Context: an optimization exercise on an open-source flow, tuned for small area, a short achievable clock period and few clock cycles. The choices shown serve that exercise and are no tape-out recipe.
RTL that was checked went through simulation tests only; none was proved equivalent to the original.
Some runs may be left out. An edit can pass the tests and still lose a function that they never use.
The RTL of runs 4 and 5 was laid out without a check of its function.

<file path="design/flow/design.v">
`timescale 1ns / 1ps
module Translate (
    input             CLK,
    input             RSTn,        
    output     [15:0] MADDR,       
    output            M_W,         
    output     [15:0] MDATAOUT,    
    input      [15:0] MDATAIN,     
    output reg        HALTED
);
    parameter word_size = 16;
    reg [1:0]            stage;    
    reg [word_size-1:0]  PC;
    reg [word_size-1:0]  I_IN;
    reg [word_size-1:0]  regdata1;
    reg                  equal;
    reg [word_size-1:0]  REG [15:0];
    wire [3:0] op      = I_IN[15:12];
    wire [3:0] regaddr1 = I_IN[11:8];
    wire [3:0] regaddr2 = I_IN[7:4];
    wire [3:0] regaddr3 = I_IN[3:0];
    wire [7:0] im      = I_IN[7:0];
    wire [3:0] offset  = I_IN[3:0];
    wire [7:0] target  = I_IN[11:4];
    wire [word_size-1:0] r1 = REG[regaddr1];
    wire [word_size-1:0] r2 = REG[regaddr2];
    wire [word_size-1:0] r3 = REG[regaddr3];
    wire mem_op = (op == 4'b0001) || (op == 4'b0011);
    assign MADDR    = (stage == 2'd2 && mem_op) ? {8'b0, im} : PC;
    assign M_W      = (stage == 2'd2 && op == 4'b0011);
    assign MDATAOUT = r1;
    wire [word_size-1:0] sum  = r2 + r3;
    wire [word_size-1:0] diff = r2 - r3;
    wire add_overflow = (r2[16-1] & r3[16-1] & ~sum[16-1]) |
                        (~r2[16-1] & ~r3[16-1] & sum[16-1]);
    wire sub_overflow = (r2[16-1] & ~r3[16-1] & ~diff[16-1]) |
                        (~r2[16-1] & r3[16-1] & diff[16-1]);
    always @(posedge CLK) begin
        if (!RSTn) begin
            stage  <= 2'd0;
            PC     <= 16'd0;
            HALTED <= 1'b0;
        end else if (!HALTED) begin
            stage <= stage + 2'd1;
            case (stage)
            2'd1: I_IN <= MDATAIN;
            2'd2: begin
                equal <= (r1 == r2);
                case (op)
                4'b0111: begin
                    regdata1 <= sum;
                    REG[4'b0111] <= {15'b0, add_overflow};
                end
                4'b1000: begin
                    regdata1 <= diff;
                    REG[4'b0111] <= {15'b0, sub_overflow};
                end
                4'b0110:   regdata1 <= r2 | r3;
                4'b0101:  regdata1 <= r2 & r3;
                4'b1001:  regdata1 <= (r2 < r3) ? 16'd1 : 16'd0;
                default: ;
                endcase
            end
            2'd3: begin
                case (op)
                4'b0001: begin
                    REG[regaddr1] <= MDATAIN;
                    PC <= PC + 16'd1;
                end
                4'b0011: PC <= PC + 16'd1;
                4'b0111, 4'b1000, 4'b0110, 4'b0101, 4'b1001: begin
                    REG[regaddr1] <= regdata1;
                    PC <= PC + 16'd1;
                end
                4'b1100: begin
                    REG[regaddr1] <= {8'b0, im};
                    PC <= PC + 16'd1;
                end
                4'b1010: PC <= equal ? PC + {12'b0, offset} : PC + 16'd1;
                4'b1011: PC <= {8'b0, target};
                default: HALTED <= 1'b1;
                endcase
            end
            default: ;
            endcase
        end
    end
endmodule
</file>
<file path="design/flow/run.sh">
#!/bin/bash
# synth_recipe.tcl (not shown) runs the flow's synth.tcl, then flattens the netlist and writes it again
# the make line also repeats each setting of config.mk as NAME=value (left out here)
make -C /OpenROAD-flow-scripts/flow DESIGN_CONFIG=/design/flow/config.mk WORK_HOME=/design/flow/orfs CLKGATE_MAP_FILE= SYNTH_SCRIPT=/design/flow/synth_recipe.tcl finish
</file>
<file path="design/flow/config.mk">
export PLATFORM = sky130hd
export DESIGN_NAME = Translate
export DESIGN_NICKNAME = Translate
export VERILOG_FILES = /design/flow/design.v
export SDC_FILE = /design/flow/constraint.sdc
export NUM_CORES = 4
export LEC_CHECK = 0
export CAP_MARGIN = 20
export CORE_MARGIN = 2
export CORE_UTILIZATION = 40
export SLEW_MARGIN = 20
</file>
<file path="design/flow/constraint.sdc">
create_clock -name core_clock -period 6.0 [get_ports {CLK}]
set_input_delay 1.2000 -clock core_clock [delete_from_list [all_inputs] [get_ports {CLK}]]
set_output_delay 1.2000 -clock core_clock [all_outputs]
set_load 0.01 [all_outputs]
</file>
==> Flow_metrics.wiki, run 1 <==
{| class="wikitable"
! Metric !! Value
|-
| Routability-driven placement congestion ratio || 0.934
|-
| Share of final layout cell area taken by non-clock buffers || 4.37%
|-
| Register area share after synthesis || 48.0%
|-
| Routed wire length || 58200 µm
|-
| Sequential share of cell area || 42.3%
|-
| Cell with the largest stage delay on the worst path || sky130_fd_sc_hd__dfxtp_2
|-
| Highest routed layer || met4
|-
| Worst setup endpoint || REG[1][0]
|-
| Nets in the synthesized netlist || 1373
|-
| Commonest non-fill, non-tap cell in the layout || sky130_fd_sc_hd__edfxtp_1
|-
| Initial core utilization || 40.6%
|-
| Die area || 50200 µm²
|-
| Aggregate negative setup slack || 0 ns
|-
| CTS tree || done
|-
| Number of stages on the worst setup path || 14
|-
| Post-synthesis adder-cell area fraction || 4.05%
|-
| Net count of the finished layout || 1423
|-
| Number of non-filler instances in the completed layout || 1986
|-
| Proportion of cell area spent on the clock network || 5.33%
|-
| Post-CTS Setup Bufs || 0
|-
| Status || timing/DRC/antenna clean
|-
| Number of synthesized register bits || 320
|-
| Unrepaired setup endpoints after global routing || false
|-
| Number of distinct standard cells referenced by the synthesized netlist || 69
|-
| Top reg by flops || REG
|-
| Antenna diode count || 0
|-
| Hold Path Stages || 2
|-
| Nature of the critical path endpoint || flip-flop
|-
| Placed Cells incl. Taps || 1918
|-
| Total vias in the final route || 12823
|-
| Detail Route Antenna Nets || 0
|-
| Post-Synthesis Cell Area || 19400 µm²
|-
| Standard-cell rows || 80
|-
| GRT Overall Usage || 23.5%
|-
| Number of buffers inserted for hold repair after clock tree synthesis || 0
|-
| Post-Synth XOR/XNOR Area || 1.36%
|-
| Clock insertion delay at the later pin of the skew report || 0.56 ns
|}
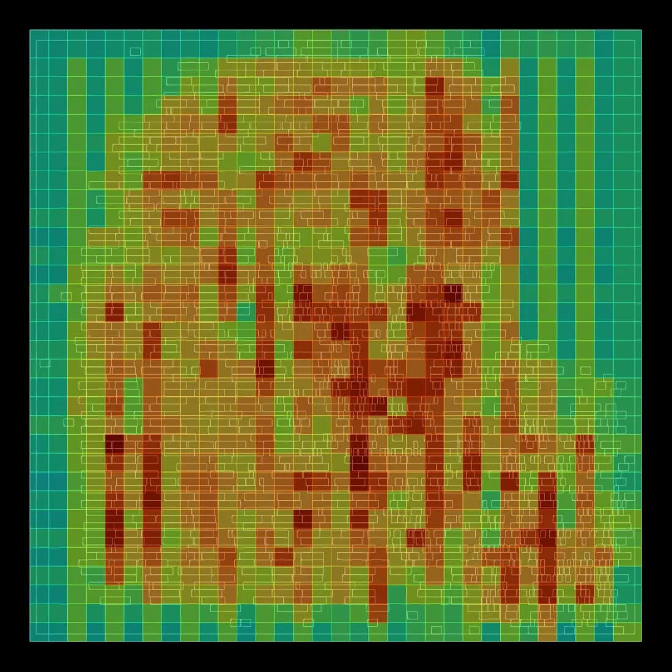
Figure 1: run 1, track usage over the die.
M1 GR Usage: 31.7%
wire length per cell after detailed routing: 29.3 µm
global-route track usage on met2: 38.0%
fraction of met3 tracks used by global routing: 3.59%

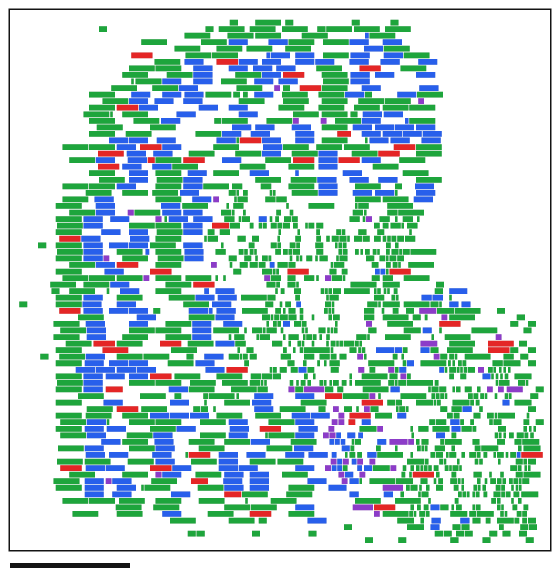
Figure 2: run 1, cells by drive strength.
Scale bar: 50 µm.
_6 and larger -> red  # cells 49, share 3.6%
_0 and _1 cells -> green  # cells 965, share 70%
_2 cells -> blue  # cells 302, share 22%
_3 and _4 cells -> purple  # cells 55, share 4.0%
Design Area, Final: 22000 µm²
area growth from synthesis to final layout: 13.7%

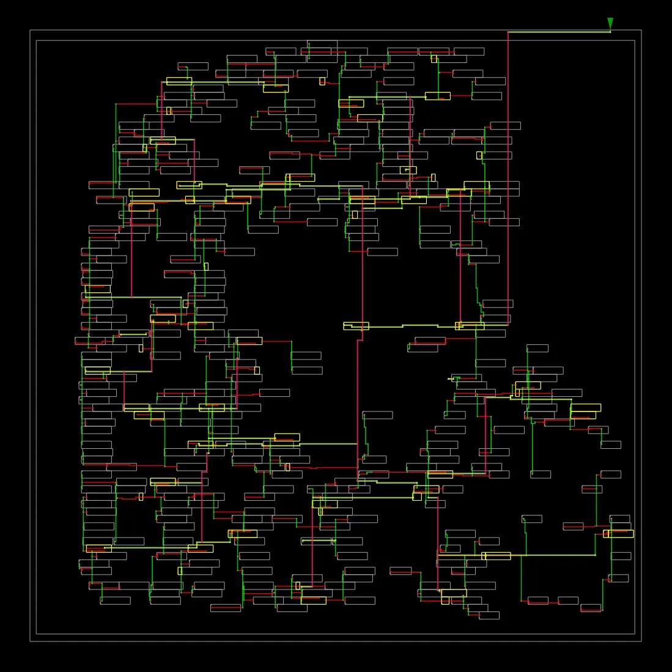
Figure 3: run 1, clock routing.
number of buffers created by CTS: 38
clock tree sinks: 320
Clock buffer cells: 48

==> inputs of run 2 (changes only) <==
==> design/flow/design.v (replaced) <==
`timescale 1ns / 1ps
module Translate (
    input             CLK,
    input             RSTn,        
    output     [15:0] MADDR,       
    output            M_W,         
    output     [15:0] MDATAOUT,    
    input      [15:0] MDATAIN,     
    output            HALTED
);
    localparam [3:0] OP_LW = 4'b0001, OP_SW = 4'b0011, OP_AND = 4'b0101,
                     OP_OR = 4'b0110, OP_ADD = 4'b0111, OP_SUB = 4'b1000,
                     OP_SLT = 4'b1001, OP_BEQ = 4'b1010, OP_J = 4'b1011,
                     OP_ADDI = 4'b1100;
    reg  [255:0] RF;       
    reg  [15:0]  NPC;      
    reg          AV;       
    reg  [15:0]  IR;       
    reg          IV;       
    reg  [3:0]   RB;       
    reg  [15:0]  BT;       
    reg          H;        
    reg          LWP;      
    reg  [3:0]   LWD;      
    wire [3:0] op = IR[15:12];
    wire [3:0] wa = IR[11:8];
    wire [3:0] ra = IR[7:4];
    wire [7:0] im = IR[7:0];
    wire is_lw   = (op == OP_LW);
    wire is_sw   = (op == OP_SW);
    wire is_and  = (op == OP_AND);
    wire is_or   = (op == OP_OR);
    wire is_add  = (op == OP_ADD);
    wire is_sub  = (op == OP_SUB);
    wire is_slt  = (op == OP_SLT);
    wire is_beq  = (op == OP_BEQ);
    wire is_addi = (op == OP_ADDI);
    wire is_halt = (op == 4'b0000) || (op == 4'b0010) || (op == 4'b0100) ||
                   (op == 4'b1101) || (op == 4'b1110) || (op == 4'b1111);
    wire ex = IV & ~LWP & ~H;
    wire [15:0] A = RF[{ra, 4'b0} +: 16];
    wire [15:0] B = RF[{RB, 4'b0} +: 16];
    wire        inv = is_sub | is_slt;
    wire [15:0] Bx  = inv ? ~B : B;
    wire [16:0] S   = {1'b0, A} + {1'b0, Bx} + {16'b0, inv};
    wire        ovf = (A[15] == Bx[15]) & (S[15] != A[15]);
    reg [15:0] res;
    always @(*) begin
        case (op)
        OP_AND:  res = A & B;
        OP_OR:   res = A | B;
        OP_SLT:  res = {15'b0, ~S[16]};
        OP_ADDI: res = {8'b0, im};
        default: res = S[15:0];
        endcase
    end
    wire eq    = (A == B);
    wire taken = ex & is_beq & eq;
    wire we    = ex & (is_and | is_or | is_add | is_sub | is_slt | is_addi);
    wire ovw   = ex & (is_add | is_sub);
    wire mem_e = ex & (is_lw | is_sw);
    wire hit   = ex & is_sw & AV & (({8'b0, im} + 16'd1) == NPC);
    wire in_j  = AV & (MDATAIN[15:12] == OP_J);
    wire [15:0] jt = {8'b0, MDATAIN[11:4]};
    wire [15:0] fa = in_j ? jt : NPC;
    wire jf    = in_j & ~taken & ~hit;     
    assign MADDR    = mem_e ? {8'b0, im} : fa;
    assign M_W      = ex & is_sw;
    assign MDATAOUT = B;
    assign HALTED   = H | (IV & ~LWP & is_halt);
    wire [15:0] wd = LWP ? MDATAIN : res;
    integer k;
    always @(posedge CLK) begin
        for (k = 0; k < 16; k = k + 1) begin
            if (LWP ? (LWD == k) : (we & (wa == k)))
                RF[16*k +: 16] <= wd;
            else if (k == 7 && ovw)
                RF[16*k +: 16] <= {15'b0, ovf};
        end
    end
    wire [3:0] in_op = MDATAIN[15:12];
    wire [4:0] zm1   = {1'b0, MDATAIN[3:0]} - 5'd1;
    always @(posedge CLK) begin
        if (AV) begin
            IR <= MDATAIN;
            RB <= (in_op == OP_SW || in_op == OP_BEQ) ? MDATAIN[11:8] : MDATAIN[3:0];
            BT <= NPC + {{11{zm1[4]}}, zm1};
        end
        LWD <= wa;
        if (!RSTn) begin
            NPC <= 16'd0;
            AV  <= 1'b0;
            IV  <= 1'b0;
            H   <= 1'b0;
            LWP <= 1'b0;
        end else begin
            LWP <= ex & is_lw;
            if (ex & is_halt) H <= 1'b1;
            AV  <= ~mem_e & ~taken;
            IV  <= (AV & ~in_j & ~taken & ~hit) | (IV & ~ex);
            if (taken)      NPC <= BT;
            else if (hit)   NPC <= {8'b0, im};
            else if (!mem_e) NPC <= fa + 16'd1;
            else if (jf)    NPC <= jt;
        end
    end
endmodule
--- a/design/flow/config.mk
+++ b/design/flow/config.mk
@@ -8,4 +8,5 @@
 export CAP_MARGIN = 20
 export CORE_MARGIN = 2
 export CORE_UTILIZATION = 40
+export SETUP_SLACK_MARGIN = 2.5
 export SLEW_MARGIN = 20
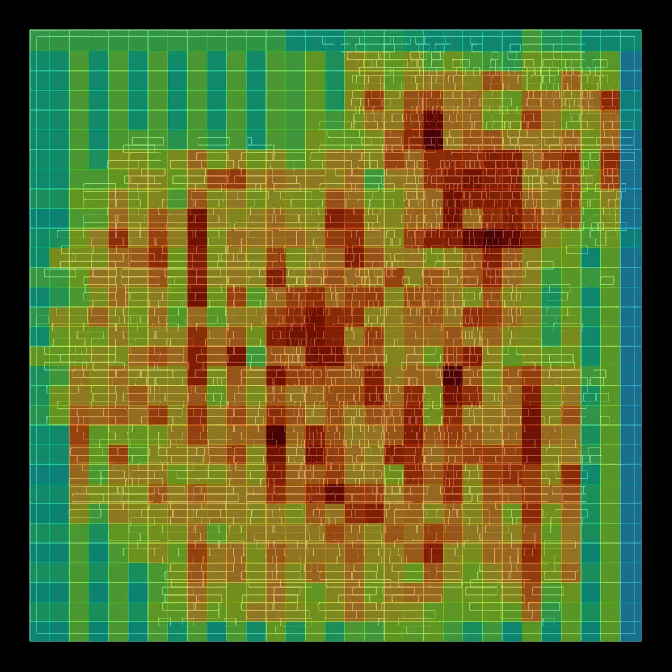
Figure 4: run 2, track usage over the die.
GRT Overall Usage: 23.4%
most congested layer reported by global routing: met2
fraction of met3 tracks used by global routing: 4.23%
M1 GR Usage: 32.2%
wire length per cell after detailed routing: 26.3 µm

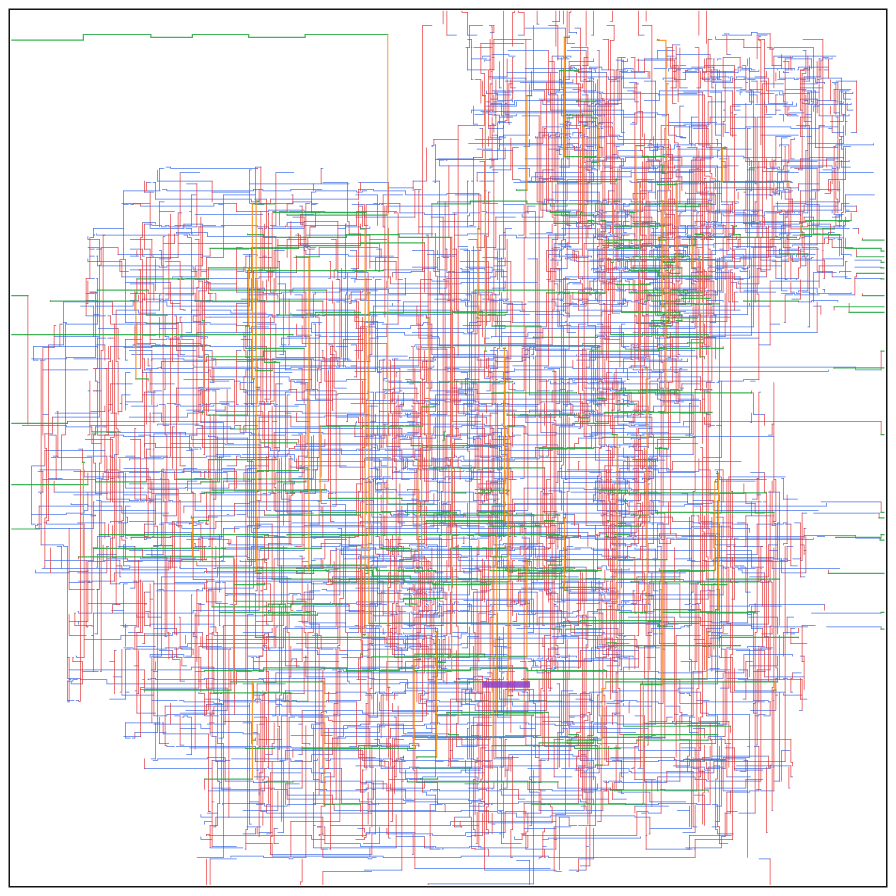
Figure 5: run 2, signal wires by layer.
metal 1 -> blue  # wire length 22.6 mm
metal 4 -> orange  # wire length 1970 µm
metal 5 -> purple  # wire length 10.1 µm
metal 3 -> green  # wire length 4210 µm
metal 2 -> red  # wire length 25.9 mm

==> run 2 against run 1 <==
Core utilization rose by 6.8 points; fmax increased by 11%; non-clock buffer count increased by 159; hold slack got worse by 0.097 ns; critical endpoint is now RF[62]; highest routed layer is now met5.
==> Flow_metrics.wiki, run 2 <==
{| class="wikitable"
! Metric !! Value
|-
| Die area || 46000 µm² (-8.5%)
|-
| CTS tree || done
|-
| Standard-cell rows || 77 (-3.8%)
|-
| Net count of the finished layout || 1543 (+8.4%)
|-
| Commonest non-fill, non-tap cell in the layout || sky130_fd_sc_hd__edfxtp_1
|-
| Hold Path Stages || 0 (-2)
|-
| Placed Cells incl. Taps || 1835 (-4.3%)
|-
| Clock tree sinks || 316 (-1.3%)
|-
| Cell with the largest stage delay on the worst path || sky130_fd_sc_hd__mux4_2
|-
| Post-CTS Setup Bufs || 111 (+111)
|-
| Number of synthesized register bits || 316 (-1.3%)
|-
| Design Area, Final || 23300 µm² (+5.6%)
|-
| Global-route track usage on met2 || 37.3% (-0.75 points)
|-
| Highest routed layer || met5
|-
| Nets in the synthesized netlist || 1311 (-4.5%)
|-
| Nature of the critical path endpoint || flip-flop
|-
| Number of buffers inserted for hold repair after clock tree synthesis || 0 (unchanged)
|-
| Status || timing/DRC/antenna clean
|-
| Top reg by flops || RF
|-
| Clock insertion delay at the later pin of the skew report || 0.56 ns (about the same)
|-
| Share of final layout cell area taken by non-clock buffers || 12.5% (+8.2 points)
|-
| Antenna diode count || 1 (+1)
|-
| Routability-driven placement congestion ratio || 0.890 (-4.7%)
|-
| Proportion of cell area spent on the clock network || 5.06% (-0.27 points)
|-
| Register area share after synthesis || 52.2% (+4.3 points)
|-
| Detail Route Antenna Nets || 0 (unchanged)
|}
Testbench counts for the RTL of run 2, summed over its fixed seeds: cycles 191,203.
==> inputs of run 3 (changes only) <==
--- a/design/flow/config.mk
+++ b/design/flow/config.mk
@@ -8,5 +8,4 @@
 export CAP_MARGIN = 20
 export CORE_MARGIN = 2
 export CORE_UTILIZATION = 40
-export SETUP_SLACK_MARGIN = 2.5
 export SLEW_MARGIN = 20
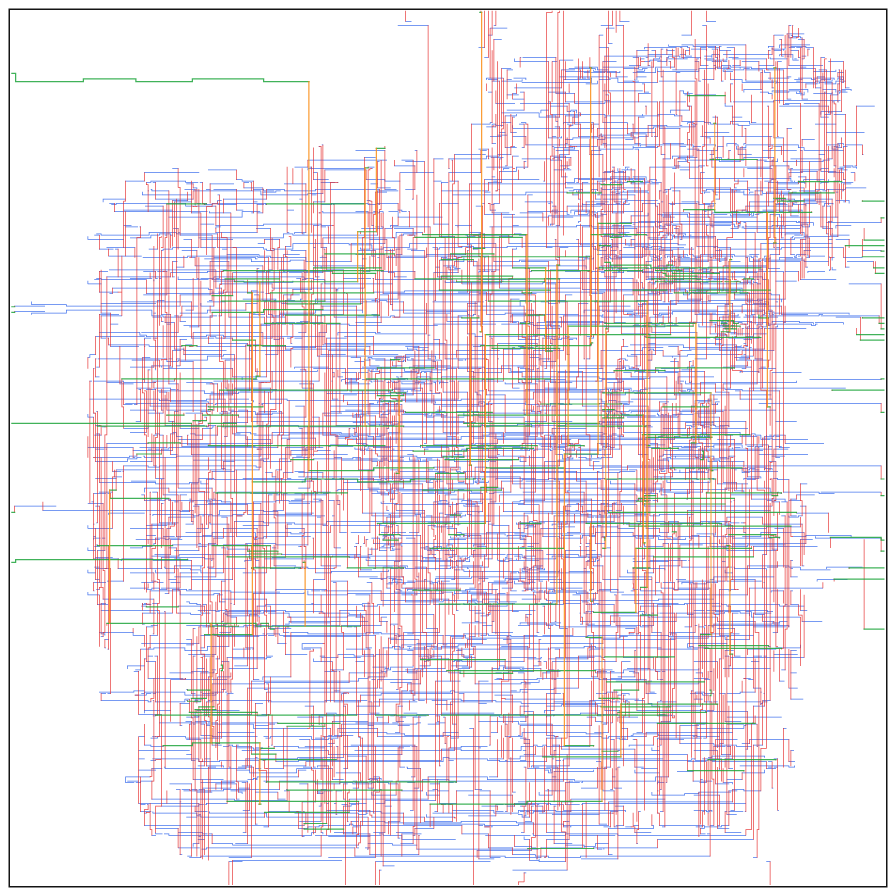
Figure 6: run 3, signal wires by layer.
metal 1 -> blue  # wire length 21.3 mm
metal 3 -> green  # wire length 3650 µm
metal 2 -> red  # wire length 23.8 mm
metal 4 -> orange  # wire length 1430 µm

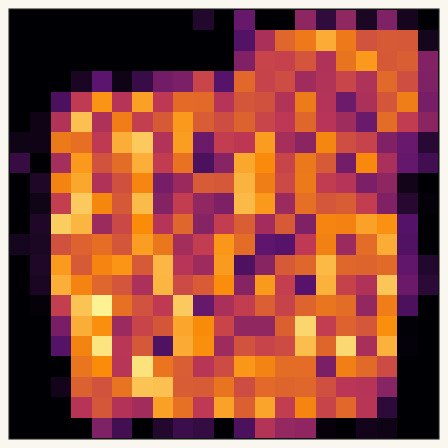
Figure 7: run 3, local utilization.
21 x 21 tiles, from black (low) to pale yellow (high), 0 to 100% covered.
emptiest ninth of the die = upper left
tiles over 75% full = 13%
mean over tiles = 43%
nearly empty tiles = 20%
initial core utilization: 40.3%
core area: 43900 µm²

==> run 3 against run 2 <==
Still clean; synthesized cell count stayed put; core utilization is 6.6 points lower; sequential cell count unchanged; cell count decreased by 8.2%; via count shrank 7.9%; worst setup slack got worse by 0.76 ns; critical endpoint is now RF[112].
==> Flow_metrics.wiki, run 3 <==
{| class="wikitable"
! Metric !! Value
|-
| Register area share after synthesis || 52.2% (unchanged)
|-
| Die area || 46000 µm² (unchanged)
|-
| Clock tree sinks || 316 (unchanged)
|-
| Post-detailed-placement half-perimeter wirelength || 32300 µm
|-
| M1 GR Usage || 30.6% (-1.5 points)
|-
| Standard-cell rows || 77 (unchanged)
|-
| Proportion of cell area spent on the clock network || 5.68% (+0.63 points)
|-
| Wire length per cell after detailed routing || 26.3 µm (about the same)
|-
| Hold Path Stages || 0 (unchanged)
|-
| Number of synthesized register bits || 316 (unchanged)
|-
| Commonest non-fill, non-tap cell in the layout || sky130_fd_sc_hd__edfxtp_1
|-
| Fraction of met3 tracks used by global routing || 3.42% (-0.81 points)
|-
| Placed Cells incl. Taps || 1842 (+0.38%)
|-
| CTS tree || done
|-
| Nets in the synthesized netlist || 1311 (unchanged)
|-
| Setup slack on the worst flop-to-flop path || 0.84 ns
|-
| Design Area, Final || 20400 µm² (-12%)
|-
| Net count of the finished layout || 1374 (-11%)
|-
| Highest routed layer || met4
|-
| Most congested layer reported by global routing || met2
|-
| Routability-driven placement congestion ratio || 0.885 (-0.54%)
|-
| Detail Route Antenna Nets || 0 (unchanged)
|-
| Antenna diode count || 0 (-1)
|-
| Synth Area in Simple Gates || 7.81%
|-
| Cell with the largest stage delay on the worst path || sky130_fd_sc_hd__mux4_2
|-
| Global-route track usage on met2 || 35.5% (-1.7 points)
|-
| Post-CTS Setup Bufs || 0 (-100%)
|-
| Post-Synthesis Cells || 1226
|-
| Max Buffers Root-to-Sink || 3
|-
| Largest area contributor in the netlist || sky130_fd_sc_hd__edfxtp_1
|-
| Most frequent cells in the layout || 292 x sky130_fd_sc_hd__edfxtp_1, 158 x sky130_fd_sc_hd__mux4_2, 79 x sky130_fd_sc_hd__nand2_1
|-
| Status || timing/DRC/antenna clean
|-
| Clock insertion delay at the later pin of the skew report || 0.56 ns (about the same)
|}
--- run 4 (changed files replaced; the others as in run 3) ---
==> design/flow/design.v <==
`timescale 1ns / 1ps
module Translate (
    input             CLK,
    input             RSTn,        
    output     [15:0] MADDR,       
    output            M_W,         
    output     [15:0] MDATAOUT,    
    input      [15:0] MDATAIN,     
    output            HALTED
);
    localparam [3:0] OP_LW = 4'b0001, OP_SW = 4'b0011, OP_AND = 4'b0101,
                     OP_OR = 4'b0110, OP_ADD = 4'b0111, OP_SUB = 4'b1000,
                     OP_SLT = 4'b1001, OP_BEQ = 4'b1010, OP_J = 4'b1011,
                     OP_ADDI = 4'b1100;
    function is_halt_op(input [3:0] o);
        is_halt_op = (o == 4'b0000) || (o == 4'b0010) || (o == 4'b0100) ||
                     (o == 4'b1101) || (o == 4'b1110) || (o == 4'b1111);
    endfunction
    reg  [255:0] RF;       
    reg  [15:0] MA;        
    reg         MF;        
    reg         MWR;       
    reg  [15:0] P;         
    reg         AV;        
    reg  [15:0] IR;
    reg         IV;
    reg  [15:0] IPC1;      
    reg  [3:0]  RB;        
    reg  [15:0] EI;
    reg         EV;
    reg  [15:0] OA, OB;    
    reg         PA, PB;    
    reg  [15:0] BTE;       
    reg         LWP;       
    reg  [3:0]  LWD;       
    reg         H;         
    wire [3:0] eop = EI[15:12];
    wire [3:0] ewa = EI[11:8];
    wire [7:0] eim = EI[7:0];
    wire e_lw   = (eop == OP_LW);
    wire e_sw   = (eop == OP_SW);
    wire e_sub  = (eop == OP_SUB);
    wire e_slt  = (eop == OP_SLT);
    wire e_add  = (eop == OP_ADD);
    wire e_beq  = (eop == OP_BEQ);
    wire e_halt = is_halt_op(eop);
    wire e_wr   = (eop == OP_AND) | (eop == OP_OR) | e_add | e_sub | e_slt | (eop == OP_ADDI);
    wire ex = EV & ~LWP & ~H;
    wire        inv = e_sub | e_slt;
    wire [15:0] Bx  = inv ? ~OB : OB;
    wire [16:0] S   = {1'b0, OA} + {1'b0, Bx} + {16'b0, inv};
    wire        ovf = (OA[15] == Bx[15]) & (S[15] != OA[15]);
    reg [15:0] res;
    always @(*) begin
        case (eop)
        OP_AND:  res = OA & OB;
        OP_OR:   res = OA | OB;
        OP_SLT:  res = {15'b0, ~S[16]};
        OP_ADDI: res = {8'b0, eim};
        default: res = S[15:0];
        endcase
    end
    wire we    = ex & e_wr;
    wire ovw   = ex & (e_add | e_sub);
    wire taken = ex & e_beq & (OA == OB);
    wire [8:0] eim1 = {1'b0, eim} + 9'd1;
    wire hitR  = IV & (IPC1 == {7'b0, eim1});
    wire hitA  = AV & (P == {7'b0, eim1});
    wire hit   = ex & e_sw & (hitR | hitA);
    wire [3:0] rop = IR[15:12];
    wire [3:0] ra  = IR[7:4];
    wire r_j  = (rop == OP_J);
    wire r_sw = (rop == OP_SW);
    wire radv = ~LWP;                         
    wire rsq  = taken | (hit & hitR);         
    wire rfold = IV & r_j & radv & ~rsq;
    wire [15:0] rfa = RF[{ra, 4'b0} +: 16];
    wire [15:0] rfb = RF[{RB, 4'b0} +: 16];
    wire [15:0] ovword = {15'b0, ovf};
    wire [15:0] fa = (we & (ewa == ra)) ? res : (ovw & (ra == 4'd7)) ? ovword : rfa;
    wire [15:0] fb = (we & (ewa == RB)) ? res : (ovw & (RB == 4'd7)) ? ovword : rfb;
    wire [3:0] aop = MDATAIN[15:12];
    wire asq   = taken | hit | rfold;
    wire afold = AV & (aop == OP_J) & ~(IV & r_sw) & ~asq;
    wire acap  = AV & ~asq & ~afold;
    wire ev_n   = radv ? (IV & ~rsq & ~r_j) : EV;
    wire [15:0] ni = radv ? IR : EI;
    wire lwp_n  = ex & e_lw;
    wire h_n    = H | (ex & e_halt);
    wire nex    = ev_n & ~lwp_n & ~h_n;
    wire nlw    = nex & (ni[15:12] == OP_LW);
    wire nsw    = nex & (ni[15:12] == OP_SW);
    wire dnext  = nlw | nsw;
    wire [15:0] seq  = MF ? MA + 16'd1 : P;
    wire [15:0] cand = taken ? BTE :
                       hit   ? {8'b0, eim} :
                       rfold ? {8'b0, IR[11:4]} :
                       afold ? {8'b0, MDATAIN[11:4]} : seq;
    assign MADDR    = MA;
    assign M_W      = MWR;
    assign MDATAOUT = OB;
    assign HALTED   = H | (EV & ~LWP & e_halt);
    wire [15:0] wd = LWP ? MDATAIN : res;
    integer k;
    always @(posedge CLK) begin
        for (k = 0; k < 16; k = k + 1) begin
            if (LWP ? (LWD == k) : (we & (ewa == k)))
                RF[16*k +: 16] <= wd;
            else if (k == 7 && ovw)
                RF[16*k +: 16] <= ovword;
        end
    end
    wire [4:0] zm1 = {1'b0, IR[3:0]} - 5'd1;
    always @(posedge CLK) begin
        LWD <= ewa;
        if (acap) begin
            IR   <= MDATAIN;
            IPC1 <= P;
            RB   <= (aop == OP_SW || aop == OP_BEQ) ? MDATAIN[11:8] : MDATAIN[3:0];
        end
        if (radv) begin
            EI  <= IR;
            OA  <= fa;
            OB  <= fb;
            PA  <= ex & e_lw & (ewa == ra);
            PB  <= ex & e_lw & (ewa == RB);
            BTE <= IPC1 + {{11{zm1[4]}}, zm1};
        end else begin
            if (PA) OA <= MDATAIN;
            if (PB) OB <= MDATAIN;
        end
        MA <= dnext ? {8'b0, ni[7:0]} : cand;
        P  <= dnext ? cand : seq;
        if (!RSTn) begin
            MA  <= 16'd0;
            MF  <= 1'b1;
            MWR <= 1'b0;
            AV  <= 1'b0;
            IV  <= 1'b0;
            EV  <= 1'b0;
            LWP <= 1'b0;
            H   <= 1'b0;
        end else begin
            MF  <= ~dnext;
            MWR <= nsw;
            AV  <= MF & ~asq & ~afold;
            IV  <= acap | (IV & ~radv & ~rsq);
            EV  <= ev_n;
            LWP <= lwp_n;
            H   <= h_n;
        end
    end
endmodule
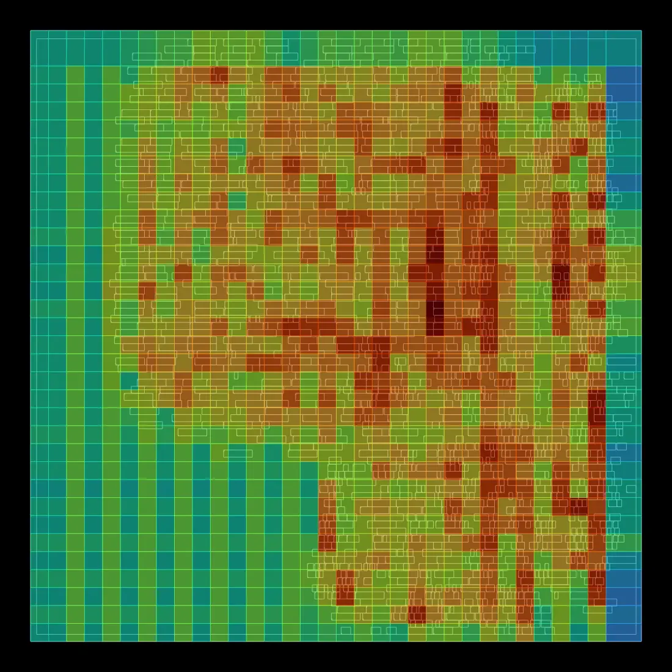
Figure 8: run 4, track usage over the die.
global-route track usage on met2: 34.9%
M1 GR Usage: 30.4%
fraction of met3 tracks used by global routing: 4.07%
GRT Overall Usage: 21.9%

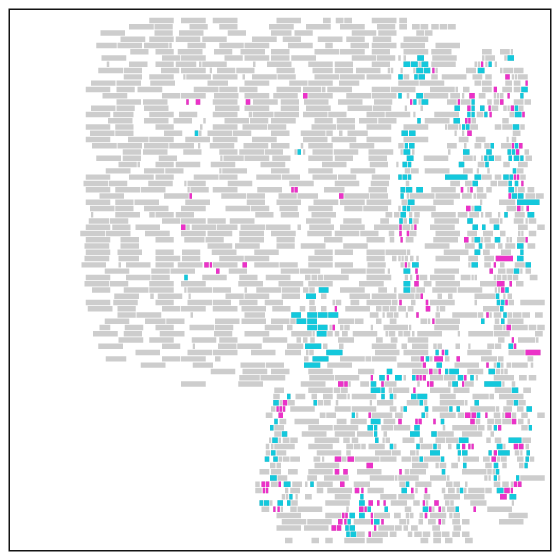
Figure 9: run 4, gate-type map.
inverting AOI/OAI gates -> cyan  # cells 232, most used a21oi_1
NOR gates -> magenta  # cells 165, most used nor2_1
number of non-filler instances in the completed layout: 2279
multi-input combinational area share: 38.5%
commonest non-fill, non-tap cell in the layout: sky130_fd_sc_hd__edfxtp_1

==> run 4 against run 3 <==
Sequential cell count grew 85; synthesized cell count rose by 23%; hold slack gained 0.010 ns; sequential share of layout area rose by 2.4 points; count of clock-buffer cells in the layout grew 15; fmax increased by 8.4%; core utilization down 0.63 points; cell area grew 18%; via count rose by 20%.
==> Flow_metrics.wiki, run 4 <==
{| class="wikitable"
! Metric !! Value
|-
| Status || timing/DRC/antenna clean
|-
| Post-Synthesis Cells || 1508 (+23%)
|-
| Clock insertion delay at the later pin of the skew report || 0.59 ns (+0.03 ns)
|-
| Hold Path Stages || 0 (unchanged)
|-
| Proportion of cell area spent on the clock network || 5.54% (-0.15 points)
|-
| Synth Area in Simple Gates || 8.46% (+0.66 points)
|-
| Antenna diode count || 0 (unchanged)
|-
| Register area share after synthesis || 54.1% (+1.9 points)
|-
| CTS tree || done
|-
| Initial core utilization || 40.4% (+0.089 points)
|-
| Max Buffers Root-to-Sink || 3 (unchanged)
|-
| Placed Cells incl. Taps || 2203 (+20%)
|-
| Post-CTS Setup Bufs || 0 (unchanged)
|-
| Design Area, Final || 24000 µm² (+18%)
|-
| Post-detailed-placement half-perimeter wirelength || 39600 µm (+23%)
|-
| Wire length per cell after detailed routing || 26.0 µm (-1.4%)
|-
| Clock tree sinks || 401 (+27%)
|-
| Nets in the synthesized netlist || 1593 (+22%)
|-
| Routability-driven placement congestion ratio || 0.896 (+1.2%)
|-
| Number of synthesized register bits || 401 (+27%)
|-
| Largest area contributor in the netlist || sky130_fd_sc_hd__edfxtp_1
|-
| Detail Route Antenna Nets || 0 (unchanged)
|-
| Standard-cell rows || 84 (+9.1%)
|-
| Setup slack on the worst flop-to-flop path || 1.24 ns (+0.40 ns)
|-
| Die area || 54900 µm² (+19%)
|}
==> inputs of run 5 (changes only) <==
--- a/design/flow/config.mk
+++ b/design/flow/config.mk
@@ -8,4 +8,5 @@
 export CAP_MARGIN = 20
 export CORE_MARGIN = 2
 export CORE_UTILIZATION = 40
+export SETUP_SLACK_MARGIN = 3.0
 export SLEW_MARGIN = 20
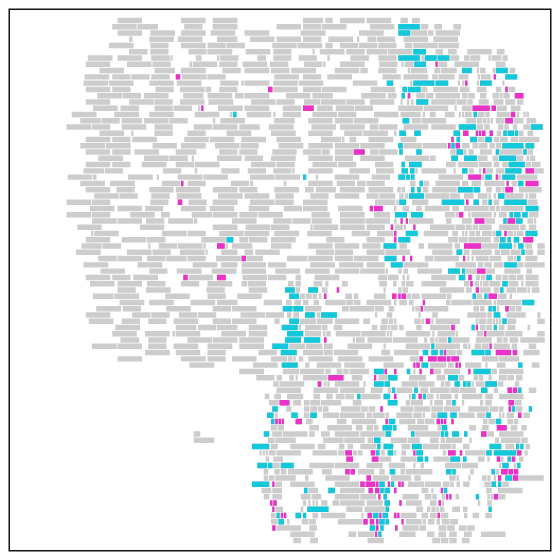
Figure 10: run 5, gate-type map.
inverting AOI/OAI gates -> cyan  # cells 232, most used a21oi_1
NOR gates -> magenta  # cells 166, most used nor2_1
multi-input combinational area share: 39.3%
number of non-filler instances in the completed layout: 2415

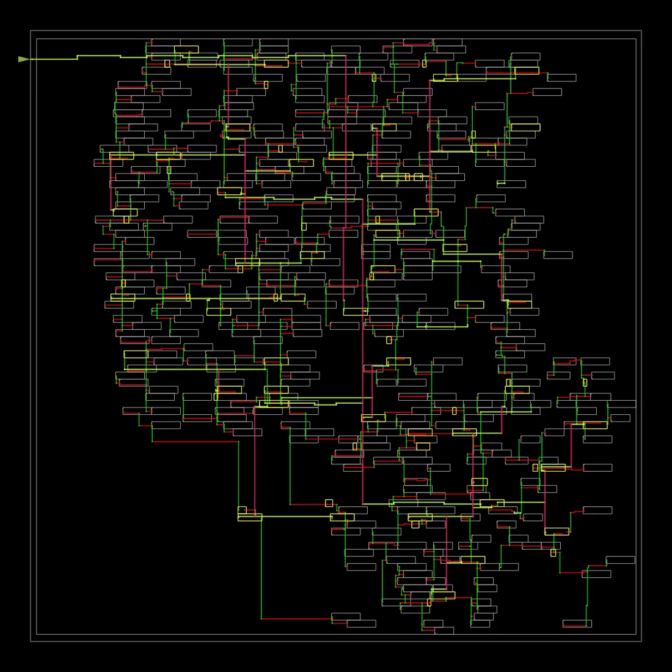
Figure 11: run 5, clock routing.
total number of sequential cells: 401
Clock buffer cells: 57
clock tree sinks: 401

==> run 5 against run 4 <==
First-iteration DRC count rose by 7.4%; critical path type unchanged; sequential cell count stayed put; clock skew fell by 0.023 ns.
==> Flow_metrics.wiki, run 5 <==
{| class="wikitable"
! Metric !! Value
|-
| Average instance area after synthesis || 14.1 µm²
|-
| Total vias in the final route || 14876
|-
| CTS tree || done
|-
| Status || timing/DRC/antenna clean
|-
| Proportion of cell area spent on the clock network || 4.96% (-0.57 points)
|-
| Largest area contributor in the netlist || sky130_fd_sc_hd__edfxtp_1
|-
| Synth Area in Simple Gates || 8.46% (unchanged)
|-
| Detail Route Antenna Nets || 0 (unchanged)
|-
| Design Area, Final || 26800 µm² (+12%)
|-
| Commonest non-fill, non-tap cell in the layout || sky130_fd_sc_hd__edfxtp_1
|-
| Fraction of met3 tracks used by global routing || 5.81% (+1.7 points)
|-
| M1 GR Usage || 31.1% (+0.75 points)
|-
| Average vias per placed instance || 6.16
|-
| Routability-driven placement congestion ratio || 0.935 (+4.4%)
|-
| Nets in the synthesized netlist || 1593 (unchanged)
|-
| Antenna diode count || 0 (unchanged)
|-
| Hold Path Stages || 0 (unchanged)
|-
| Register area share after synthesis || 54.1% (unchanged)
|-
| Post-CTS Setup Bufs || 85 (+85)
|-
| Initial core utilization || 40.4% (unchanged)
|-
| Number of synthesized register bits || 401 (unchanged)
|-
| Reg-to-Reg Start || EI[14]
|-
| Clock insertion delay at the later pin of the skew report || 0.59 ns (about the same)
|-
| Post-detailed-placement half-perimeter wirelength || 40400 µm (+2.0%)
|-
| Die area || 54900 µm² (unchanged)
|-
| Placed Cells incl. Taps || 2192 (-0.50%)
|-
| Post-Synthesis Cells || 1508 (unchanged)
|-
| Wire length per cell after detailed routing || 27.0 µm (+4.0%)
|-
| GRT Overall Usage || 23.2% (+1.3 points)
|-
| Global-route track usage on met2 || 36.2% (+1.4 points)
|}
==> run 6: a larger rewrite; changed files in full <==
==> design/flow/design.v <==
`timescale 1ns / 1ps
module Translate (
    input             CLK,
    input             RSTn,        
    output     [15:0] MADDR,       
    output            M_W,         
    output     [15:0] MDATAOUT,    
    input      [15:0] MDATAIN,     
    output            HALTED
);
    localparam [3:0] OP_LW = 4'b0001, OP_SW = 4'b0011, OP_AND = 4'b0101,
                     OP_OR = 4'b0110, OP_ADD = 4'b0111, OP_SUB = 4'b1000,
                     OP_SLT = 4'b1001, OP_BEQ = 4'b1010, OP_J = 4'b1011,
                     OP_ADDI = 4'b1100;
    function is_halt_op(input [3:0] o);
        is_halt_op = (o == 4'b0000) || (o == 4'b0010) || (o == 4'b0100) ||
                     (o == 4'b1101) || (o == 4'b1110) || (o == 4'b1111);
    endfunction
    reg  [255:0] RF;       
    reg  [15:0] MA;        
    reg         MF;        
    reg         MWR;       
    reg  [15:0] P;         
    reg         AV;        
    reg  [15:0] IR;
    reg         IV;
    reg  [15:0] IPC1;      
    reg  [3:0]  RB;        
    reg  [11:0] EI;        
    reg         EV;
    reg         f_inv, f_and, f_or, f_sum, f_slt, f_addi, f_wr, f_as;
    reg         f_lw, f_sw, f_beq, f_halt;
    reg  [15:0] OA, OB;    
    reg         PA, PB;    
    reg  [15:0] BTE;       
    reg         LWP;       
    reg  [3:0]  LWD;       
    reg         H;         
    reg         MAA, MAB;  
    reg         SVA, SVB;  
    reg         HR;        
    wire [3:0] ewa = EI[11:8];
    wire [7:0] eim = EI[7:0];
    wire ex = EV & ~LWP & ~H;
    wire [15:0] Bx  = f_inv ? ~OB : OB;
    wire [16:0] S   = {1'b0, OA} + {1'b0, Bx} + {16'b0, f_inv};
    wire        ovf = (OA[15] == Bx[15]) & (S[15] != OA[15]);
    wire [15:0] res = ({16{f_and}} & (OA & OB)) |
                      ({16{f_or}}  & (OA | OB)) |
                      ({16{f_sum}} & S[15:0]) |
                      {15'b0, f_slt & ~S[16]} |
                      ({16{f_addi}} & {8'b0, eim});
    wire we    = ex & f_wr;
    wire ovw   = ex & f_as;
    wire taken = ex & f_beq & (OA == OB);
    wire [8:0] eim1 = {1'b0, eim} + 9'd1;
    wire hitR  = IV & HR;
    wire hitA  = AV & (P == {7'b0, eim1});
    wire hit   = ex & f_sw & (hitR | hitA);
    wire [3:0] rop = IR[15:12];
    wire [3:0] ra  = IR[7:4];
    wire r_j  = (rop == OP_J);
    wire r_sw = (rop == OP_SW);
    wire radv = ~LWP;                         
    wire rsq  = taken | (hit & hitR);         
    wire rfold = IV & r_j & radv & ~rsq;
    wire [15:0] rfa = RF[{ra, 4'b0} +: 16];
    wire [15:0] rfb = RF[{RB, 4'b0} +: 16];
    wire [15:0] ovword = {15'b0, ovf};
    wire [15:0] fa = (we & MAA) ? res : (ovw & SVA) ? ovword : rfa;
    wire [15:0] fb = (we & MAB) ? res : (ovw & SVB) ? ovword : rfb;
    wire r_wr = (rop == OP_AND) | (rop == OP_OR) | (rop == OP_ADD) | (rop == OP_SUB) |
                (rop == OP_SLT) | (rop == OP_ADDI);
    wire [3:0] aop = MDATAIN[15:12];
    wire asq   = taken | hit | rfold;
    wire aj    = AV & (aop == OP_J) & ~(IV & r_sw);
    wire afold = aj & ~asq;
    wire [3:0] axa = MDATAIN[7:4];
    wire [3:0] axb = (aop == OP_SW || aop == OP_BEQ) ? MDATAIN[11:8] : MDATAIN[3:0];
    wire acap  = AV & ~asq & ~afold;
    wire ev_n   = radv ? (IV & ~rsq & ~r_j) : EV;
    wire [3:0] niop = radv ? IR[15:12] : (f_lw ? OP_LW : f_sw ? OP_SW : 4'b0);
    wire [7:0] niim = radv ? IR[7:0] : eim;
    wire lwp_n  = ex & f_lw;
    wire h_n    = H | (ex & f_halt);
    wire nex    = ev_n & ~lwp_n & ~h_n;
    wire nlw    = nex & (niop == OP_LW);
    wire nsw    = nex & (niop == OP_SW);
    wire dnext  = nlw | nsw;
    wire [15:0] seq  = MF ? MA + 16'd1 : P;
    wire [15:0] cand = taken ? BTE :
                       hit   ? {8'b0, eim} :
                       rfold ? {8'b0, IR[11:4]} :
                       aj    ? {8'b0, MDATAIN[11:4]} : seq;
    assign MADDR    = MA;
    assign M_W      = MWR;
    assign MDATAOUT = OB;
    assign HALTED   = H | (EV & ~LWP & f_halt);
    wire [15:0] wd = LWP ? MDATAIN : res;
    integer k;
    always @(posedge CLK) begin
        for (k = 0; k < 16; k = k + 1) begin
            if (LWP ? (LWD == k) : (we & (ewa == k)))
                RF[16*k +: 16] <= wd;
            else if (k == 7 && ovw)
                RF[16*k +: 16] <= ovword;
        end
    end
    wire [4:0] zm1 = {1'b0, IR[3:0]} - 5'd1;
    always @(posedge CLK) begin
        LWD <= ewa;
        if (acap) begin
            IR   <= MDATAIN;
            IPC1 <= P;
            RB   <= axb;
            MAA  <= (IR[11:8] == axa);
            MAB  <= (IR[11:8] == axb);
            SVA  <= (axa == 4'd7);
            SVB  <= (axb == 4'd7);
            HR   <= r_sw & (P == {7'b0, {1'b0, IR[7:0]} + 9'd1});
        end
        if (radv) begin
            EI  <= IR[11:0];
            f_inv  <= (rop == OP_SUB) | (rop == OP_SLT);
            f_and  <= (rop == OP_AND);
            f_or   <= (rop == OP_OR);
            f_sum  <= (rop == OP_ADD) | (rop == OP_SUB);
            f_slt  <= (rop == OP_SLT);
            f_addi <= (rop == OP_ADDI);
            f_wr   <= r_wr;
            f_as   <= (rop == OP_ADD) | (rop == OP_SUB);
            f_lw   <= (rop == OP_LW);
            f_sw   <= (rop == OP_SW);
            f_beq  <= (rop == OP_BEQ);
            f_halt <= is_halt_op(rop);
            OA  <= fa;
            OB  <= fb;
            PA  <= ex & f_lw & MAA;
            PB  <= ex & f_lw & MAB;
            BTE <= IPC1 + {{11{zm1[4]}}, zm1};
        end else begin
            if (PA) OA <= MDATAIN;
            if (PB) OB <= MDATAIN;
        end
        MA <= dnext ? {8'b0, niim} : cand;
        P  <= dnext ? cand : seq;
        if (!RSTn) begin
            MA  <= 16'd0;
            MF  <= 1'b1;
            MWR <= 1'b0;
            AV  <= 1'b0;
            IV  <= 1'b0;
            EV  <= 1'b0;
            LWP <= 1'b0;
            H   <= 1'b0;
        end else begin
            MF  <= ~dnext;
            MWR <= nsw;
            AV  <= MF & ~asq & ~afold;
            IV  <= acap | (IV & ~radv & ~rsq);
            EV  <= ev_n;
            LWP <= lwp_n;
            H   <= h_n;
        end
    end
endmodule
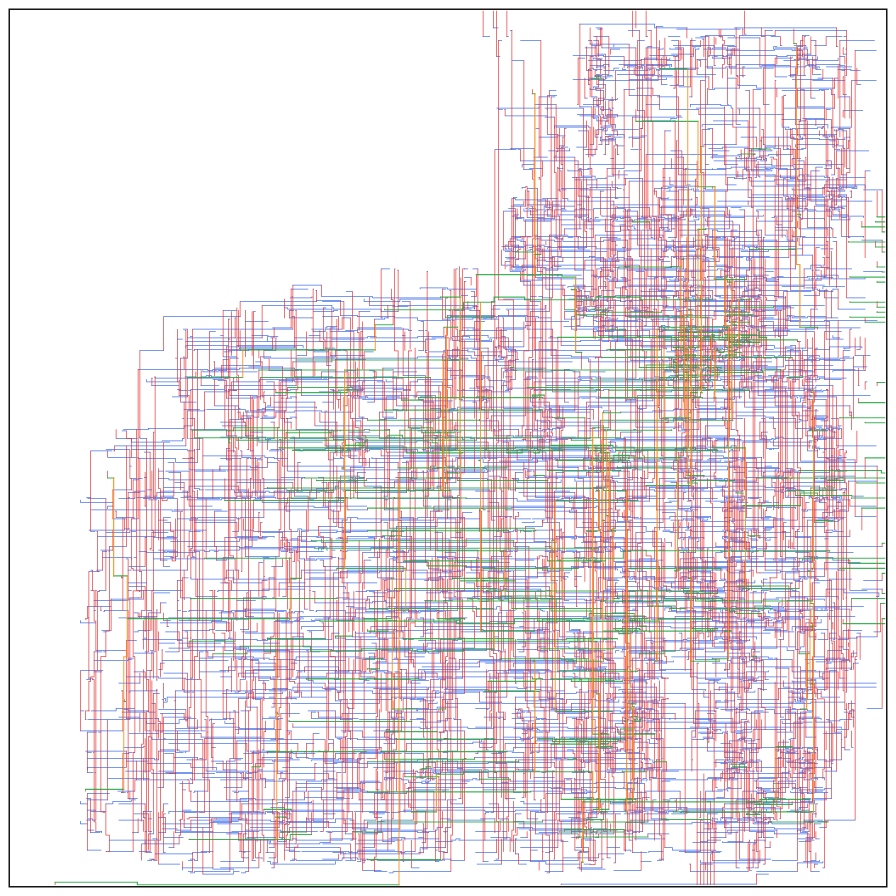
Figure 12: run 6, signal wires by layer.
metal 4 -> orange  # wire length 2190 µm
metal 1 -> blue  # wire length 26.0 mm
metal 2 -> red  # wire length 30.3 mm
metal 3 -> green  # wire length 5250 µm
wire length per cell after detailed routing: 26.5 µm
GRT Overall Usage: 22.3%
total vias in the final route: 14650
routed wire length: 63700 µm

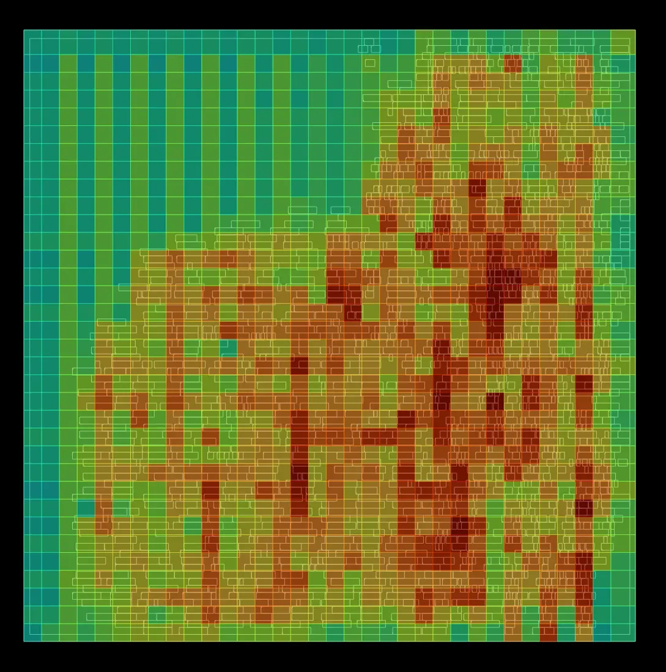
Figure 13: run 6, track usage over the die.
M1 GR Usage: 30.1%
final core utilization: 48.5%

==> run 6 against run 5 <==
Hold slack got worse by 0.0077 ns; highest routed layer unchanged; cell count is 0.54% lower; die area is 2.4% higher; sequential cell count grew 12; still clean; core utilization down 2.5 points; first-iteration DRC count up 9.6%; largest cell class unchanged; critical endpoint is now RF[79]; fmax up 6.4%; global-route usage fell by 0.96 points.
==> Flow_metrics.wiki, run 6 <==
{| class="wikitable"
! Metric !! Value
|-
| Post-Synthesis Cells || 1547 (+2.6%)
|-
| Cell chain of the critical path || buf_6, buf_6, buf_8, buf_4, xor2_1, ha_2, nand2_1, nor2_2, nand2_1, o21ai_2, a21oi_2, nand4_1, or3b_4, o21a_4
|-
| Post-detailed-placement half-perimeter wirelength || 39600 µm (-2.0%)
|-
| Pin count of the biggest net entering global routing || 71
|-
| Synth Area in Simple Gates || 8.49% (+0.030 points)
|-
| Post-synth top cells || 370 x sky130_fd_sc_hd__edfxtp_1, 144 x sky130_fd_sc_hd__mux4_2, 83 x sky130_fd_sc_hd__nand2_1
|-
| Global-route track usage on met2 || 36.1% (-0.096 points)
|-
| Commonest non-fill, non-tap cell in the layout || sky130_fd_sc_hd__edfxtp_1
|-
| First-pass GRT wire length || 93100 µm
|-
| Number of buffers inserted for hold repair after clock tree synthesis || 0
|-
| Clock buffer cells || 61 (+7.0%)
|-
| Reg-to-Reg Start || f_inv
|-
| Average vias per placed instance || 6.10 (-0.99%)
|-
| Clock tree sinks || 413 (+3.0%)
|-
| Clock insertion delay at the later pin of the skew report || 0.62 ns (+0.03 ns)
|-
| Number of buffers created by CTS || 45
|-
| Post-placement worst setup slack || 1.49 ns
|-
| Launching instance or port of the critical path || f_inv
|-
| Library cell with the highest instance count after synthesis || sky130_fd_sc_hd__edfxtp_1
|-
| Number of non-filler instances in the completed layout || 2402 (-0.54%)
|-
| Antenna diode count || 0 (unchanged)
|-
| Min Clock Period, post-route || 3.12 ns
|-
| Number of cells traversed by the worst register-to-register path || 14
|-
| Total number of sequential cells || 413 (+3.0%)
|-
| Register area share after synthesis || 55.0% (+0.89 points)
|-
| Hold Path Stages || 0 (unchanged)
|-
| Average instance area after synthesis || 14.1 µm² (about the same)
|-
| Design Area, Final || 26100 µm² (-2.7%)
|-
| Initial core utilization || 40.4% (about the same)
|-
| Class of the worst hold path || reg2reg
|-
| Post-CTS Setup Bufs || 48 (-44%)
|-
| Number of synthesized register bits || 413 (+3.0%)
|-
| Post-Synthesis Cell Area || 21800 µm²
|-
| Fraction of met3 tracks used by global routing || 4.35% (-1.5 points)
|-
| Classification of the worst setup path || reg2reg
|-
| Largest area contributor in the netlist || sky130_fd_sc_hd__edfxtp_1
|-
| Die area || 56300 µm² (+2.4%)
|-
| Multi-input combinational area share || 38.5% (-0.79 points)
|-
| Nets in the synthesized netlist || 1633 (+2.5%)
|-
| Routability-driven placement congestion ratio || 0.868 (-7.3%)
|-
| Worst setup endpoint || RF[79]
|-
| Proportion of cell area spent on the clock network || 5.32% (+0.35 points)
|-
| MaxCap Viol Count || 0
|-
| Status || timing/DRC/antenna clean
|-
| CTS tree || done
|-
| Detail Route Antenna Nets || 0 (unchanged)
|-
| Count of buffering cells on the critical path with inverters included || 4
|-
| Placed Cells incl. Taps || 2232 (+1.8%)
|}
Testbench counts for the RTL of run 6, summed over its fixed seeds: cycles 206,549.
==> inputs of run 7 (changes only) <==
--- a/design/flow/design.v
+++ b/design/flow/design.v
@@ -38,11 +38,13 @@
     reg         H;         
     reg         MAA, MAB;  
     reg         SVA, SVB;  
+    reg         FAR, FBR;  
+    reg         FAO, FBO;  
     reg         HR;        
     wire [3:0] ewa = EI[11:8];
     wire [7:0] eim = EI[7:0];
     wire ex = EV & ~LWP & ~H;
-    wire [15:0] Bx  = f_inv ? ~OB : OB;
+    wire [15:0] Bx  = OB;      
     wire [16:0] S   = {1'b0, OA} + {1'b0, Bx} + {16'b0, f_inv};
     wire        ovf = (OA[15] == Bx[15]) & (S[15] != OA[15]);
     wire [15:0] res = ({16{f_and}} & (OA & OB)) |
@@ -67,8 +69,9 @@
     wire [15:0] rfa = RF[{ra, 4'b0} +: 16];
     wire [15:0] rfb = RF[{RB, 4'b0} +: 16];
     wire [15:0] ovword = {15'b0, ovf};
-    wire [15:0] fa = (we & MAA) ? res : (ovw & SVA) ? ovword : rfa;
-    wire [15:0] fb = (we & MAB) ? res : (ovw & SVB) ? ovword : rfb;
+    wire [15:0] fa = FAR ? res : FAO ? ovword : rfa;
+    wire [15:0] fb = FBR ? res : FBO ? ovword : rfb;
+    wire r_inv = (rop == OP_SUB) | (rop == OP_SLT);
     wire r_wr = (rop == OP_AND) | (rop == OP_OR) | (rop == OP_ADD) | (rop == OP_SUB) |
                 (rop == OP_SLT) | (rop == OP_ADDI);
     wire [3:0] aop = MDATAIN[15:12];
@@ -87,6 +90,12 @@
     wire nlw    = nex & (niop == OP_LW);
     wire nsw    = nex & (niop == OP_SW);
     wire dnext  = nlw | nsw;
+    wire nwr    = nex & (radv ? r_wr : f_wr);
+    wire nas    = nex & (radv ? ((rop == OP_ADD) | (rop == OP_SUB)) : f_as);
+    wire maa_n  = acap ? (IR[11:8] == axa) : MAA;
+    wire mab_n  = acap ? (IR[11:8] == axb) : MAB;
+    wire sva_n  = acap ? (axa == 4'd7) : SVA;
+    wire svb_n  = acap ? (axb == 4'd7) : SVB;
     wire [15:0] seq  = MF ? MA + 16'd1 : P;
     wire [15:0] cand = taken ? BTE :
                        hit   ? {8'b0, eim} :
@@ -113,10 +122,6 @@
             IR   <= MDATAIN;
             IPC1 <= P;
             RB   <= axb;
-            MAA  <= (IR[11:8] == axa);
-            MAB  <= (IR[11:8] == axb);
-            SVA  <= (axa == 4'd7);
-            SVB  <= (axb == 4'd7);
             HR   <= r_sw & (P == {7'b0, {1'b0, IR[7:0]} + 9'd1});
         end
         if (radv) begin
@@ -134,14 +139,22 @@
             f_beq  <= (rop == OP_BEQ);
             f_halt <= is_halt_op(rop);
             OA  <= fa;
-            OB  <= fb;
+            OB  <= fb ^ {16{r_inv}};
             PA  <= ex & f_lw & MAA;
             PB  <= ex & f_lw & MAB;
             BTE <= IPC1 + {{11{zm1[4]}}, zm1};
         end else begin
             if (PA) OA <= MDATAIN;
-            if (PB) OB <= MDATAIN;
+            if (PB) OB <= MDATAIN ^ {16{f_inv}};
         end
+        MAA <= maa_n;
+        MAB <= mab_n;
+        SVA <= sva_n;
+        SVB <= svb_n;
+        FAR <= nwr & maa_n;
+        FBR <= nwr & mab_n;
+        FAO <= nas & sva_n;
+        FBO <= nas & svb_n;
         MA <= dnext ? {8'b0, niim} : cand;
         P  <= dnext ? cand : seq;
         if (!RSTn) begin
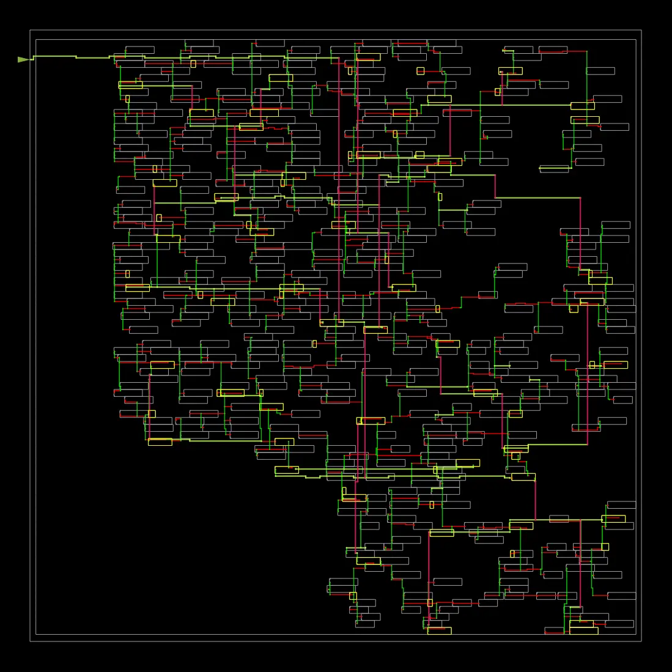
Figure 14: run 7, clock routing.
total number of sequential cells: 418
clock insertion delay at the later pin of the skew report: 0.60 ns

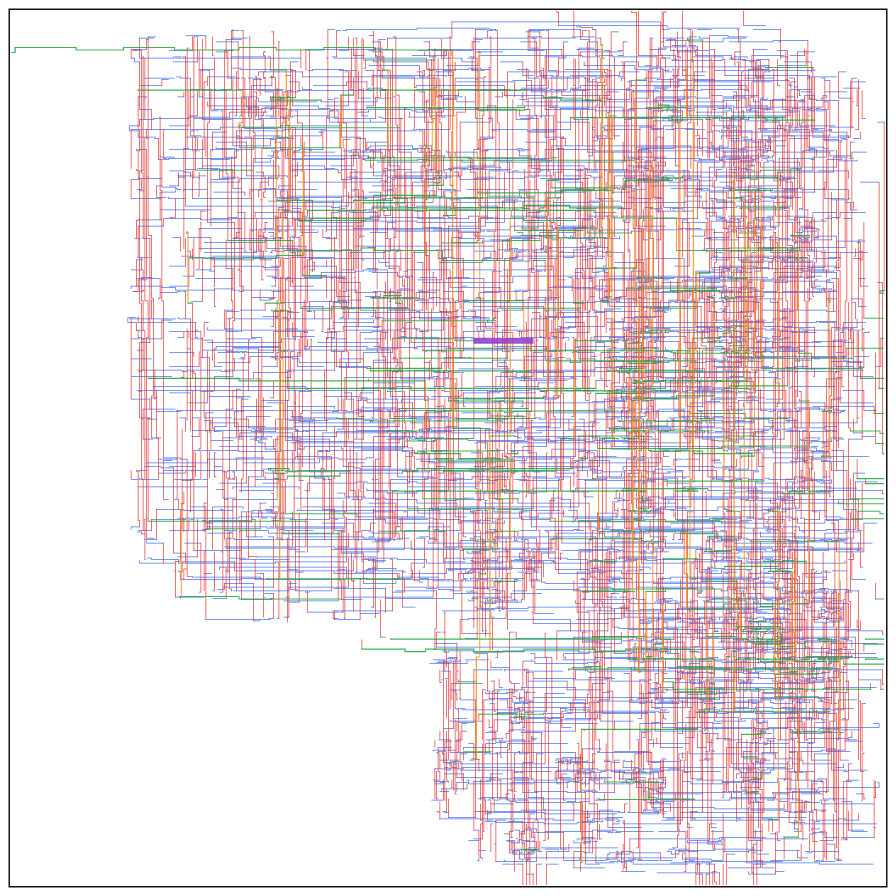
Figure 15: run 7, signal wires by layer.
metal 4 -> orange  # wire length 2960 µm
metal 2 -> red  # wire length 31.7 mm
metal 1 -> blue  # wire length 26.3 mm
metal 5 -> purple  # wire length 14.7 µm
metal 3 -> green  # wire length 4590 µm
GRT Overall Usage: 23.3%
routed wire length: 65600 µm
total vias in the final route: 14811
wire length per cell after detailed routing: 26.9 µm

==> run 7 against run 6 <==
Count of clock-buffer cells in the layout is 9 lower; hold slack worse by 0.028 ns; still clean; critical path depth is 2 lower; critical path type unchanged; area after synthesis is 0.34% higher; wire length is 3.0% higher.
==> Flow_metrics.wiki, run 7 <==
{| class="wikitable"
! Metric !! Value
|-
| Global-route track usage on met2 || 38.7% (+2.6 points)
|-
| Commonest non-fill, non-tap cell in the layout || sky130_fd_sc_hd__edfxtp_1
|-
| Pin count of the biggest net entering global routing || 66 (-7.0%)
|-
| Number of buffers created by CTS || 45 (unchanged)
|-
| Min Clock Period, post-route || 3.07 ns (-0.0528 ns)
|-
| Register area share after synthesis || 55.1% (about the same)
|-
| Number of synthesized register bits || 418 (+1.2%)
|-
| Count of buffering cells on the critical path with inverters included || 2 (-2)
|-
| Antenna diode count || 0 (unchanged)
|-
| Routability-driven placement congestion ratio || 0.932 (+7.4%)
|-
| Die area || 56500 µm² (+0.33%)
|-
| Status || timing/DRC/antenna clean
|-
| Fraction of met3 tracks used by global routing || 3.59% (-0.77 points)
|-
| Average vias per placed instance || 6.07 (-0.43%)
|-
| Synth Area in Simple Gates || 7.78% (-0.71 points)
|-
| Launching instance or port of the critical path || f_inv
|-
| Initial core utilization || 40.5% (+0.057 points)
|-
| Design Area, Final || 26600 µm² (+1.8%)
|-
| Final core utilization || 49.3% (+0.78 points)
|-
| Post-synth top cells || 365 x sky130_fd_sc_hd__edfxtp_1, 159 x sky130_fd_sc_hd__mux4_2, 94 x sky130_fd_sc_hd__nor2_1
|-
| MaxCap Viol Count || 0 (unchanged)
|-
| Multi-input combinational area share || 38.1% (-0.36 points)
|-
| Clock buffer cells || 52 (-15%)
|-
| Post-detailed-placement half-perimeter wirelength || 40200 µm (+1.5%)
|-
| Worst setup endpoint || RF[124]
|-
| Post-Synthesis Cells || 1559 (+0.78%)
|-
| First-pass GRT wire length || 97000 µm (+4.2%)
|-
| Cell chain of the critical path || fa_2, inv_2, fa_2, nor2b_4, o31ai_4, buf_6, a211oi_4, nor2_1, xnor2_1, a21o_1, mux2_4, and2_4
|-
| Class of the worst hold path || reg2reg
|-
| Post-CTS Setup Bufs || 55 (+15%)
|-
| Reg-to-Reg Start || f_inv
|-
| Classification of the worst setup path || reg2reg
|-
| Post-Synthesis Cell Area || 21800 µm² (+0.34%)
|}
Testbench counts for the RTL of run 7, summed over its fixed seeds: cycles 206,549.
==> inputs of run 8 (changes only) <==
--- a/design/flow/config.mk
+++ b/design/flow/config.mk
@@ -8,5 +8,5 @@
 export CAP_MARGIN = 20
 export CORE_MARGIN = 2
 export CORE_UTILIZATION = 40
-export SETUP_SLACK_MARGIN = 3.0
+export SETUP_SLACK_MARGIN = 2.6
 export SLEW_MARGIN = 20
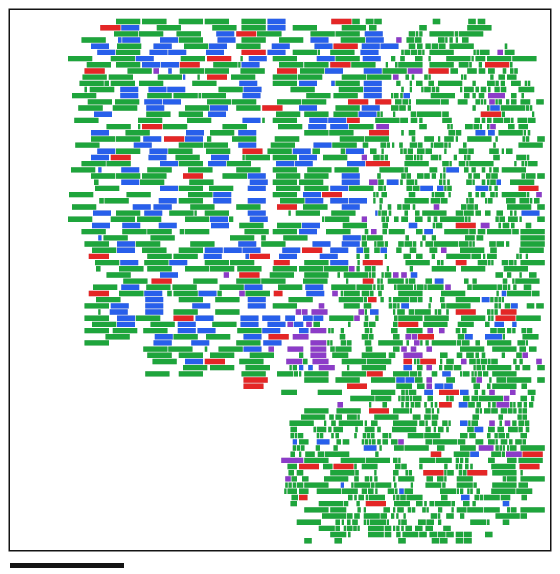
Figure 16: run 8, cells by drive strength.
Scale bar: 50 µm.
_3 and _4 cells -> purple  # cells 70, share 4.2%
_2 cells -> blue  # cells 219, share 13%
_0 and _1 cells -> green  # cells 1305, share 79%
_6 and larger -> red  # cells 67, share 4.0%

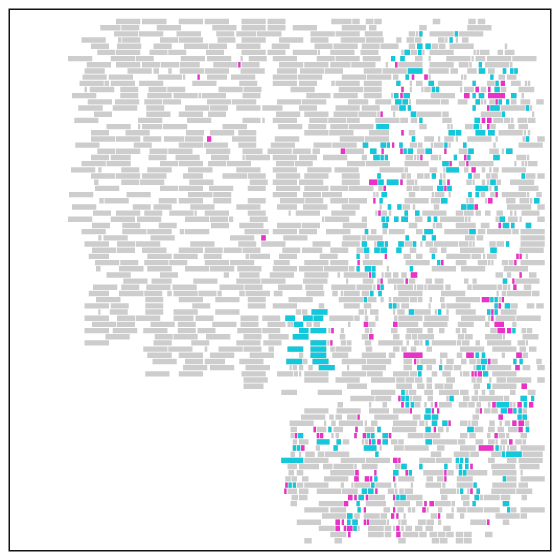
Figure 17: run 8, gate-type map.
inverting AOI/OAI gates -> cyan  # cells 253, most used a21oi_1
NOR gates -> magenta  # cells 151, most used nor2_1
number of non-filler instances in the completed layout: 2357
multi-input combinational area share: 37.5%

==> run 8 against run 7 <==
Critical endpoint is now HALTED; register-to-register slack got worse by 0.21 ns; sequential share of layout area rose by 2.5 points; cell count fell by 3.4%; non-clock buffer count fell by 82; area after synthesis did not move; synthesized cell count did not move; hold slack improved by 0.028 ns; highest routed layer unchanged; worst setup slack got worse by 0.21 ns; fmax fell by 6.4%; via count fell by 3.9%; critical path depth fell by 8.
==> Flow_metrics.wiki, run 8 <==
{| class="wikitable"
! Metric !! Value
|-
| Post-detailed-placement half-perimeter wirelength || 40000 µm (-0.47%)
|-
| Launching instance or port of the critical path || LWP
|-
| Routability-driven placement congestion ratio || 0.894 (-4.1%)
|-
| Total vias in the final route || 14238 (-3.9%)
|-
| Clock insertion delay at the later pin of the skew report || 0.60 ns (about the same)
|-
| Pin count of the biggest net entering global routing || 75 (+14%)
|-
| Commonest non-fill, non-tap cell in the layout || sky130_fd_sc_hd__edfxtp_1
|-
| Count of buffering cells on the critical path with inverters included || 2 (unchanged)
|-
| Classification of the worst setup path || reg2out
|-
| Reg-to-Reg Start || OB[3]
|-
| Min Clock Period, post-route || 3.28 ns (+0.209 ns)
|-
| Die area || 56500 µm² (unchanged)
|-
| Cell chain of the critical path || buf_12, nor2b_1, a21o_1, clkdlybuf4s50_1
|-
| Wire length per cell after detailed routing || 26.5 µm (-1.4%)
|-
| Post-Synthesis Cell Area || 21800 µm² (unchanged)
|-
| Post-synth top cells || 365 x sky130_fd_sc_hd__edfxtp_1, 159 x sky130_fd_sc_hd__mux4_2, 94 x sky130_fd_sc_hd__nor2_1
|-
| Status || timing/DRC/antenna clean
|-
| Post-Synthesis Cells || 1559 (unchanged)
|-
| Number of synthesized register bits || 418 (unchanged)
|-
| Clock buffer cells || 57 (+9.6%)
|-
| Fraction of met3 tracks used by global routing || 3.68% (+0.093 points)
|-
| Synth Area in Simple Gates || 7.78% (unchanged)
|-
| Post-CTS Setup Bufs || 9 (-84%)
|}
==> inputs of run 9 (changes only) <==
--- a/design/flow/config.mk
+++ b/design/flow/config.mk
@@ -8,5 +8,5 @@
 export CAP_MARGIN = 20
 export CORE_MARGIN = 2
 export CORE_UTILIZATION = 40
-export SETUP_SLACK_MARGIN = 2.6
+export SETUP_SLACK_MARGIN = 3.4
 export SLEW_MARGIN = 20
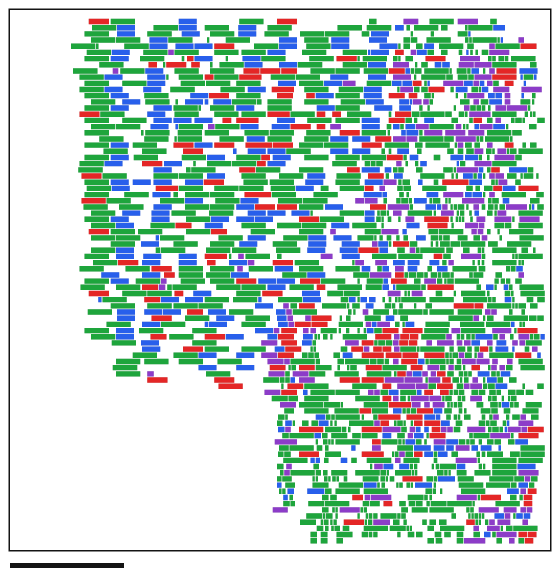
Figure 18: run 9, cells by drive strength.
Scale bar: 50 µm.
_2 cells -> blue  # cells 332, share 18%
_0 and _1 cells -> green  # cells 1095, share 60%
_6 and larger -> red  # cells 179, share 9.8%
_3 and _4 cells -> purple  # cells 217, share 12%
smallest setup slack after layout: 2.79 ns
Non-CTS buffers: 270
Design Area, Final: 28900 µm²
area growth from synthesis to final layout: 32.2%

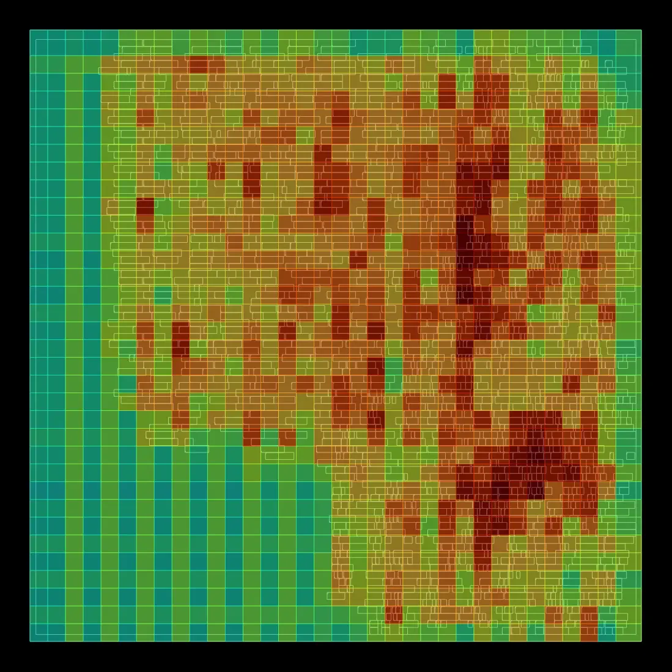
Figure 19: run 9, track usage over the die.
global-route track usage on met2: 39.8%
final core utilization: 53.5%
M1 GR Usage: 32.3%

==> run 9 against run 8 <==
Non-clock buffer count is 165 higher; register-to-register slack better by 0.07 ns; critical endpoint is now OB[0].
==> Flow_metrics.wiki, run 9 <==
{| class="wikitable"
! Metric !! Value
|-
| Status || timing/DRC/antenna clean
|-
| Multi-input combinational area share || 37.7% (+0.15 points)
|-
| Classification of the worst setup path || reg2reg
|-
| Post-Synthesis Cell Area || 21800 µm² (unchanged)
|-
| Number of cells traversed by the worst register-to-register path || 13
|-
| Total number of yosys warnings || 1
|-
| Cell chain of the critical path || buf_12, fa_2, inv_2, fa_2, nor2b_4, o31ai_4, buf_4, a211oi_4, o21ai_2, nand2_2, a21oi_4, mux2i_1, and4b_1
|-
| Count of buffering cells on the critical path with inverters included || 3 (+1)
|-
| Post-synthesis adder-cell area fraction || 3.20%
|-
| Standard-cell rows || 85
|-
| Number of non-filler instances in the completed layout || 2519 (+6.9%)
|-
| Cell with the largest stage delay on the worst path || sky130_fd_sc_hd__edfxtp_1
|-
| Pin count of the biggest net entering global routing || 64 (-15%)
|-
| Final max-slew violation count || 0
|-
| Synth Area in Simple Gates || 7.78% (unchanged)
|-
| Total number of sequential cells || 418
|-
| Reg-to-Reg Start || f_inv
|-
| Number of search-and-repair iterations in the first detailed-routing pass || 6
|-
| Post-CTS Setup Bufs || 103 (+94)
|-
| Kind of start point of the critical path || flip-flop
|-
| Number of buffers inserted for hold repair after clock tree synthesis || 0
|-
| Clk root buf || sky130_fd_sc_hd__clkbuf_16
|-
| Clock buffer cells || 55 (-3.5%)
|-
| Die area || 56500 µm² (unchanged)
|-
| Fraction of met3 tracks used by global routing || 4.23% (+0.55 points)
|-
| Nets in the synthesized netlist || 1631
|-
| Post-synth top cells || 365 x sky130_fd_sc_hd__edfxtp_1, 159 x sky130_fd_sc_hd__mux4_2, 94 x sky130_fd_sc_hd__nor2_1
|-
| Total vias in the final route || 15551 (+9.2%)
|-
| Routability-driven placement congestion ratio || 0.900 (+0.66%)
|-
| Clock tree sinks || 418
|-
| Commonest non-fill, non-tap cell in the layout || sky130_fd_sc_hd__edfxtp_1
|-
| Min Clock Period, post-route || 3.21 ns (-0.0701 ns)
|-
| Final number of hold-violating endpoints || 0
|-
| Layout multi-input combinational cell count || 980
|-
| Proportion of cell area spent on the clock network || 4.93%
|-
| Post-Synthesis Cells || 1559 (unchanged)
|-
| Headroom to the max-slew limit || 25.5%
|-
| Wire length per cell after detailed routing || 28.0 µm (+5.7%)
|-
| Launching instance or port of the critical path || f_inv
|-
| Most congested layer reported by global routing || met2
|-
| Hold Path Stages || 0
|-
| Number of synthesized register bits || 418 (unchanged)
|-
| Ratio of cells with drive above 1 in the final layout || 39.9%
|-
| Clock insertion delay at the later pin of the skew report || 0.60 ns (about the same)
|-
| Post-detailed-placement half-perimeter wirelength || 40200 µm (+0.48%)
|-
| Hold slack final || 0.440 ns
|}
==> inputs of run 10 (changes only) <==
--- a/design/flow/config.mk
+++ b/design/flow/config.mk
@@ -5,6 +5,7 @@
 export SDC_FILE = /design/flow/constraint.sdc
 export NUM_CORES = 4
 export LEC_CHECK = 0
+export ABC_AREA = 1
 export CAP_MARGIN = 20
 export CORE_MARGIN = 2
 export CORE_UTILIZATION = 40
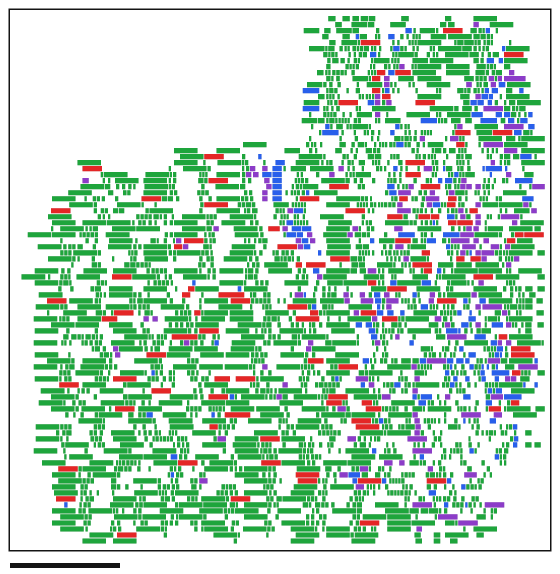
Figure 20: run 10, cells by drive strength.
Scale bar: 50 µm.
_3 and _4 cells -> purple  # cells 162, share 5.6%
_0 and _1 cells -> green  # cells 2442, share 85%
_2 cells -> blue  # cells 175, share 6.1%
_6 and larger -> red  # cells 106, share 3.7%

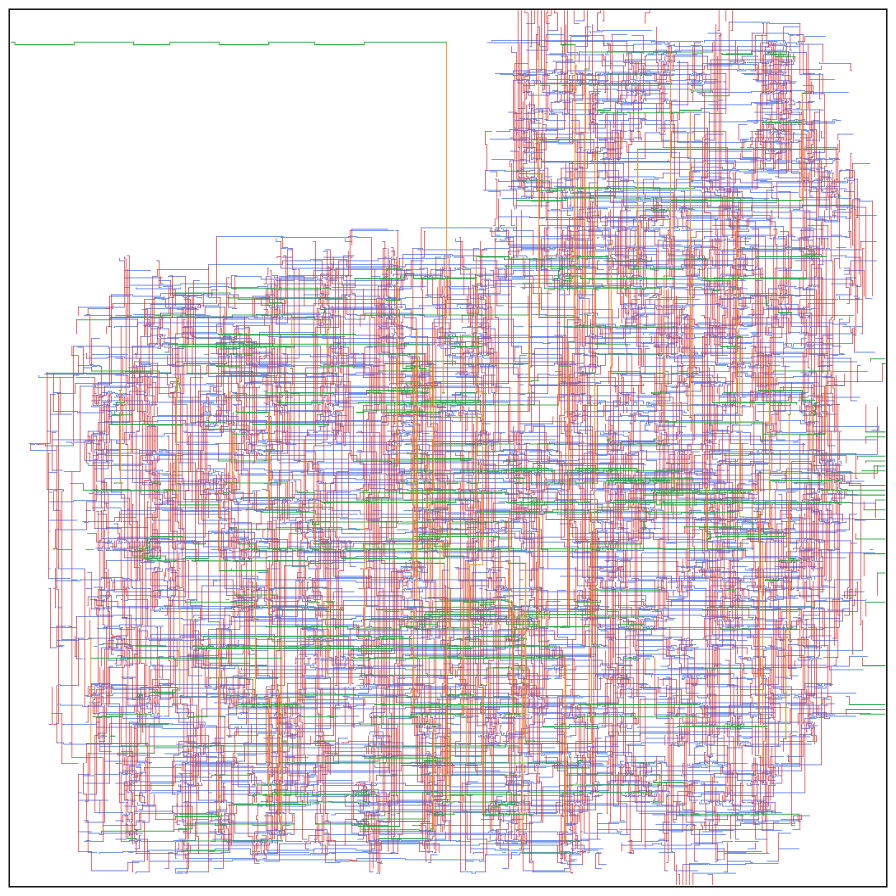
Figure 21: run 10, signal wires by layer.
metal 2 -> red  # wire length 37.8 mm
metal 1 -> blue  # wire length 34.1 mm
metal 4 -> orange  # wire length 2790 µm
metal 3 -> green  # wire length 7340 µm
GRT Overall Usage: 26.3%
wire length per cell after detailed routing: 22.5 µm
routed wire length: 82000 µm
total vias in the final route: 20933

==> run 10 against run 9 <==
Synthesized cell count is 76% higher; fmax increased by 19%; core utilization down 4.8 points; critical endpoint is now MDATAOUT[1]; clock skew increased by 0.027 ns; via count increased by 35%; worst setup slack better by 0.52 ns.
==> Flow_metrics.wiki, run 10 <==
{| class="wikitable"
! Metric !! Value
|-
| Status || timing/DRC/antenna clean
|-
| Final core utilization || 48.8% (-4.8 points)
|-
| Ratio of cells with drive above 1 in the final layout || 15.4% (-25 points)
|-
| Routability-driven placement congestion ratio || 0.912 (+1.4%)
|-
| Clock buffer cells || 58 (+5.5%)
|-
| M1 GR Usage || 36.1% (+3.8 points)
|-
| Pin count of the biggest net entering global routing || 103 (+61%)
|-
| Multi-input combinational area share || 36.9% (-0.75 points)
|-
| Cell with the largest stage delay on the worst path || sky130_fd_sc_hd__edfxtp_1
|-
| Count of buffering cells on the critical path with inverters included || 2 (-1)
|-
| Synth Area in Simple Gates || 19.5% (+12 points)
|-
| Global-route track usage on met2 || 42.2% (+2.4 points)
|-
| Proportion of cell area spent on the clock network || 5.66% (+0.73 points)
|-
| Clock insertion delay at the later pin of the skew report || 0.64 ns (+0.04 ns)
|-
| Hold Path Stages || 0 (unchanged)
|-
| Cell chain of the critical path || buf_4, dlygate4sd2_1
|-
| Kind of start point of the critical path || flip-flop
|-
| Non-CTS buffers || 186 (-31%)
|-
| Post-Synthesis Cells || 2750 (+76%)
|-
| Final max-slew violation count || 0 (unchanged)
|-
| Area growth from synthesis to final layout || 21.0%
|-
| Post-synthesis adder-cell area fraction || 3.01% (-0.18 points)
|-
| Number of cells traversed by the worst register-to-register path || 15 (+2)
|-
| Fraction of met3 tracks used by global routing || 4.09% (-0.14 points)
|-
| Post-Synthesis Cell Area || 23200 µm² (+6.1%)
|-
| Launching instance or port of the critical path || OB[1]
|-
| Number of buffers inserted for hold repair after clock tree synthesis || 0 (unchanged)
|-
| Clk root buf || sky130_fd_sc_hd__clkbuf_16
|-
| Design Area, Final || 28000 µm² (-2.9%)
|-
| Final number of hold-violating endpoints || 0 (unchanged)
|-
| Most congested layer reported by global routing || met2
|-
| Number of search-and-repair iterations in the first detailed-routing pass || 6 (unchanged)
|-
| Number of synthesized register bits || 418 (unchanged)
|-
| MaxCap Viol Count || 0
|-
| Number of non-filler instances in the completed layout || 3650 (+45%)
|-
| Nets in the synthesized netlist || 2822 (+73%)
|-
| Total number of yosys warnings || 1 (unchanged)
|-
| Hold slack final || 0.436 ns (-0.00446 ns)
|-
| Reg-to-Reg Start || OB[0]
|-
| Headroom to the max-slew limit || 21.3% (-4.2 points)
|-
| Smallest setup slack after layout || 3.31 ns (+0.519 ns)
|-
| Vias in the first global route || 19691
|-
| Total number of sequential cells || 418 (unchanged)
|-
| Die area || 59800 µm² (+6.0%)
|-
| Post-CTS Setup Bufs || 52 (-50%)
|-
| Post-detailed-placement half-perimeter wirelength || 50100 µm (+25%)
|-
| Standard-cell rows || 88 (+3.5%)
|}
==> inputs of run 11 (changes only) <==
--- a/design/flow/config.mk
+++ b/design/flow/config.mk
@@ -9,5 +9,5 @@
 export CAP_MARGIN = 20
 export CORE_MARGIN = 2
 export CORE_UTILIZATION = 40
-export SETUP_SLACK_MARGIN = 3.4
+export SETUP_SLACK_MARGIN = 3.2
 export SLEW_MARGIN = 20
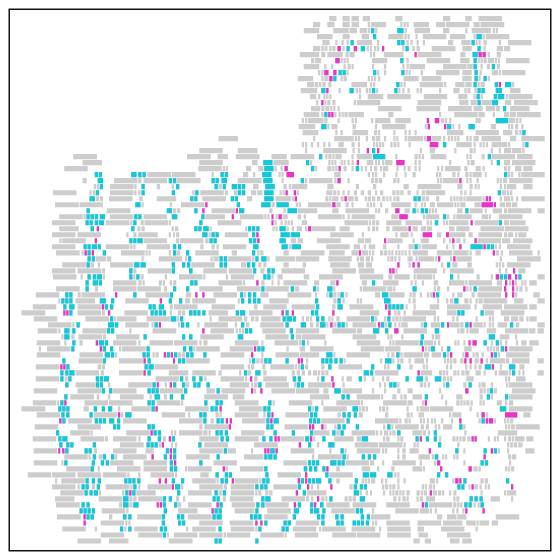
Figure 22: run 11, gate-type map.
NOR gates -> magenta  # cells 216, most used nor2_1, where all over the die
inverting AOI/OAI gates -> cyan  # cells 726, most used o21ai_0

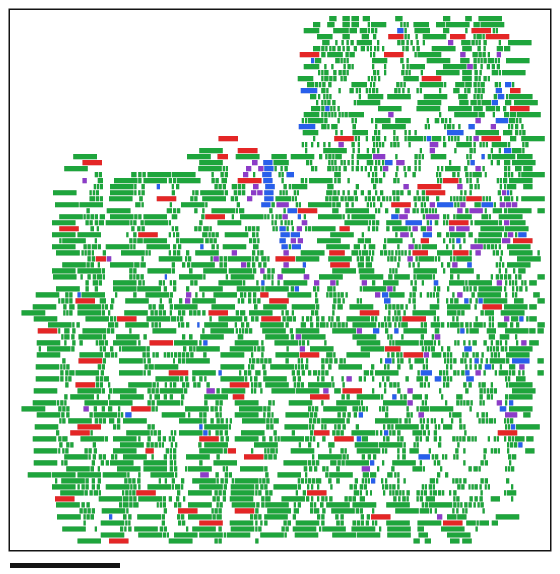
Figure 23: run 11, cells by drive strength.
Scale bar: 50 µm.
_2 cells -> blue  # cells 87, share 3.1%
_6 and larger -> red  # cells 76, share 2.7%
_0 and _1 cells -> green  # cells 2573, share 91%
_3 and _4 cells -> purple  # cells 95, share 3.4%

==> run 11 against run 10 <==
Still clean on timing, DRC and antenna; synthesized cell count did not move; hold slack improved by 0.0036 ns; fmax fell by 7.9%; cell count fell by 1.5%; largest cell class unchanged.
==> Flow_metrics.wiki, run 11 <==
{| class="wikitable"
! Metric !! Value
|-
| Status || timing/DRC/antenna clean
|-
| Total number of sequential cells || 418 (unchanged)
|-
| Post-Synthesis Cell Area || 23200 µm² (unchanged)
|-
| Reg-to-Reg Start || OA[0]
|-
| Proportion of cell area spent on the clock network || 6.20% (+0.54 points)
|-
| Standard-cell rows || 88 (unchanged)
|-
| Hold slack final || 0.439 ns (+0.00360 ns)
|-
| Number of synthesized register bits || 418 (unchanged)
|-
| Post-CTS Setup Bufs || 24 (-54%)
|-
| Cell chain of the critical path || inv_8, nand3_4, o21ai_4, clkdlybuf4s15_2
|-
| Final core utilization || 46.7% (-2.0 points)
|-
| Clock insertion delay at the later pin of the skew report || 0.64 ns (about the same)
|-
| Post-Synthesis Cells || 2750 (unchanged)
|-
| MaxCap Viol Count || 0 (unchanged)
|-
| Count of buffering cells on the critical path with inverters included || 2 (unchanged)
|-
| Number of buffers inserted for hold repair after clock tree synthesis || 0 (unchanged)
|-
| Vias in the first global route || 19402 (-1.5%)
|-
| Die area || 59800 µm² (unchanged)
|-
| Routability-driven placement congestion ratio || 0.899 (-1.4%)
|-
| Fraction of met3 tracks used by global routing || 4.03% (-0.055 points)
|-
| Post-detailed-placement half-perimeter wirelength || 50200 µm (+0.31%)
|-
| Number of search-and-repair iterations in the first detailed-routing pass || 5 (-1)
|-
| Ratio of cells with drive above 1 in the final layout || 9.11% (-6.2 points)
|-
| Final number of hold-violating endpoints || 0 (unchanged)
|}
==> inputs of run 12 (changes only) <==
--- a/design/flow/config.mk
+++ b/design/flow/config.mk
@@ -9,5 +9,5 @@
 export CAP_MARGIN = 20
 export CORE_MARGIN = 2
 export CORE_UTILIZATION = 40
-export SETUP_SLACK_MARGIN = 3.2
+export SETUP_SLACK_MARGIN = 3.8
 export SLEW_MARGIN = 20
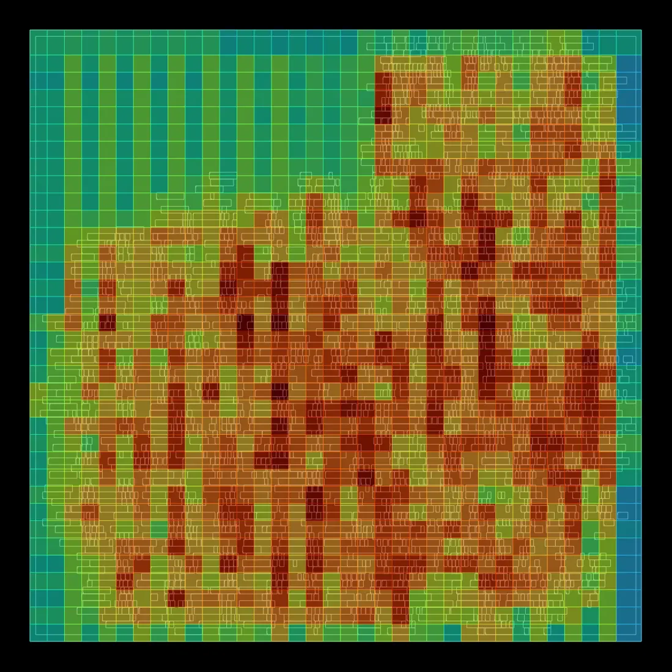
Figure 24: run 12, track usage over the die.
GRT Overall Usage: 29.2%
global-route track usage on met2: 46.1%
fraction of met3 tracks used by global routing: 6.08%
M1 GR Usage: 38.6%
final core utilization: 54.0%

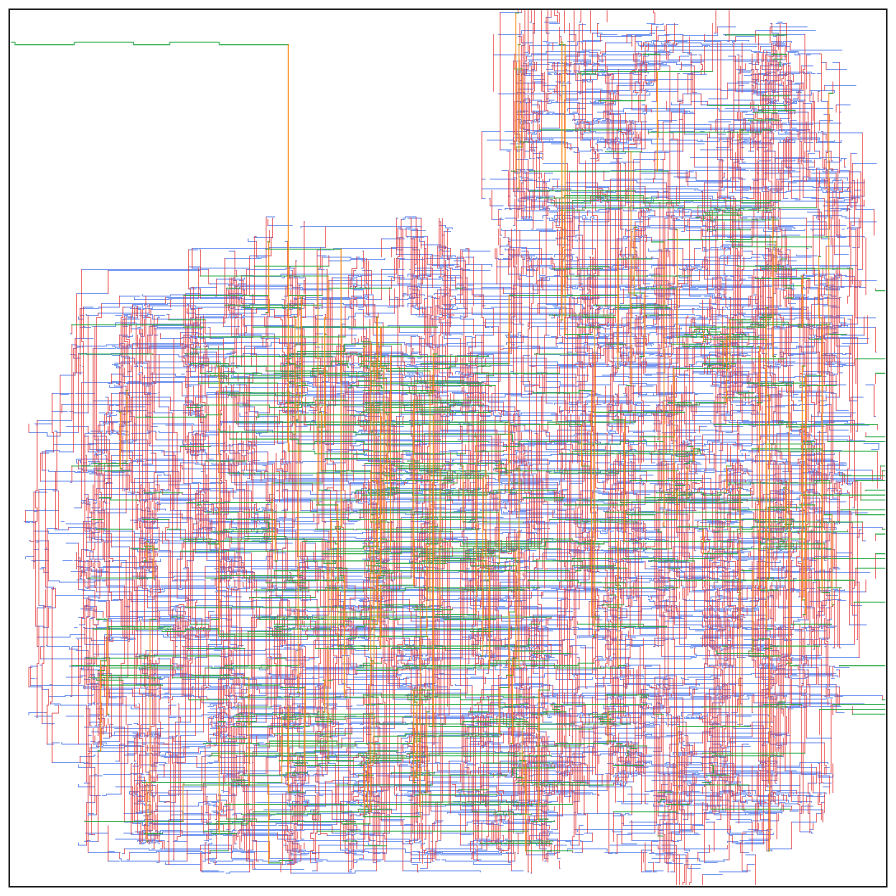
Figure 25: run 12, signal wires by layer.
metal 1 -> blue  # wire length 35.4 mm
metal 2 -> red  # wire length 40.3 mm
metal 3 -> green  # wire length 9210 µm
metal 4 -> orange  # wire length 4180 µm

==> run 12 against run 11 <==
Still clean on timing, DRC and antenna; via count rose by 7.6%; core utilization is 7.2 points higher; sequential share of layout area shrank 5.9 points; fmax rose by 14%; cell area up 16%; hold slack worse by 0.0085 ns; non-clock buffer count up 165; highest routed layer unchanged.
==> Flow_metrics.wiki, run 12 <==
{| class="wikitable"
! Metric !! Value
|-
| Critical path data arrival time || 1.35 ns
|-
| Post-route clock period utilization || 42.6%
|-
| Cell chain of the critical path || inv_8, nand3_4, o21ai_4, buf_6
|-
| Post-Synthesis Cell Area || 23200 µm² (unchanged)
|-
| MaxCap Viol Count || 0 (unchanged)
|-
| Die area || 59800 µm² (unchanged)
|-
| Routed wire length || 89000 µm
|-
| Number of buffers created by CTS || 48
|-
| Average vias per placed instance || 5.90
|-
| Commonest non-fill, non-tap cell in the layout || sky130_fd_sc_hd__nand2_1
|-
| Vias in the first global route || 21379 (+10%)
|-
| Status || timing/DRC/antenna clean
|-
| Setup slack on the worst flop-to-flop path || 3.45 ns
|-
| Ratio of cells with drive above 1 in the final layout || 26.6% (+17 points)
|-
| Post-CTS Setup Bufs || 148 (+520%)
|-
| Count of flip-flops with a built-in enable after synthesis || 365
|-
| Total number of sequential cells || 418 (unchanged)
|-
| Post-detailed-placement half-perimeter wirelength || 50300 µm (about the same)
|-
| Final max-slew violation count || 0
|-
| Number of buffers inserted for hold repair after clock tree synthesis || 0 (unchanged)
|-
| Routability-driven placement congestion ratio || 0.893 (-0.76%)
|-
| Proportion of cell area spent on the clock network || 5.20% (-1.0 points)
|-
| Hold slack final || 0.431 ns (-0.00853 ns)
|-
| Routed metal-1 wirelength || 35400 µm
|-
| Hold Path Stages || 0
|-
| Share of final layout cell area taken by non-clock buffers || 10.6%
|-
| Post-CTS sizing || 652
|-
| Number of distinct standard cells referenced by the synthesized netlist || 45
|-
| Number of search-and-repair iterations in the first detailed-routing pass || 6 (+1)
|-
| Standard-cell rows || 88 (unchanged)
|-
| Clock insertion delay at the later pin of the skew report || 0.64 ns (about the same)
|-
| Post-Synthesis Cells || 2750 (unchanged)
|-
| Non-clk invs || 305
|-
| Reg-to-Reg Start || OA[0]
|-
| Achievable frequency || 0.392 GHz
|-
| Count of buffers inserted at the top-level ports || 51
|}
==> inputs of run 13 (changes only) <==
--- a/design/flow/config.mk
+++ b/design/flow/config.mk
@@ -9,5 +9,5 @@
 export CAP_MARGIN = 20
 export CORE_MARGIN = 2
 export CORE_UTILIZATION = 40
-export SETUP_SLACK_MARGIN = 3.8
+export SETUP_SLACK_MARGIN = 3.0
 export SLEW_MARGIN = 20
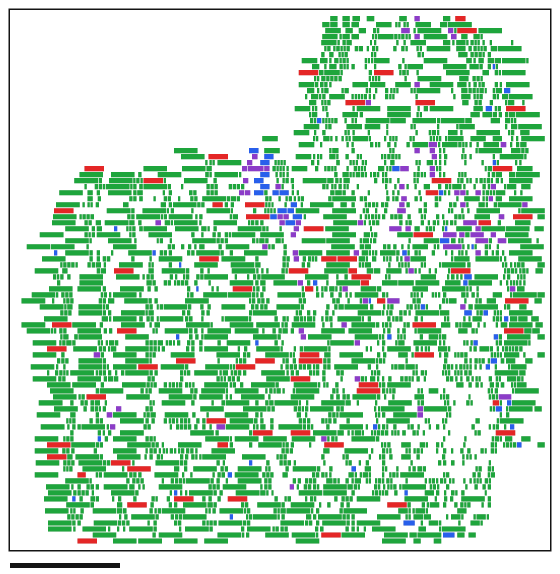
Figure 26: run 13, cells by drive strength.
Scale bar: 50 µm.
_0 and _1 cells -> green  # cells 2604, share 92%
_6 and larger -> red  # cells 68, share 2.4%
_3 and _4 cells -> purple  # cells 83, share 2.9%
_2 cells -> blue  # cells 61, share 2.2%

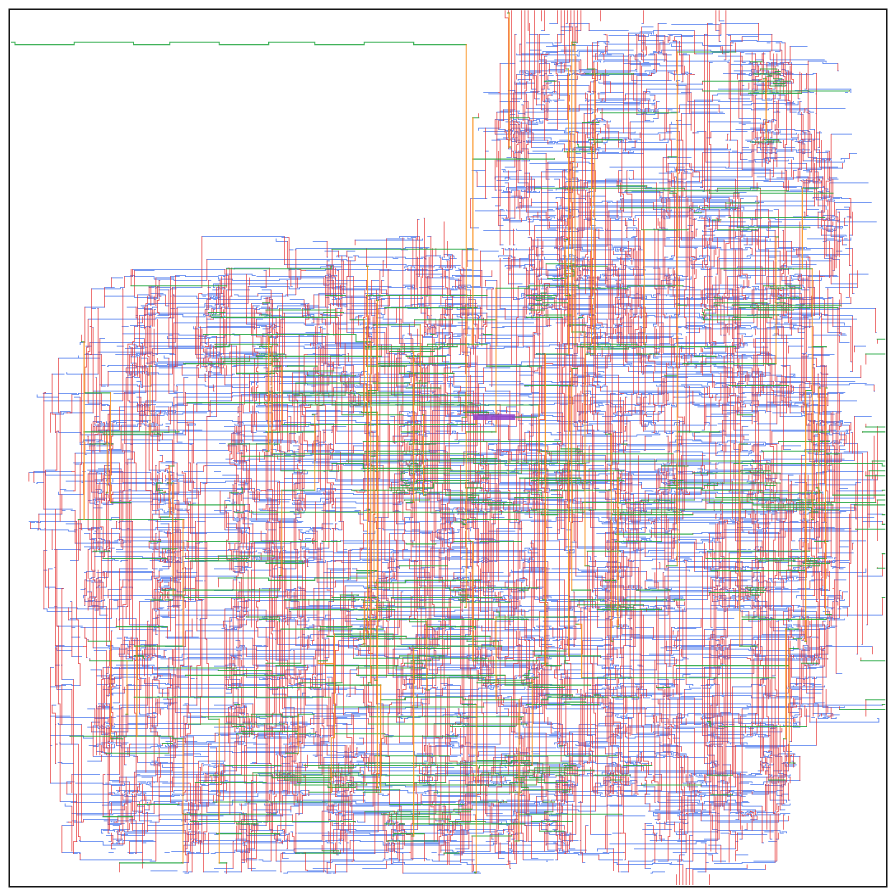
Figure 27: run 13, signal wires by layer.
metal 4 -> orange  # wire length 2990 µm
metal 3 -> green  # wire length 7240 µm
metal 2 -> red  # wire length 34.9 mm
metal 5 -> purple  # wire length 10.1 µm
metal 1 -> blue  # wire length 33.2 mm
wire length per cell after detailed routing: 21.9 µm
routed wire length: 78300 µm
total vias in the final route: 20402

==> run 13 against run 12 <==
Still clean; synthesized cell count unchanged; cell count down 4.9%; critical endpoint is now OA[11]; highest routed layer is now met5.
==> Flow_metrics.wiki, run 13 <==
{| class="wikitable"
! Metric !! Value
|-
| Number of buffers inserted for hold repair after clock tree synthesis || 0 (unchanged)
|-
| Core area || 57500 µm²
|-
| Cell chain of the critical path || buf_6, clkbuf_8, a21oi_1, o21ai_0, o21ai_0, o21ai_0, a31oi_1, o21ai_0, o211ai_1
|-
| Share of final layout cell area taken by non-clock buffers || 3.98% (-6.6 points)
|-
| Post-Place Cell Area || 24400 µm²
|-
| Post-detailed-placement half-perimeter wirelength || 50700 µm (+0.84%)
|-
| Standard-cell rows || 88 (unchanged)
|-
| Worst Path Required || 6.32 ns
|-
| Setup slack on the worst flop-to-flop path || 3.08 ns (-0.37 ns)
|-
| Post-route clock period utilization || 48.7% (+6.1 points)
|-
| Final core utilization || 46.1% (-7.9 points)
|-
| Clock insertion delay at the later pin of the skew report || 0.61 ns (-0.03 ns)
|-
| Commonest non-fill, non-tap cell in the layout || sky130_fd_sc_hd__nand2_1
|-
| Routed metal-1 wirelength || 33200 µm (-6.3%)
|-
| Register area share after synthesis || 51.9%
|-
| Ratio of cells with drive above 1 in the final layout || 7.53% (-19 points)
|-
| Largest area contributor in the netlist || sky130_fd_sc_hd__edfxtp_1
|-
| Total number of sequential cells || 418 (unchanged)
|-
| Post-Synthesis Cell Area || 23200 µm² (unchanged)
|-
| Status || timing/DRC/antenna clean
|-
| Share of the synthesized area in the top cell type || 47.3%
|-
| Final max-slew violation count || 0 (unchanged)
|-
| Antenna violations before repair || 1
|-
| Die area || 59800 µm² (unchanged)
|-
| Number of buffers created by CTS || 48 (unchanged)
|-
| Count of buffers inserted at the top-level ports || 51 (unchanged)
|-
| Count of flip-flops with a built-in enable after synthesis || 365 (unchanged)
|-
| Global-route track usage on met2 || 39.9% (-6.2 points)
|-
| Critical path data arrival time || 3.24 ns (+1.89 ns)
|-
| Post-CTS sizing || 29 (-96%)
|-
| MaxCap Viol Count || 0 (unchanged)
|-
| Reg-to-Reg Start || IR[4]
|-
| Average vias per placed instance || 5.70 (-3.4%)
|-
| Number of search-and-repair iterations in the first detailed-routing pass || 6 (unchanged)
|-
| Non-clk invs || 305 (unchanged)
|-
| M1 GR Usage || 35.5% (-3.2 points)
|-
| Fraction of met3 tracks used by global routing || 4.46% (-1.6 points)
|-
| Post-Synthesis Cells || 2750 (unchanged)
|-
| Post-CTS Setup Bufs || 9 (-94%)
|-
| Met3 wire length || 7240 µm
|-
| Most frequent cells in the layout || 540 x sky130_fd_sc_hd__nand2_1, 366 x sky130_fd_sc_hd__o21ai_0, 365 x sky130_fd_sc_hd__edfxtp_1
|-
| Leading register cell type out of synthesis || sky130_fd_sc_hd__edfxtp_1
|-
| DRT iter0 DRCs || 2435
|-
| Number of distinct standard cells referenced by the synthesized netlist || 45 (unchanged)
|-
| Proportion of cell area spent on the clock network || 6.09% (+0.89 points)
|-
| Hold Path Stages || 0 (unchanged)
|}
==> inputs of run 14 (changes only) <==
--- a/design/flow/config.mk
+++ b/design/flow/config.mk
@@ -5,9 +5,9 @@
 export SDC_FILE = /design/flow/constraint.sdc
 export NUM_CORES = 4
 export LEC_CHECK = 0
-export ABC_AREA = 1
 export CAP_MARGIN = 20
 export CORE_MARGIN = 2
 export CORE_UTILIZATION = 40
+export CTS_BUF_LIST = sky130_fd_sc_hd__clkbuf_4 sky130_fd_sc_hd__clkbuf_8
 export SETUP_SLACK_MARGIN = 3.0
 export SLEW_MARGIN = 20
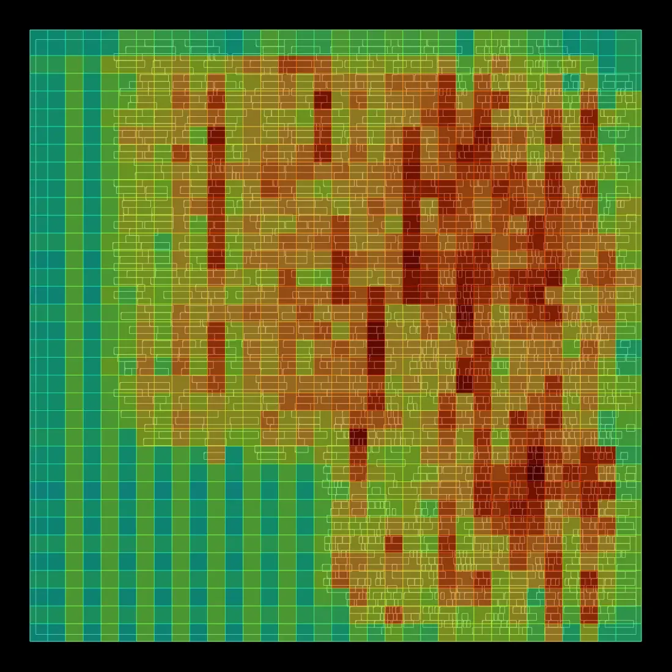
Figure 28: run 14, track usage over the die.
global-route track usage on met2: 38.9%
fraction of met3 tracks used by global routing: 3.87%

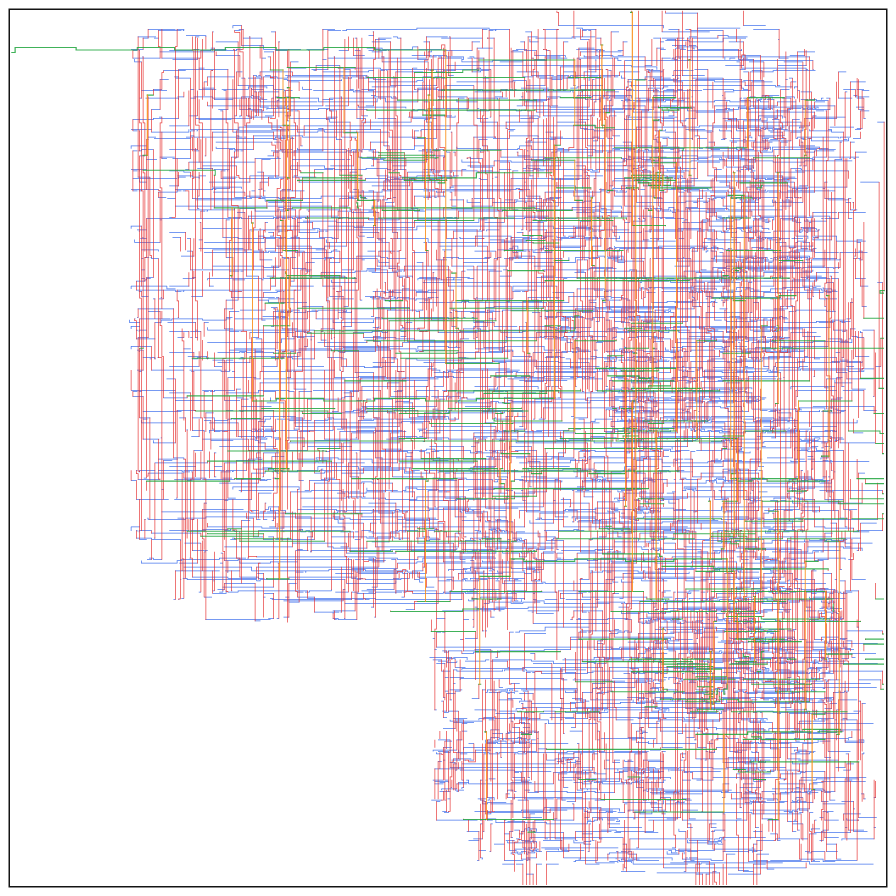
Figure 29: run 14, signal wires by layer.
metal 4 -> orange  # wire length 2360 µm
metal 1 -> blue  # wire length 26.2 mm
metal 3 -> green  # wire length 5050 µm
metal 2 -> red  # wire length 32.6 mm

==> run 14 against run 13 <==
Still clean on timing, DRC and antenna; wire length decreased by 16%; die area decreased by 5.6%; critical path depth unchanged; via count decreased by 26%; cell area increased by 0.89%; cell count decreased by 30%; fmax decreased by 3.6%; critical endpoint is now OB[0]; highest routed layer is now met4.
==> Flow_metrics.wiki, run 14 <==
{| class="wikitable"
! Metric !! Value
|-
| Total vias in the final route || 15037 (-26%)
|-
| Critical path data arrival time || 3.43 ns (+0.19 ns)
|-
| Post-Synthesis Cell Area || 21800 µm² (-5.7%)
|-
| Count of flip-flops with a built-in enable after synthesis || 365 (unchanged)
|-
| Most frequent cells in the layout || 365 x sky130_fd_sc_hd__edfxtp_1, 159 x sky130_fd_sc_hd__mux4_2, 110 x sky130_fd_sc_hd__buf_4
|-
| DRT iter0 DRCs || 1501 (-38%)
|-
| Share of final layout cell area taken by non-clock buffers || 7.07% (+3.1 points)
|-
| Routed wire length || 66200 µm (-16%)
|-
| Final core utilization || 49.6% (+3.5 points)
|-
| Met3 wire length || 5050 µm (-30%)
|-
| Largest area contributor in the netlist || sky130_fd_sc_hd__edfxtp_1
|-
| Post-Synthesis Cells || 1559 (-43%)
|-
| Wire length per cell after detailed routing || 26.6 µm (+21%)
|-
| Leading register cell type out of synthesis || sky130_fd_sc_hd__edfxtp_1
|-
| Core area || 53900 µm² (-6.2%)
|-
| Dominant combinational cell family by area after synthesis || multiplexers
|-
| Placed Cells incl. Taps || 2251
|-
| Setup slack on the worst flop-to-flop path || 2.97 ns (-0.11 ns)
|-
| Reg-to-Reg Start || f_inv
|-
| Post-Place Cell Area || 23400 µm² (-4.2%)
|-
| Cell with the largest stage delay on the worst path || sky130_fd_sc_hd__fa_2
|-
| Number of buffers created by CTS || 72 (+50%)
|-
| Post-CTS Setup Bufs || 55 (+46)
|-
| Count of buffers inserted at the top-level ports || 51 (unchanged)
|-
| Post-CTS sizing || 96 (+230%)
|-
| Final max-slew violation count || 0 (unchanged)
|-
| Unrepaired setup endpoints after global routing || true
|-
| Antenna diode count || 0
|-
| H-tree level count || 3
|-
| Hold Path Stages || 0 (unchanged)
|-
| Average vias per placed instance || 6.03 (+5.9%)
|-
| MaxCap Viol Count || 0 (unchanged)
|-
| Cell chain of the critical path || fa_2, a211oi_2, o211a_1, or3_4, a41oi_4, xnor2_2, o31ai_1, or4_1, and4b_1
|-
| Routed metal-1 wirelength || 26200 µm (-21%)
|-
| Die area || 56500 µm² (-5.6%)
|-
| Proportion of synthesized flip-flops having asynchronous set or reset || 0%
|-
| Number of buffers inserted for hold repair after clock tree synthesis || 0 (unchanged)
|-
| Proportion of cell area spent on the clock network || 5.61% (-0.48 points)
|-
| Non-clk invs || 76 (-75%)
|-
| Standard-cell rows || 85 (-3.4%)
|-
| Total grt overflow || 0
|-
| Number of search-and-repair iterations in the first detailed-routing pass || 6 (unchanged)
|-
| Antenna violations before repair || 0 (-1)
|-
| Number of distinct standard cells referenced by the synthesized netlist || 83 (+84%)
|-
| Clock insertion delay at the later pin of the skew report || 0.70 ns (+0.09 ns)
|-
| Status || timing/DRC/antenna clean
|-
| Worst Path Required || 6.41 ns (+0.09 ns)
|-
| Share of the synthesized area in the top cell type || 50.2% (+2.9 points)
|-
| Clock tree sinks || 418
|-
| Total number of sequential cells || 418 (unchanged)
|-
| CP top delay family || simple AND/OR/NAND/NOR gates
|-
| Post-detailed-placement half-perimeter wirelength || 40200 µm (-21%)
|-
| Ratio of cells with drive above 1 in the final layout || 33.1% (+26 points)
|-
| Post-route clock period utilization || 50.5% (+1.8 points)
|}
==> inputs of run 15 (changes only) <==
==> design/flow/config.mk (replaced) <==
export PLATFORM = sky130hd
export DESIGN_NAME = Translate
export DESIGN_NICKNAME = Translate
export VERILOG_FILES = /design/flow/design.v
export SDC_FILE = /design/flow/constraint.sdc
export NUM_CORES = 4
export LEC_CHECK = 0
export ABC_AREA = 1
export CAP_MARGIN = 20
export CORE_MARGIN = 2
export CORE_UTILIZATION = 40
export CTS_CLUSTER_DIAMETER = 100
export CTS_CLUSTER_SIZE = 30
export SETUP_SLACK_MARGIN = 3.0
export SLEW_MARGIN = 20
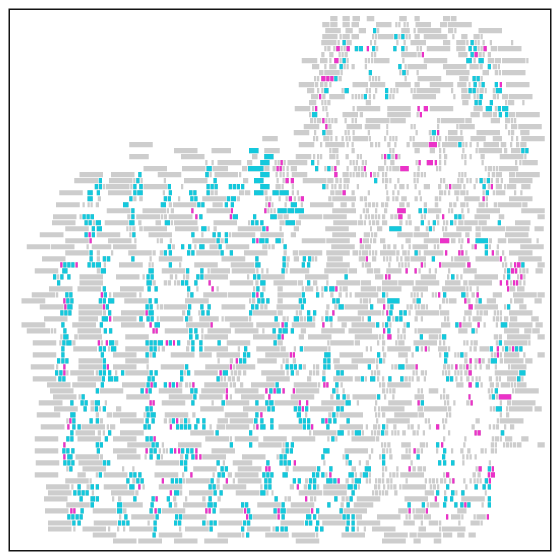
Figure 30: run 15, gate-type map.
NOR gates -> magenta  # cells 216, most used nor2_1
inverting AOI/OAI gates -> cyan  # cells 726, most used o21ai_0

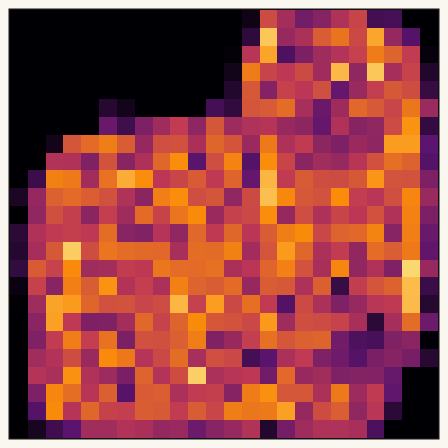
Figure 31: run 15, local utilization.
24 x 24 tiles, from black (low) to pale yellow (high), 0 to 100% covered.
mean over tiles = 41%
tiles over 75% full = 5.7%
fullest tile = 91%
nearly empty tiles = 18%

==> run 15 against run 14 <==
Still clean; worst setup slack gained 0.010 ns; critical path depth is the same; global-route usage grew 1.8 points; register-to-register slack is essentially flat; critical endpoint is now OA[9]; highest routed layer is now met5.
==> Flow_metrics.wiki, run 15 <==
{| class="wikitable"
! Metric !! Value
|-
| Non-clk invs || 305 (+300%)
|-
| Antenna diode count || 0 (unchanged)
|-
| Post-Place Cell Area || 24400 µm² (+4.4%)
|-
| Post-CTS Setup Bufs || 9 (-84%)
|-
| Core area || 57500 µm² (+6.6%)
|-
| Post-detailed-placement half-perimeter wirelength || 50700 µm (+26%)
|-
| Placed Cells incl. Taps || 3460 (+54%)
|-
| Cell with the largest stage delay on the worst path || sky130_fd_sc_hd__clkbuf_8
|-
| Final max-slew violation count || 0 (unchanged)
|-
| MaxCap Viol Count || 0 (unchanged)
|-
| Largest area contributor in the netlist || sky130_fd_sc_hd__edfxtp_1
|-
| Dominant combinational cell family by area after synthesis || simple AND/OR/NAND/NOR gates
|-
| Global-route track usage on met2 || 40.0% (+1.1 points)
|-
| Total number of sequential cells || 418 (unchanged)
|-
| Clock tree sinks || 418 (unchanged)
|-
| Wire length per cell after detailed routing || 22.0 µm (-17%)
|-
| Critical path data arrival time || 3.31 ns (-0.12 ns)
|-
| Unrepaired setup endpoints after global routing || true
|-
| Post-Synthesis Cell Area || 23200 µm² (+6.1%)
|-
| Antenna violations before repair || 1 (+1)
|-
| Routed wire length || 77400 µm (+17%)
|-
| Total grt overflow || 0 (unchanged)
|-
| Cell chain of the critical path || buf_6, clkbuf_8, a21oi_1, o21ai_0, o21ai_0, o21ai_0, nor2_1, o21ai_0, o221ai_1
|-
| Ratio of cells with drive above 1 in the final layout || 6.19% (-27 points)
|-
| Met3 wire length || 6730 µm (+33%)
|-
| Routed metal-1 wirelength || 33100 µm (+26%)
|-
| Average vias per placed instance || 5.73 (-5.0%)
|-
| Status || timing/DRC/antenna clean
|-
| Worst Path Required || 6.29 ns (-0.12 ns)
|-
| Die area || 59800 µm² (+6.0%)
|-
| Post-route clock period utilization || 50.3% (-0.17 points)
|-
| Hold Path Stages || 0 (unchanged)
|-
| Clock insertion delay at the later pin of the skew report || 0.60 ns (-0.10 ns)
|-
| Share of final layout cell area taken by non-clock buffers || 4.17% (-2.9 points)
|-
| Fraction of met3 tracks used by global routing || 3.37% (-0.50 points)
|-
| Number of distinct standard cells referenced by the synthesized netlist || 45 (-46%)
|-
| Post-CTS sizing || 29 (-70%)
|}
==> inputs of run 16 (changes only) <==
--- a/design/flow/config.mk
+++ b/design/flow/config.mk
@@ -8,8 +8,6 @@
 export ABC_AREA = 1
 export CAP_MARGIN = 20
 export CORE_MARGIN = 2
-export CORE_UTILIZATION = 40
-export CTS_CLUSTER_DIAMETER = 100
-export CTS_CLUSTER_SIZE = 30
-export SETUP_SLACK_MARGIN = 3.0
+export CORE_UTILIZATION = 50
+export SETUP_SLACK_MARGIN = 3.4
 export SLEW_MARGIN = 20
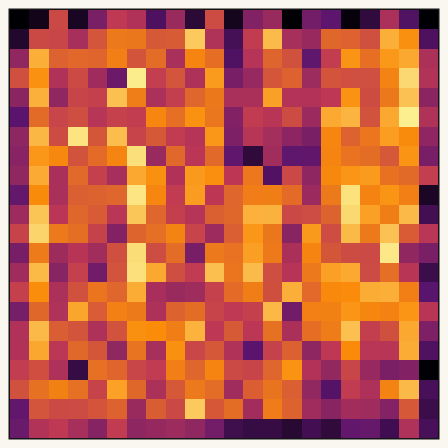
Figure 32: run 16, local utilization.
22 x 22 tiles, from black (low) to pale yellow (high), 0 to 100% covered.
nearly empty tiles = 1.0%
mean over tiles = 56%
fullest tile = 97%
tiles over 75% full = 18%
final core utilization: 60.7%
core area: 45600 µm²
initial core utilization: 50.8%

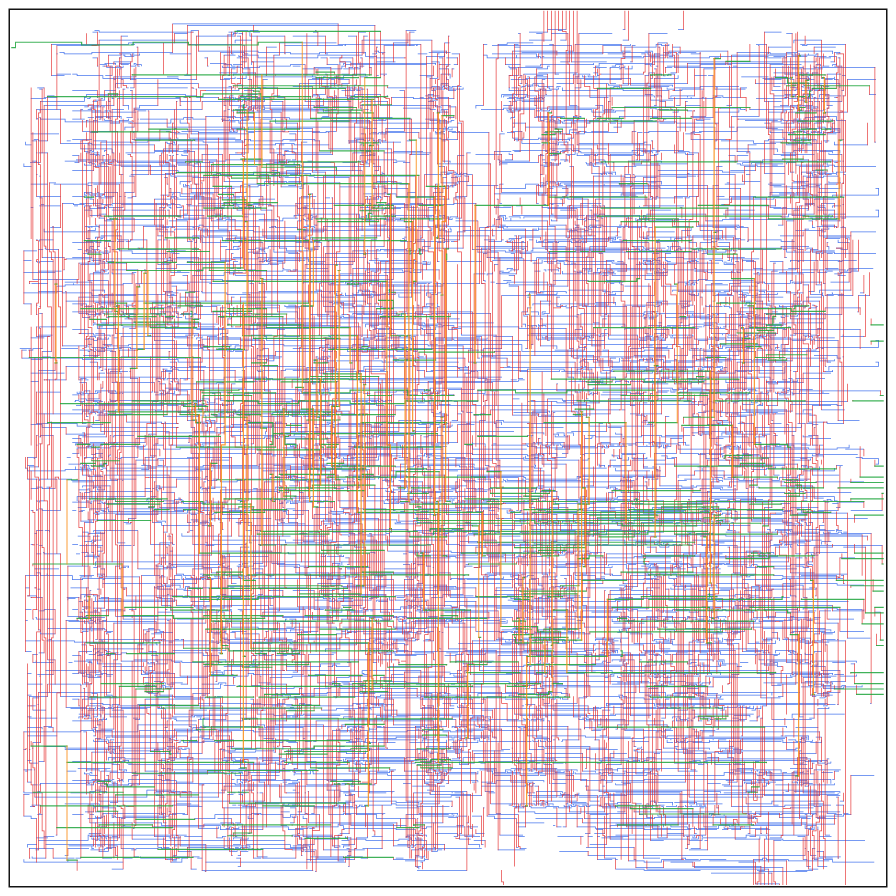
Figure 33: run 16, signal wires by layer.
metal 3 -> green  # wire length 7870 µm
metal 2 -> red  # wire length 38.1 mm
metal 4 -> orange  # wire length 3120 µm
metal 1 -> blue  # wire length 34.4 mm

==> run 16 against run 15 <==
Still clean; synthesized cell count unchanged; sequential share of layout area decreased by 3.5 points; count of clock-buffer cells in the layout increased by 43; wire length increased by 7.8%; hold slack got worse by 0.011 ns; worst setup slack improved by 0.35 ns; sequential cell count unchanged; core utilization increased by 16 points; via count increased by 5.3%.
==> Flow_metrics.wiki, run 16 <==
{| class="wikitable"
! Metric !! Value
|-
| Die area || 48100 µm² (-20%)
|-
| Critical path data arrival time || 2.99 ns (-0.32 ns)
|-
| Hold worst-path end || IPC1[15]
|-
| Post-Synthesis Cell Area || 23200 µm² (unchanged)
|-
| Count of buffering cells on the critical path with inverters included || 5
|-
| Met3 wire length || 7870 µm (+17%)
|-
| Ratio of cells with drive above 1 in the final layout || 13.7% (+7.6 points)
|-
| Unrepaired setup endpoints after global routing || true
|-
| Total grt overflow || 0 (unchanged)
|-
| Share of final layout cell area taken by non-clock buffers || 6.54% (+2.4 points)
|-
| Antenna violations before repair || 0 (-1)
|-
| Routed metal-1 wirelength || 34400 µm (+4.0%)
|-
| Wire length per cell after detailed routing || 24.1 µm (+9.7%)
|-
| Dominant combinational cell family by area after synthesis || simple AND/OR/NAND/NOR gates
|-
| Worst Path Required || 6.33 ns (+0.04 ns)
|-
| Non-clk invs || 307 (+0.66%)
|-
| Antenna diode count || 0 (unchanged)
|-
| Post-route clock period utilization || 44.4% (-5.9 points)
|-
| MaxCap Viol Count || 0 (unchanged)
|-
| Cell with the largest stage delay on the worst path || sky130_fd_sc_hd__edfxtp_1
|-
| Cell chain of the critical path || buf_12, fa_2, inv_2, fa_2, o21ai_4, nand2_2, nand2_4, nand2_1, nand3_2, nand2_2, inv_2, nor2_2, a21oi_4, buf_12, clkinvlp_4
|-
| Hold Path Stages || 0 (unchanged)
|-
| Average vias per placed instance || 6.14 (+7.2%)
|-
| Routed wire length || 83500 µm (+7.8%)
|-
| Final setup fails || 0
|-
| Global-route track usage on met2 || 54.0% (+14 points)
|-
| Post-detailed-placement half-perimeter wirelength || 50300 µm (-0.72%)
|-
| Status || timing/DRC/antenna clean
|-
| Clock tree sinks || 418 (unchanged)
|-
| Clock insertion delay at the later pin of the skew report || 0.61 ns (about the same)
|-
| Post-CTS sizing || 173 (+500%)
|-
| Fraction of met3 tracks used by global routing || 5.49% (+2.1 points)
|-
| Total number of sequential cells || 418 (unchanged)
|-
| CTS tree || done
|-
| Largest area contributor in the netlist || sky130_fd_sc_hd__edfxtp_1
|}

==> layout pictures side by side <==
Cells by drive strength.
Scale bar: 50 µm.
Plate I
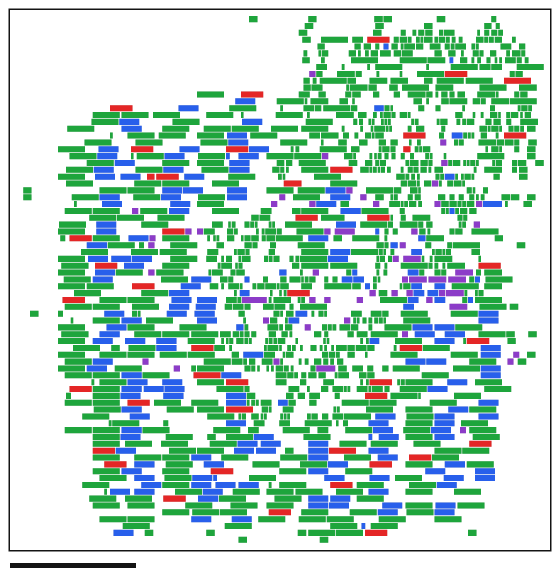
Plate II
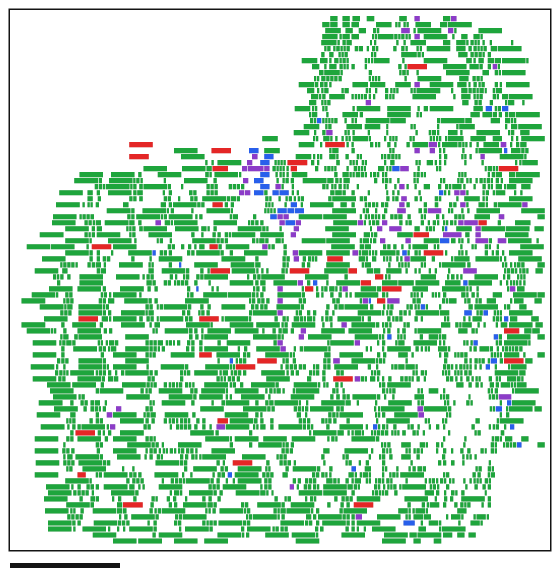
Plate III
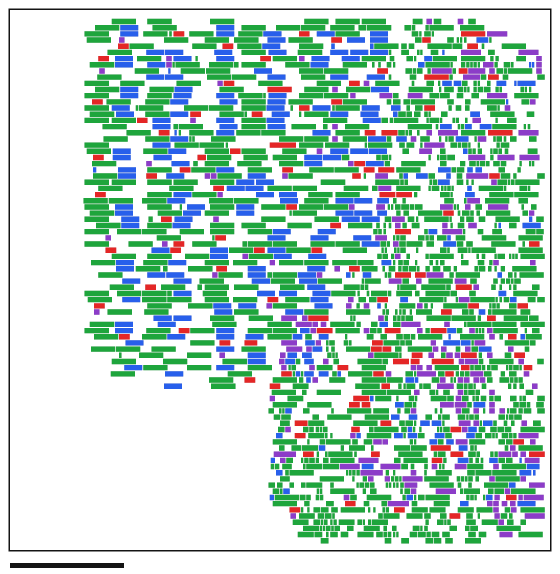
Plate IV
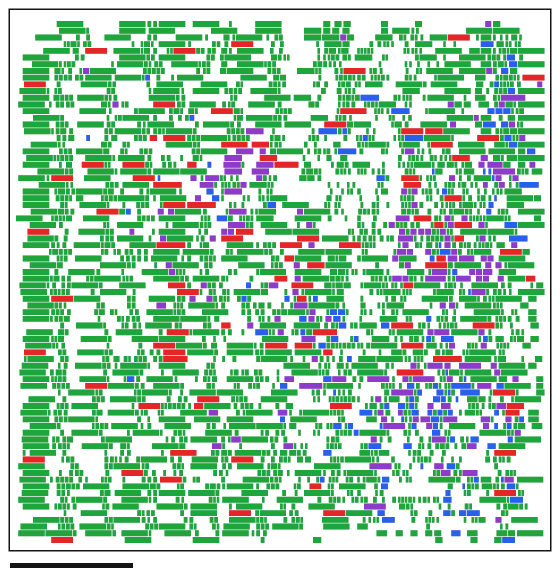
Plate V
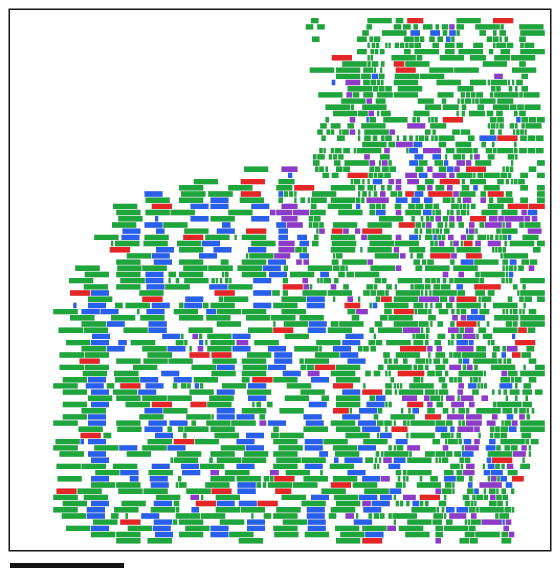
- run 3 = Plate I
- run 14 = Plate III
- run 6 = Plate V
- run 15 = Plate II
- run 16 = Plate IV
The one with the fewest cells is Plate I.

Key to Plate I:
_6 and larger -> red  # cells 44, share 3.3%
_2 cells -> blue  # cells 195, share 15%
_0 and _1 cells -> green  # cells 1023, share 78%
_3 and _4 cells -> purple  # cells 54, share 4.1%


==> gallery <==
Local utilization.
shot_01.png
23 x 23 tiles, from black (low) to pale yellow (high), 0 to 100% covered.
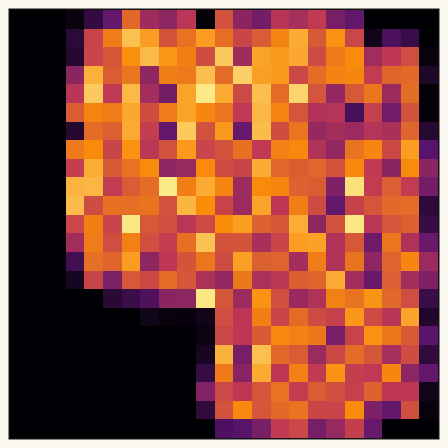
shot_02.png
21 x 21 tiles, from black (low) to pale yellow (high), 0 to 100% covered.
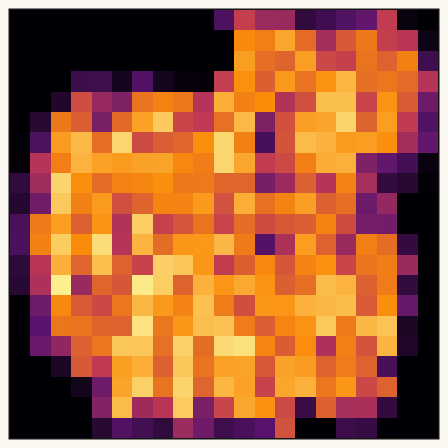
shot_03.png
24 x 24 tiles, from black (low) to pale yellow (high), 0 to 100% covered.
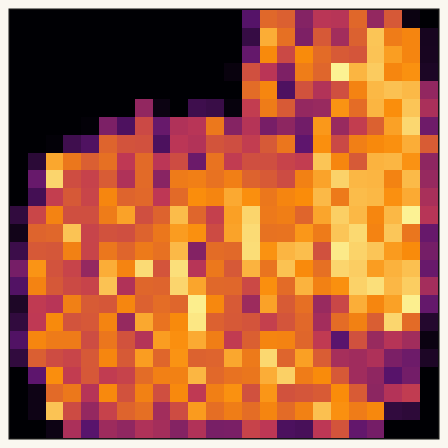
shot_04.png
22 x 22 tiles, from black (low) to pale yellow (high), 0 to 100% covered.
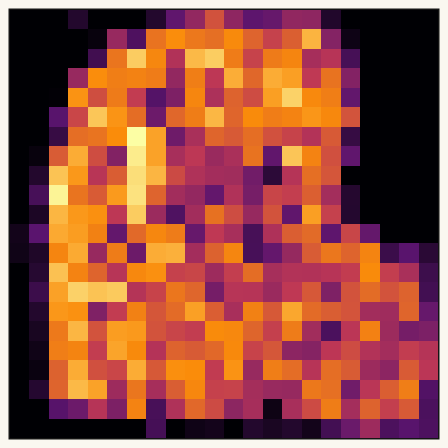
shot_04.png -> run 1
shot_03.png -> run 12
shot_02.png -> run 2
shot_01.png -> run 4

Key to shot_04.png:
nearly empty tiles = 20%
emptiest ninth of the die = upper right
densest ninth of the die = top centre

[re-timing with driven ports]
The results above use ideal ports. As a check the final layouts listed here were re-extracted and re-timed, cells and wires unchanged. Step 1 (the two cells are an assumption about what drives the block):
set clk [get_ports {CLK}]
set_driving_cell -lib_cell sky130_fd_sc_hd__clkbuf_16 $clk
set_driving_cell -lib_cell sky130_fd_sc_hd__buf_2 [delete_from_list [all_inputs] $clk]
Step 2 also shifts input and output timing later by t, the mid clock arrival at the registers, as if the neighbouring blocks saw the same clock. Slacks: ideal / step 1 / step 2; pairs: ideal / step 1.
| run | shift t [ns] | slack for setup (ns) | latest minus earliest clock arrival (ns) | cell pins on the clock port's net |
|---|---|---|---|---|
| run 1 | 0.603 | 1.131 / 1.131 / 1.131 | 0.026 / 0.025 | 1 |
| run 2 | 0.601 | 1.598 / 1.598 / 1.598 | 0.026 / 0.025 | 1 |
| run 3 | 0.605 | 0.839 / 0.839 / 0.839 | 0.020 / 0.020 | 1 |
| run 4 | 0.629 | 1.238 / 1.238 / 1.238 | 0.050 / 0.051 | 1 |
| run 5 | 0.632 | 2.679 / 2.679 / 2.438 | 0.025 / 0.026 | 1 |
| run 6 | 0.645 | 2.878 / 2.878 / 2.512 | 0.059 / 0.059 | 1 |
| run 7 | 0.641 | 2.931 / 2.931 / 2.594 | 0.038 / 0.037 | 1 |
| run 8 | 0.643 | 2.722 / 2.661 / 2.120 | 0.036 / 0.036 | 1 |
| run 9 | 0.648 | 2.792 / 2.792 / 2.501 | 0.038 / 0.038 | 1 |
| run 10 | 0.656 | 3.311 / 3.257 / 2.883 | 0.065 / 0.065 | 1 |
| run 11 | 0.666 | 3.079 / 3.020 / 2.690 | 0.067 / 0.066 | 1 |
| run 12 | 0.668 | 3.447 / 3.386 / 2.950 | 0.069 / 0.068 | 1 |
| run 13 | 0.643 | 3.080 / 3.074 / 2.479 | 0.040 / 0.041 | 1 |
| run 14 | 0.716 | 2.972 / 2.972 / 2.418 | 0.076 / 0.076 | 1 |
| run 15 | 0.634 | 2.982 / 2.982 / 2.498 | 0.046 / 0.046 | 1 |
| run 16 | 0.655 | 3.336 / 3.280 / 2.901 | 0.029 / 0.029 | 1 |
After both steps setup and hold are still met in every run listed. For run 8, which loses most, drivers alone change the setup slack by -0.061 ns; drivers and shift together by -0.602 ns.
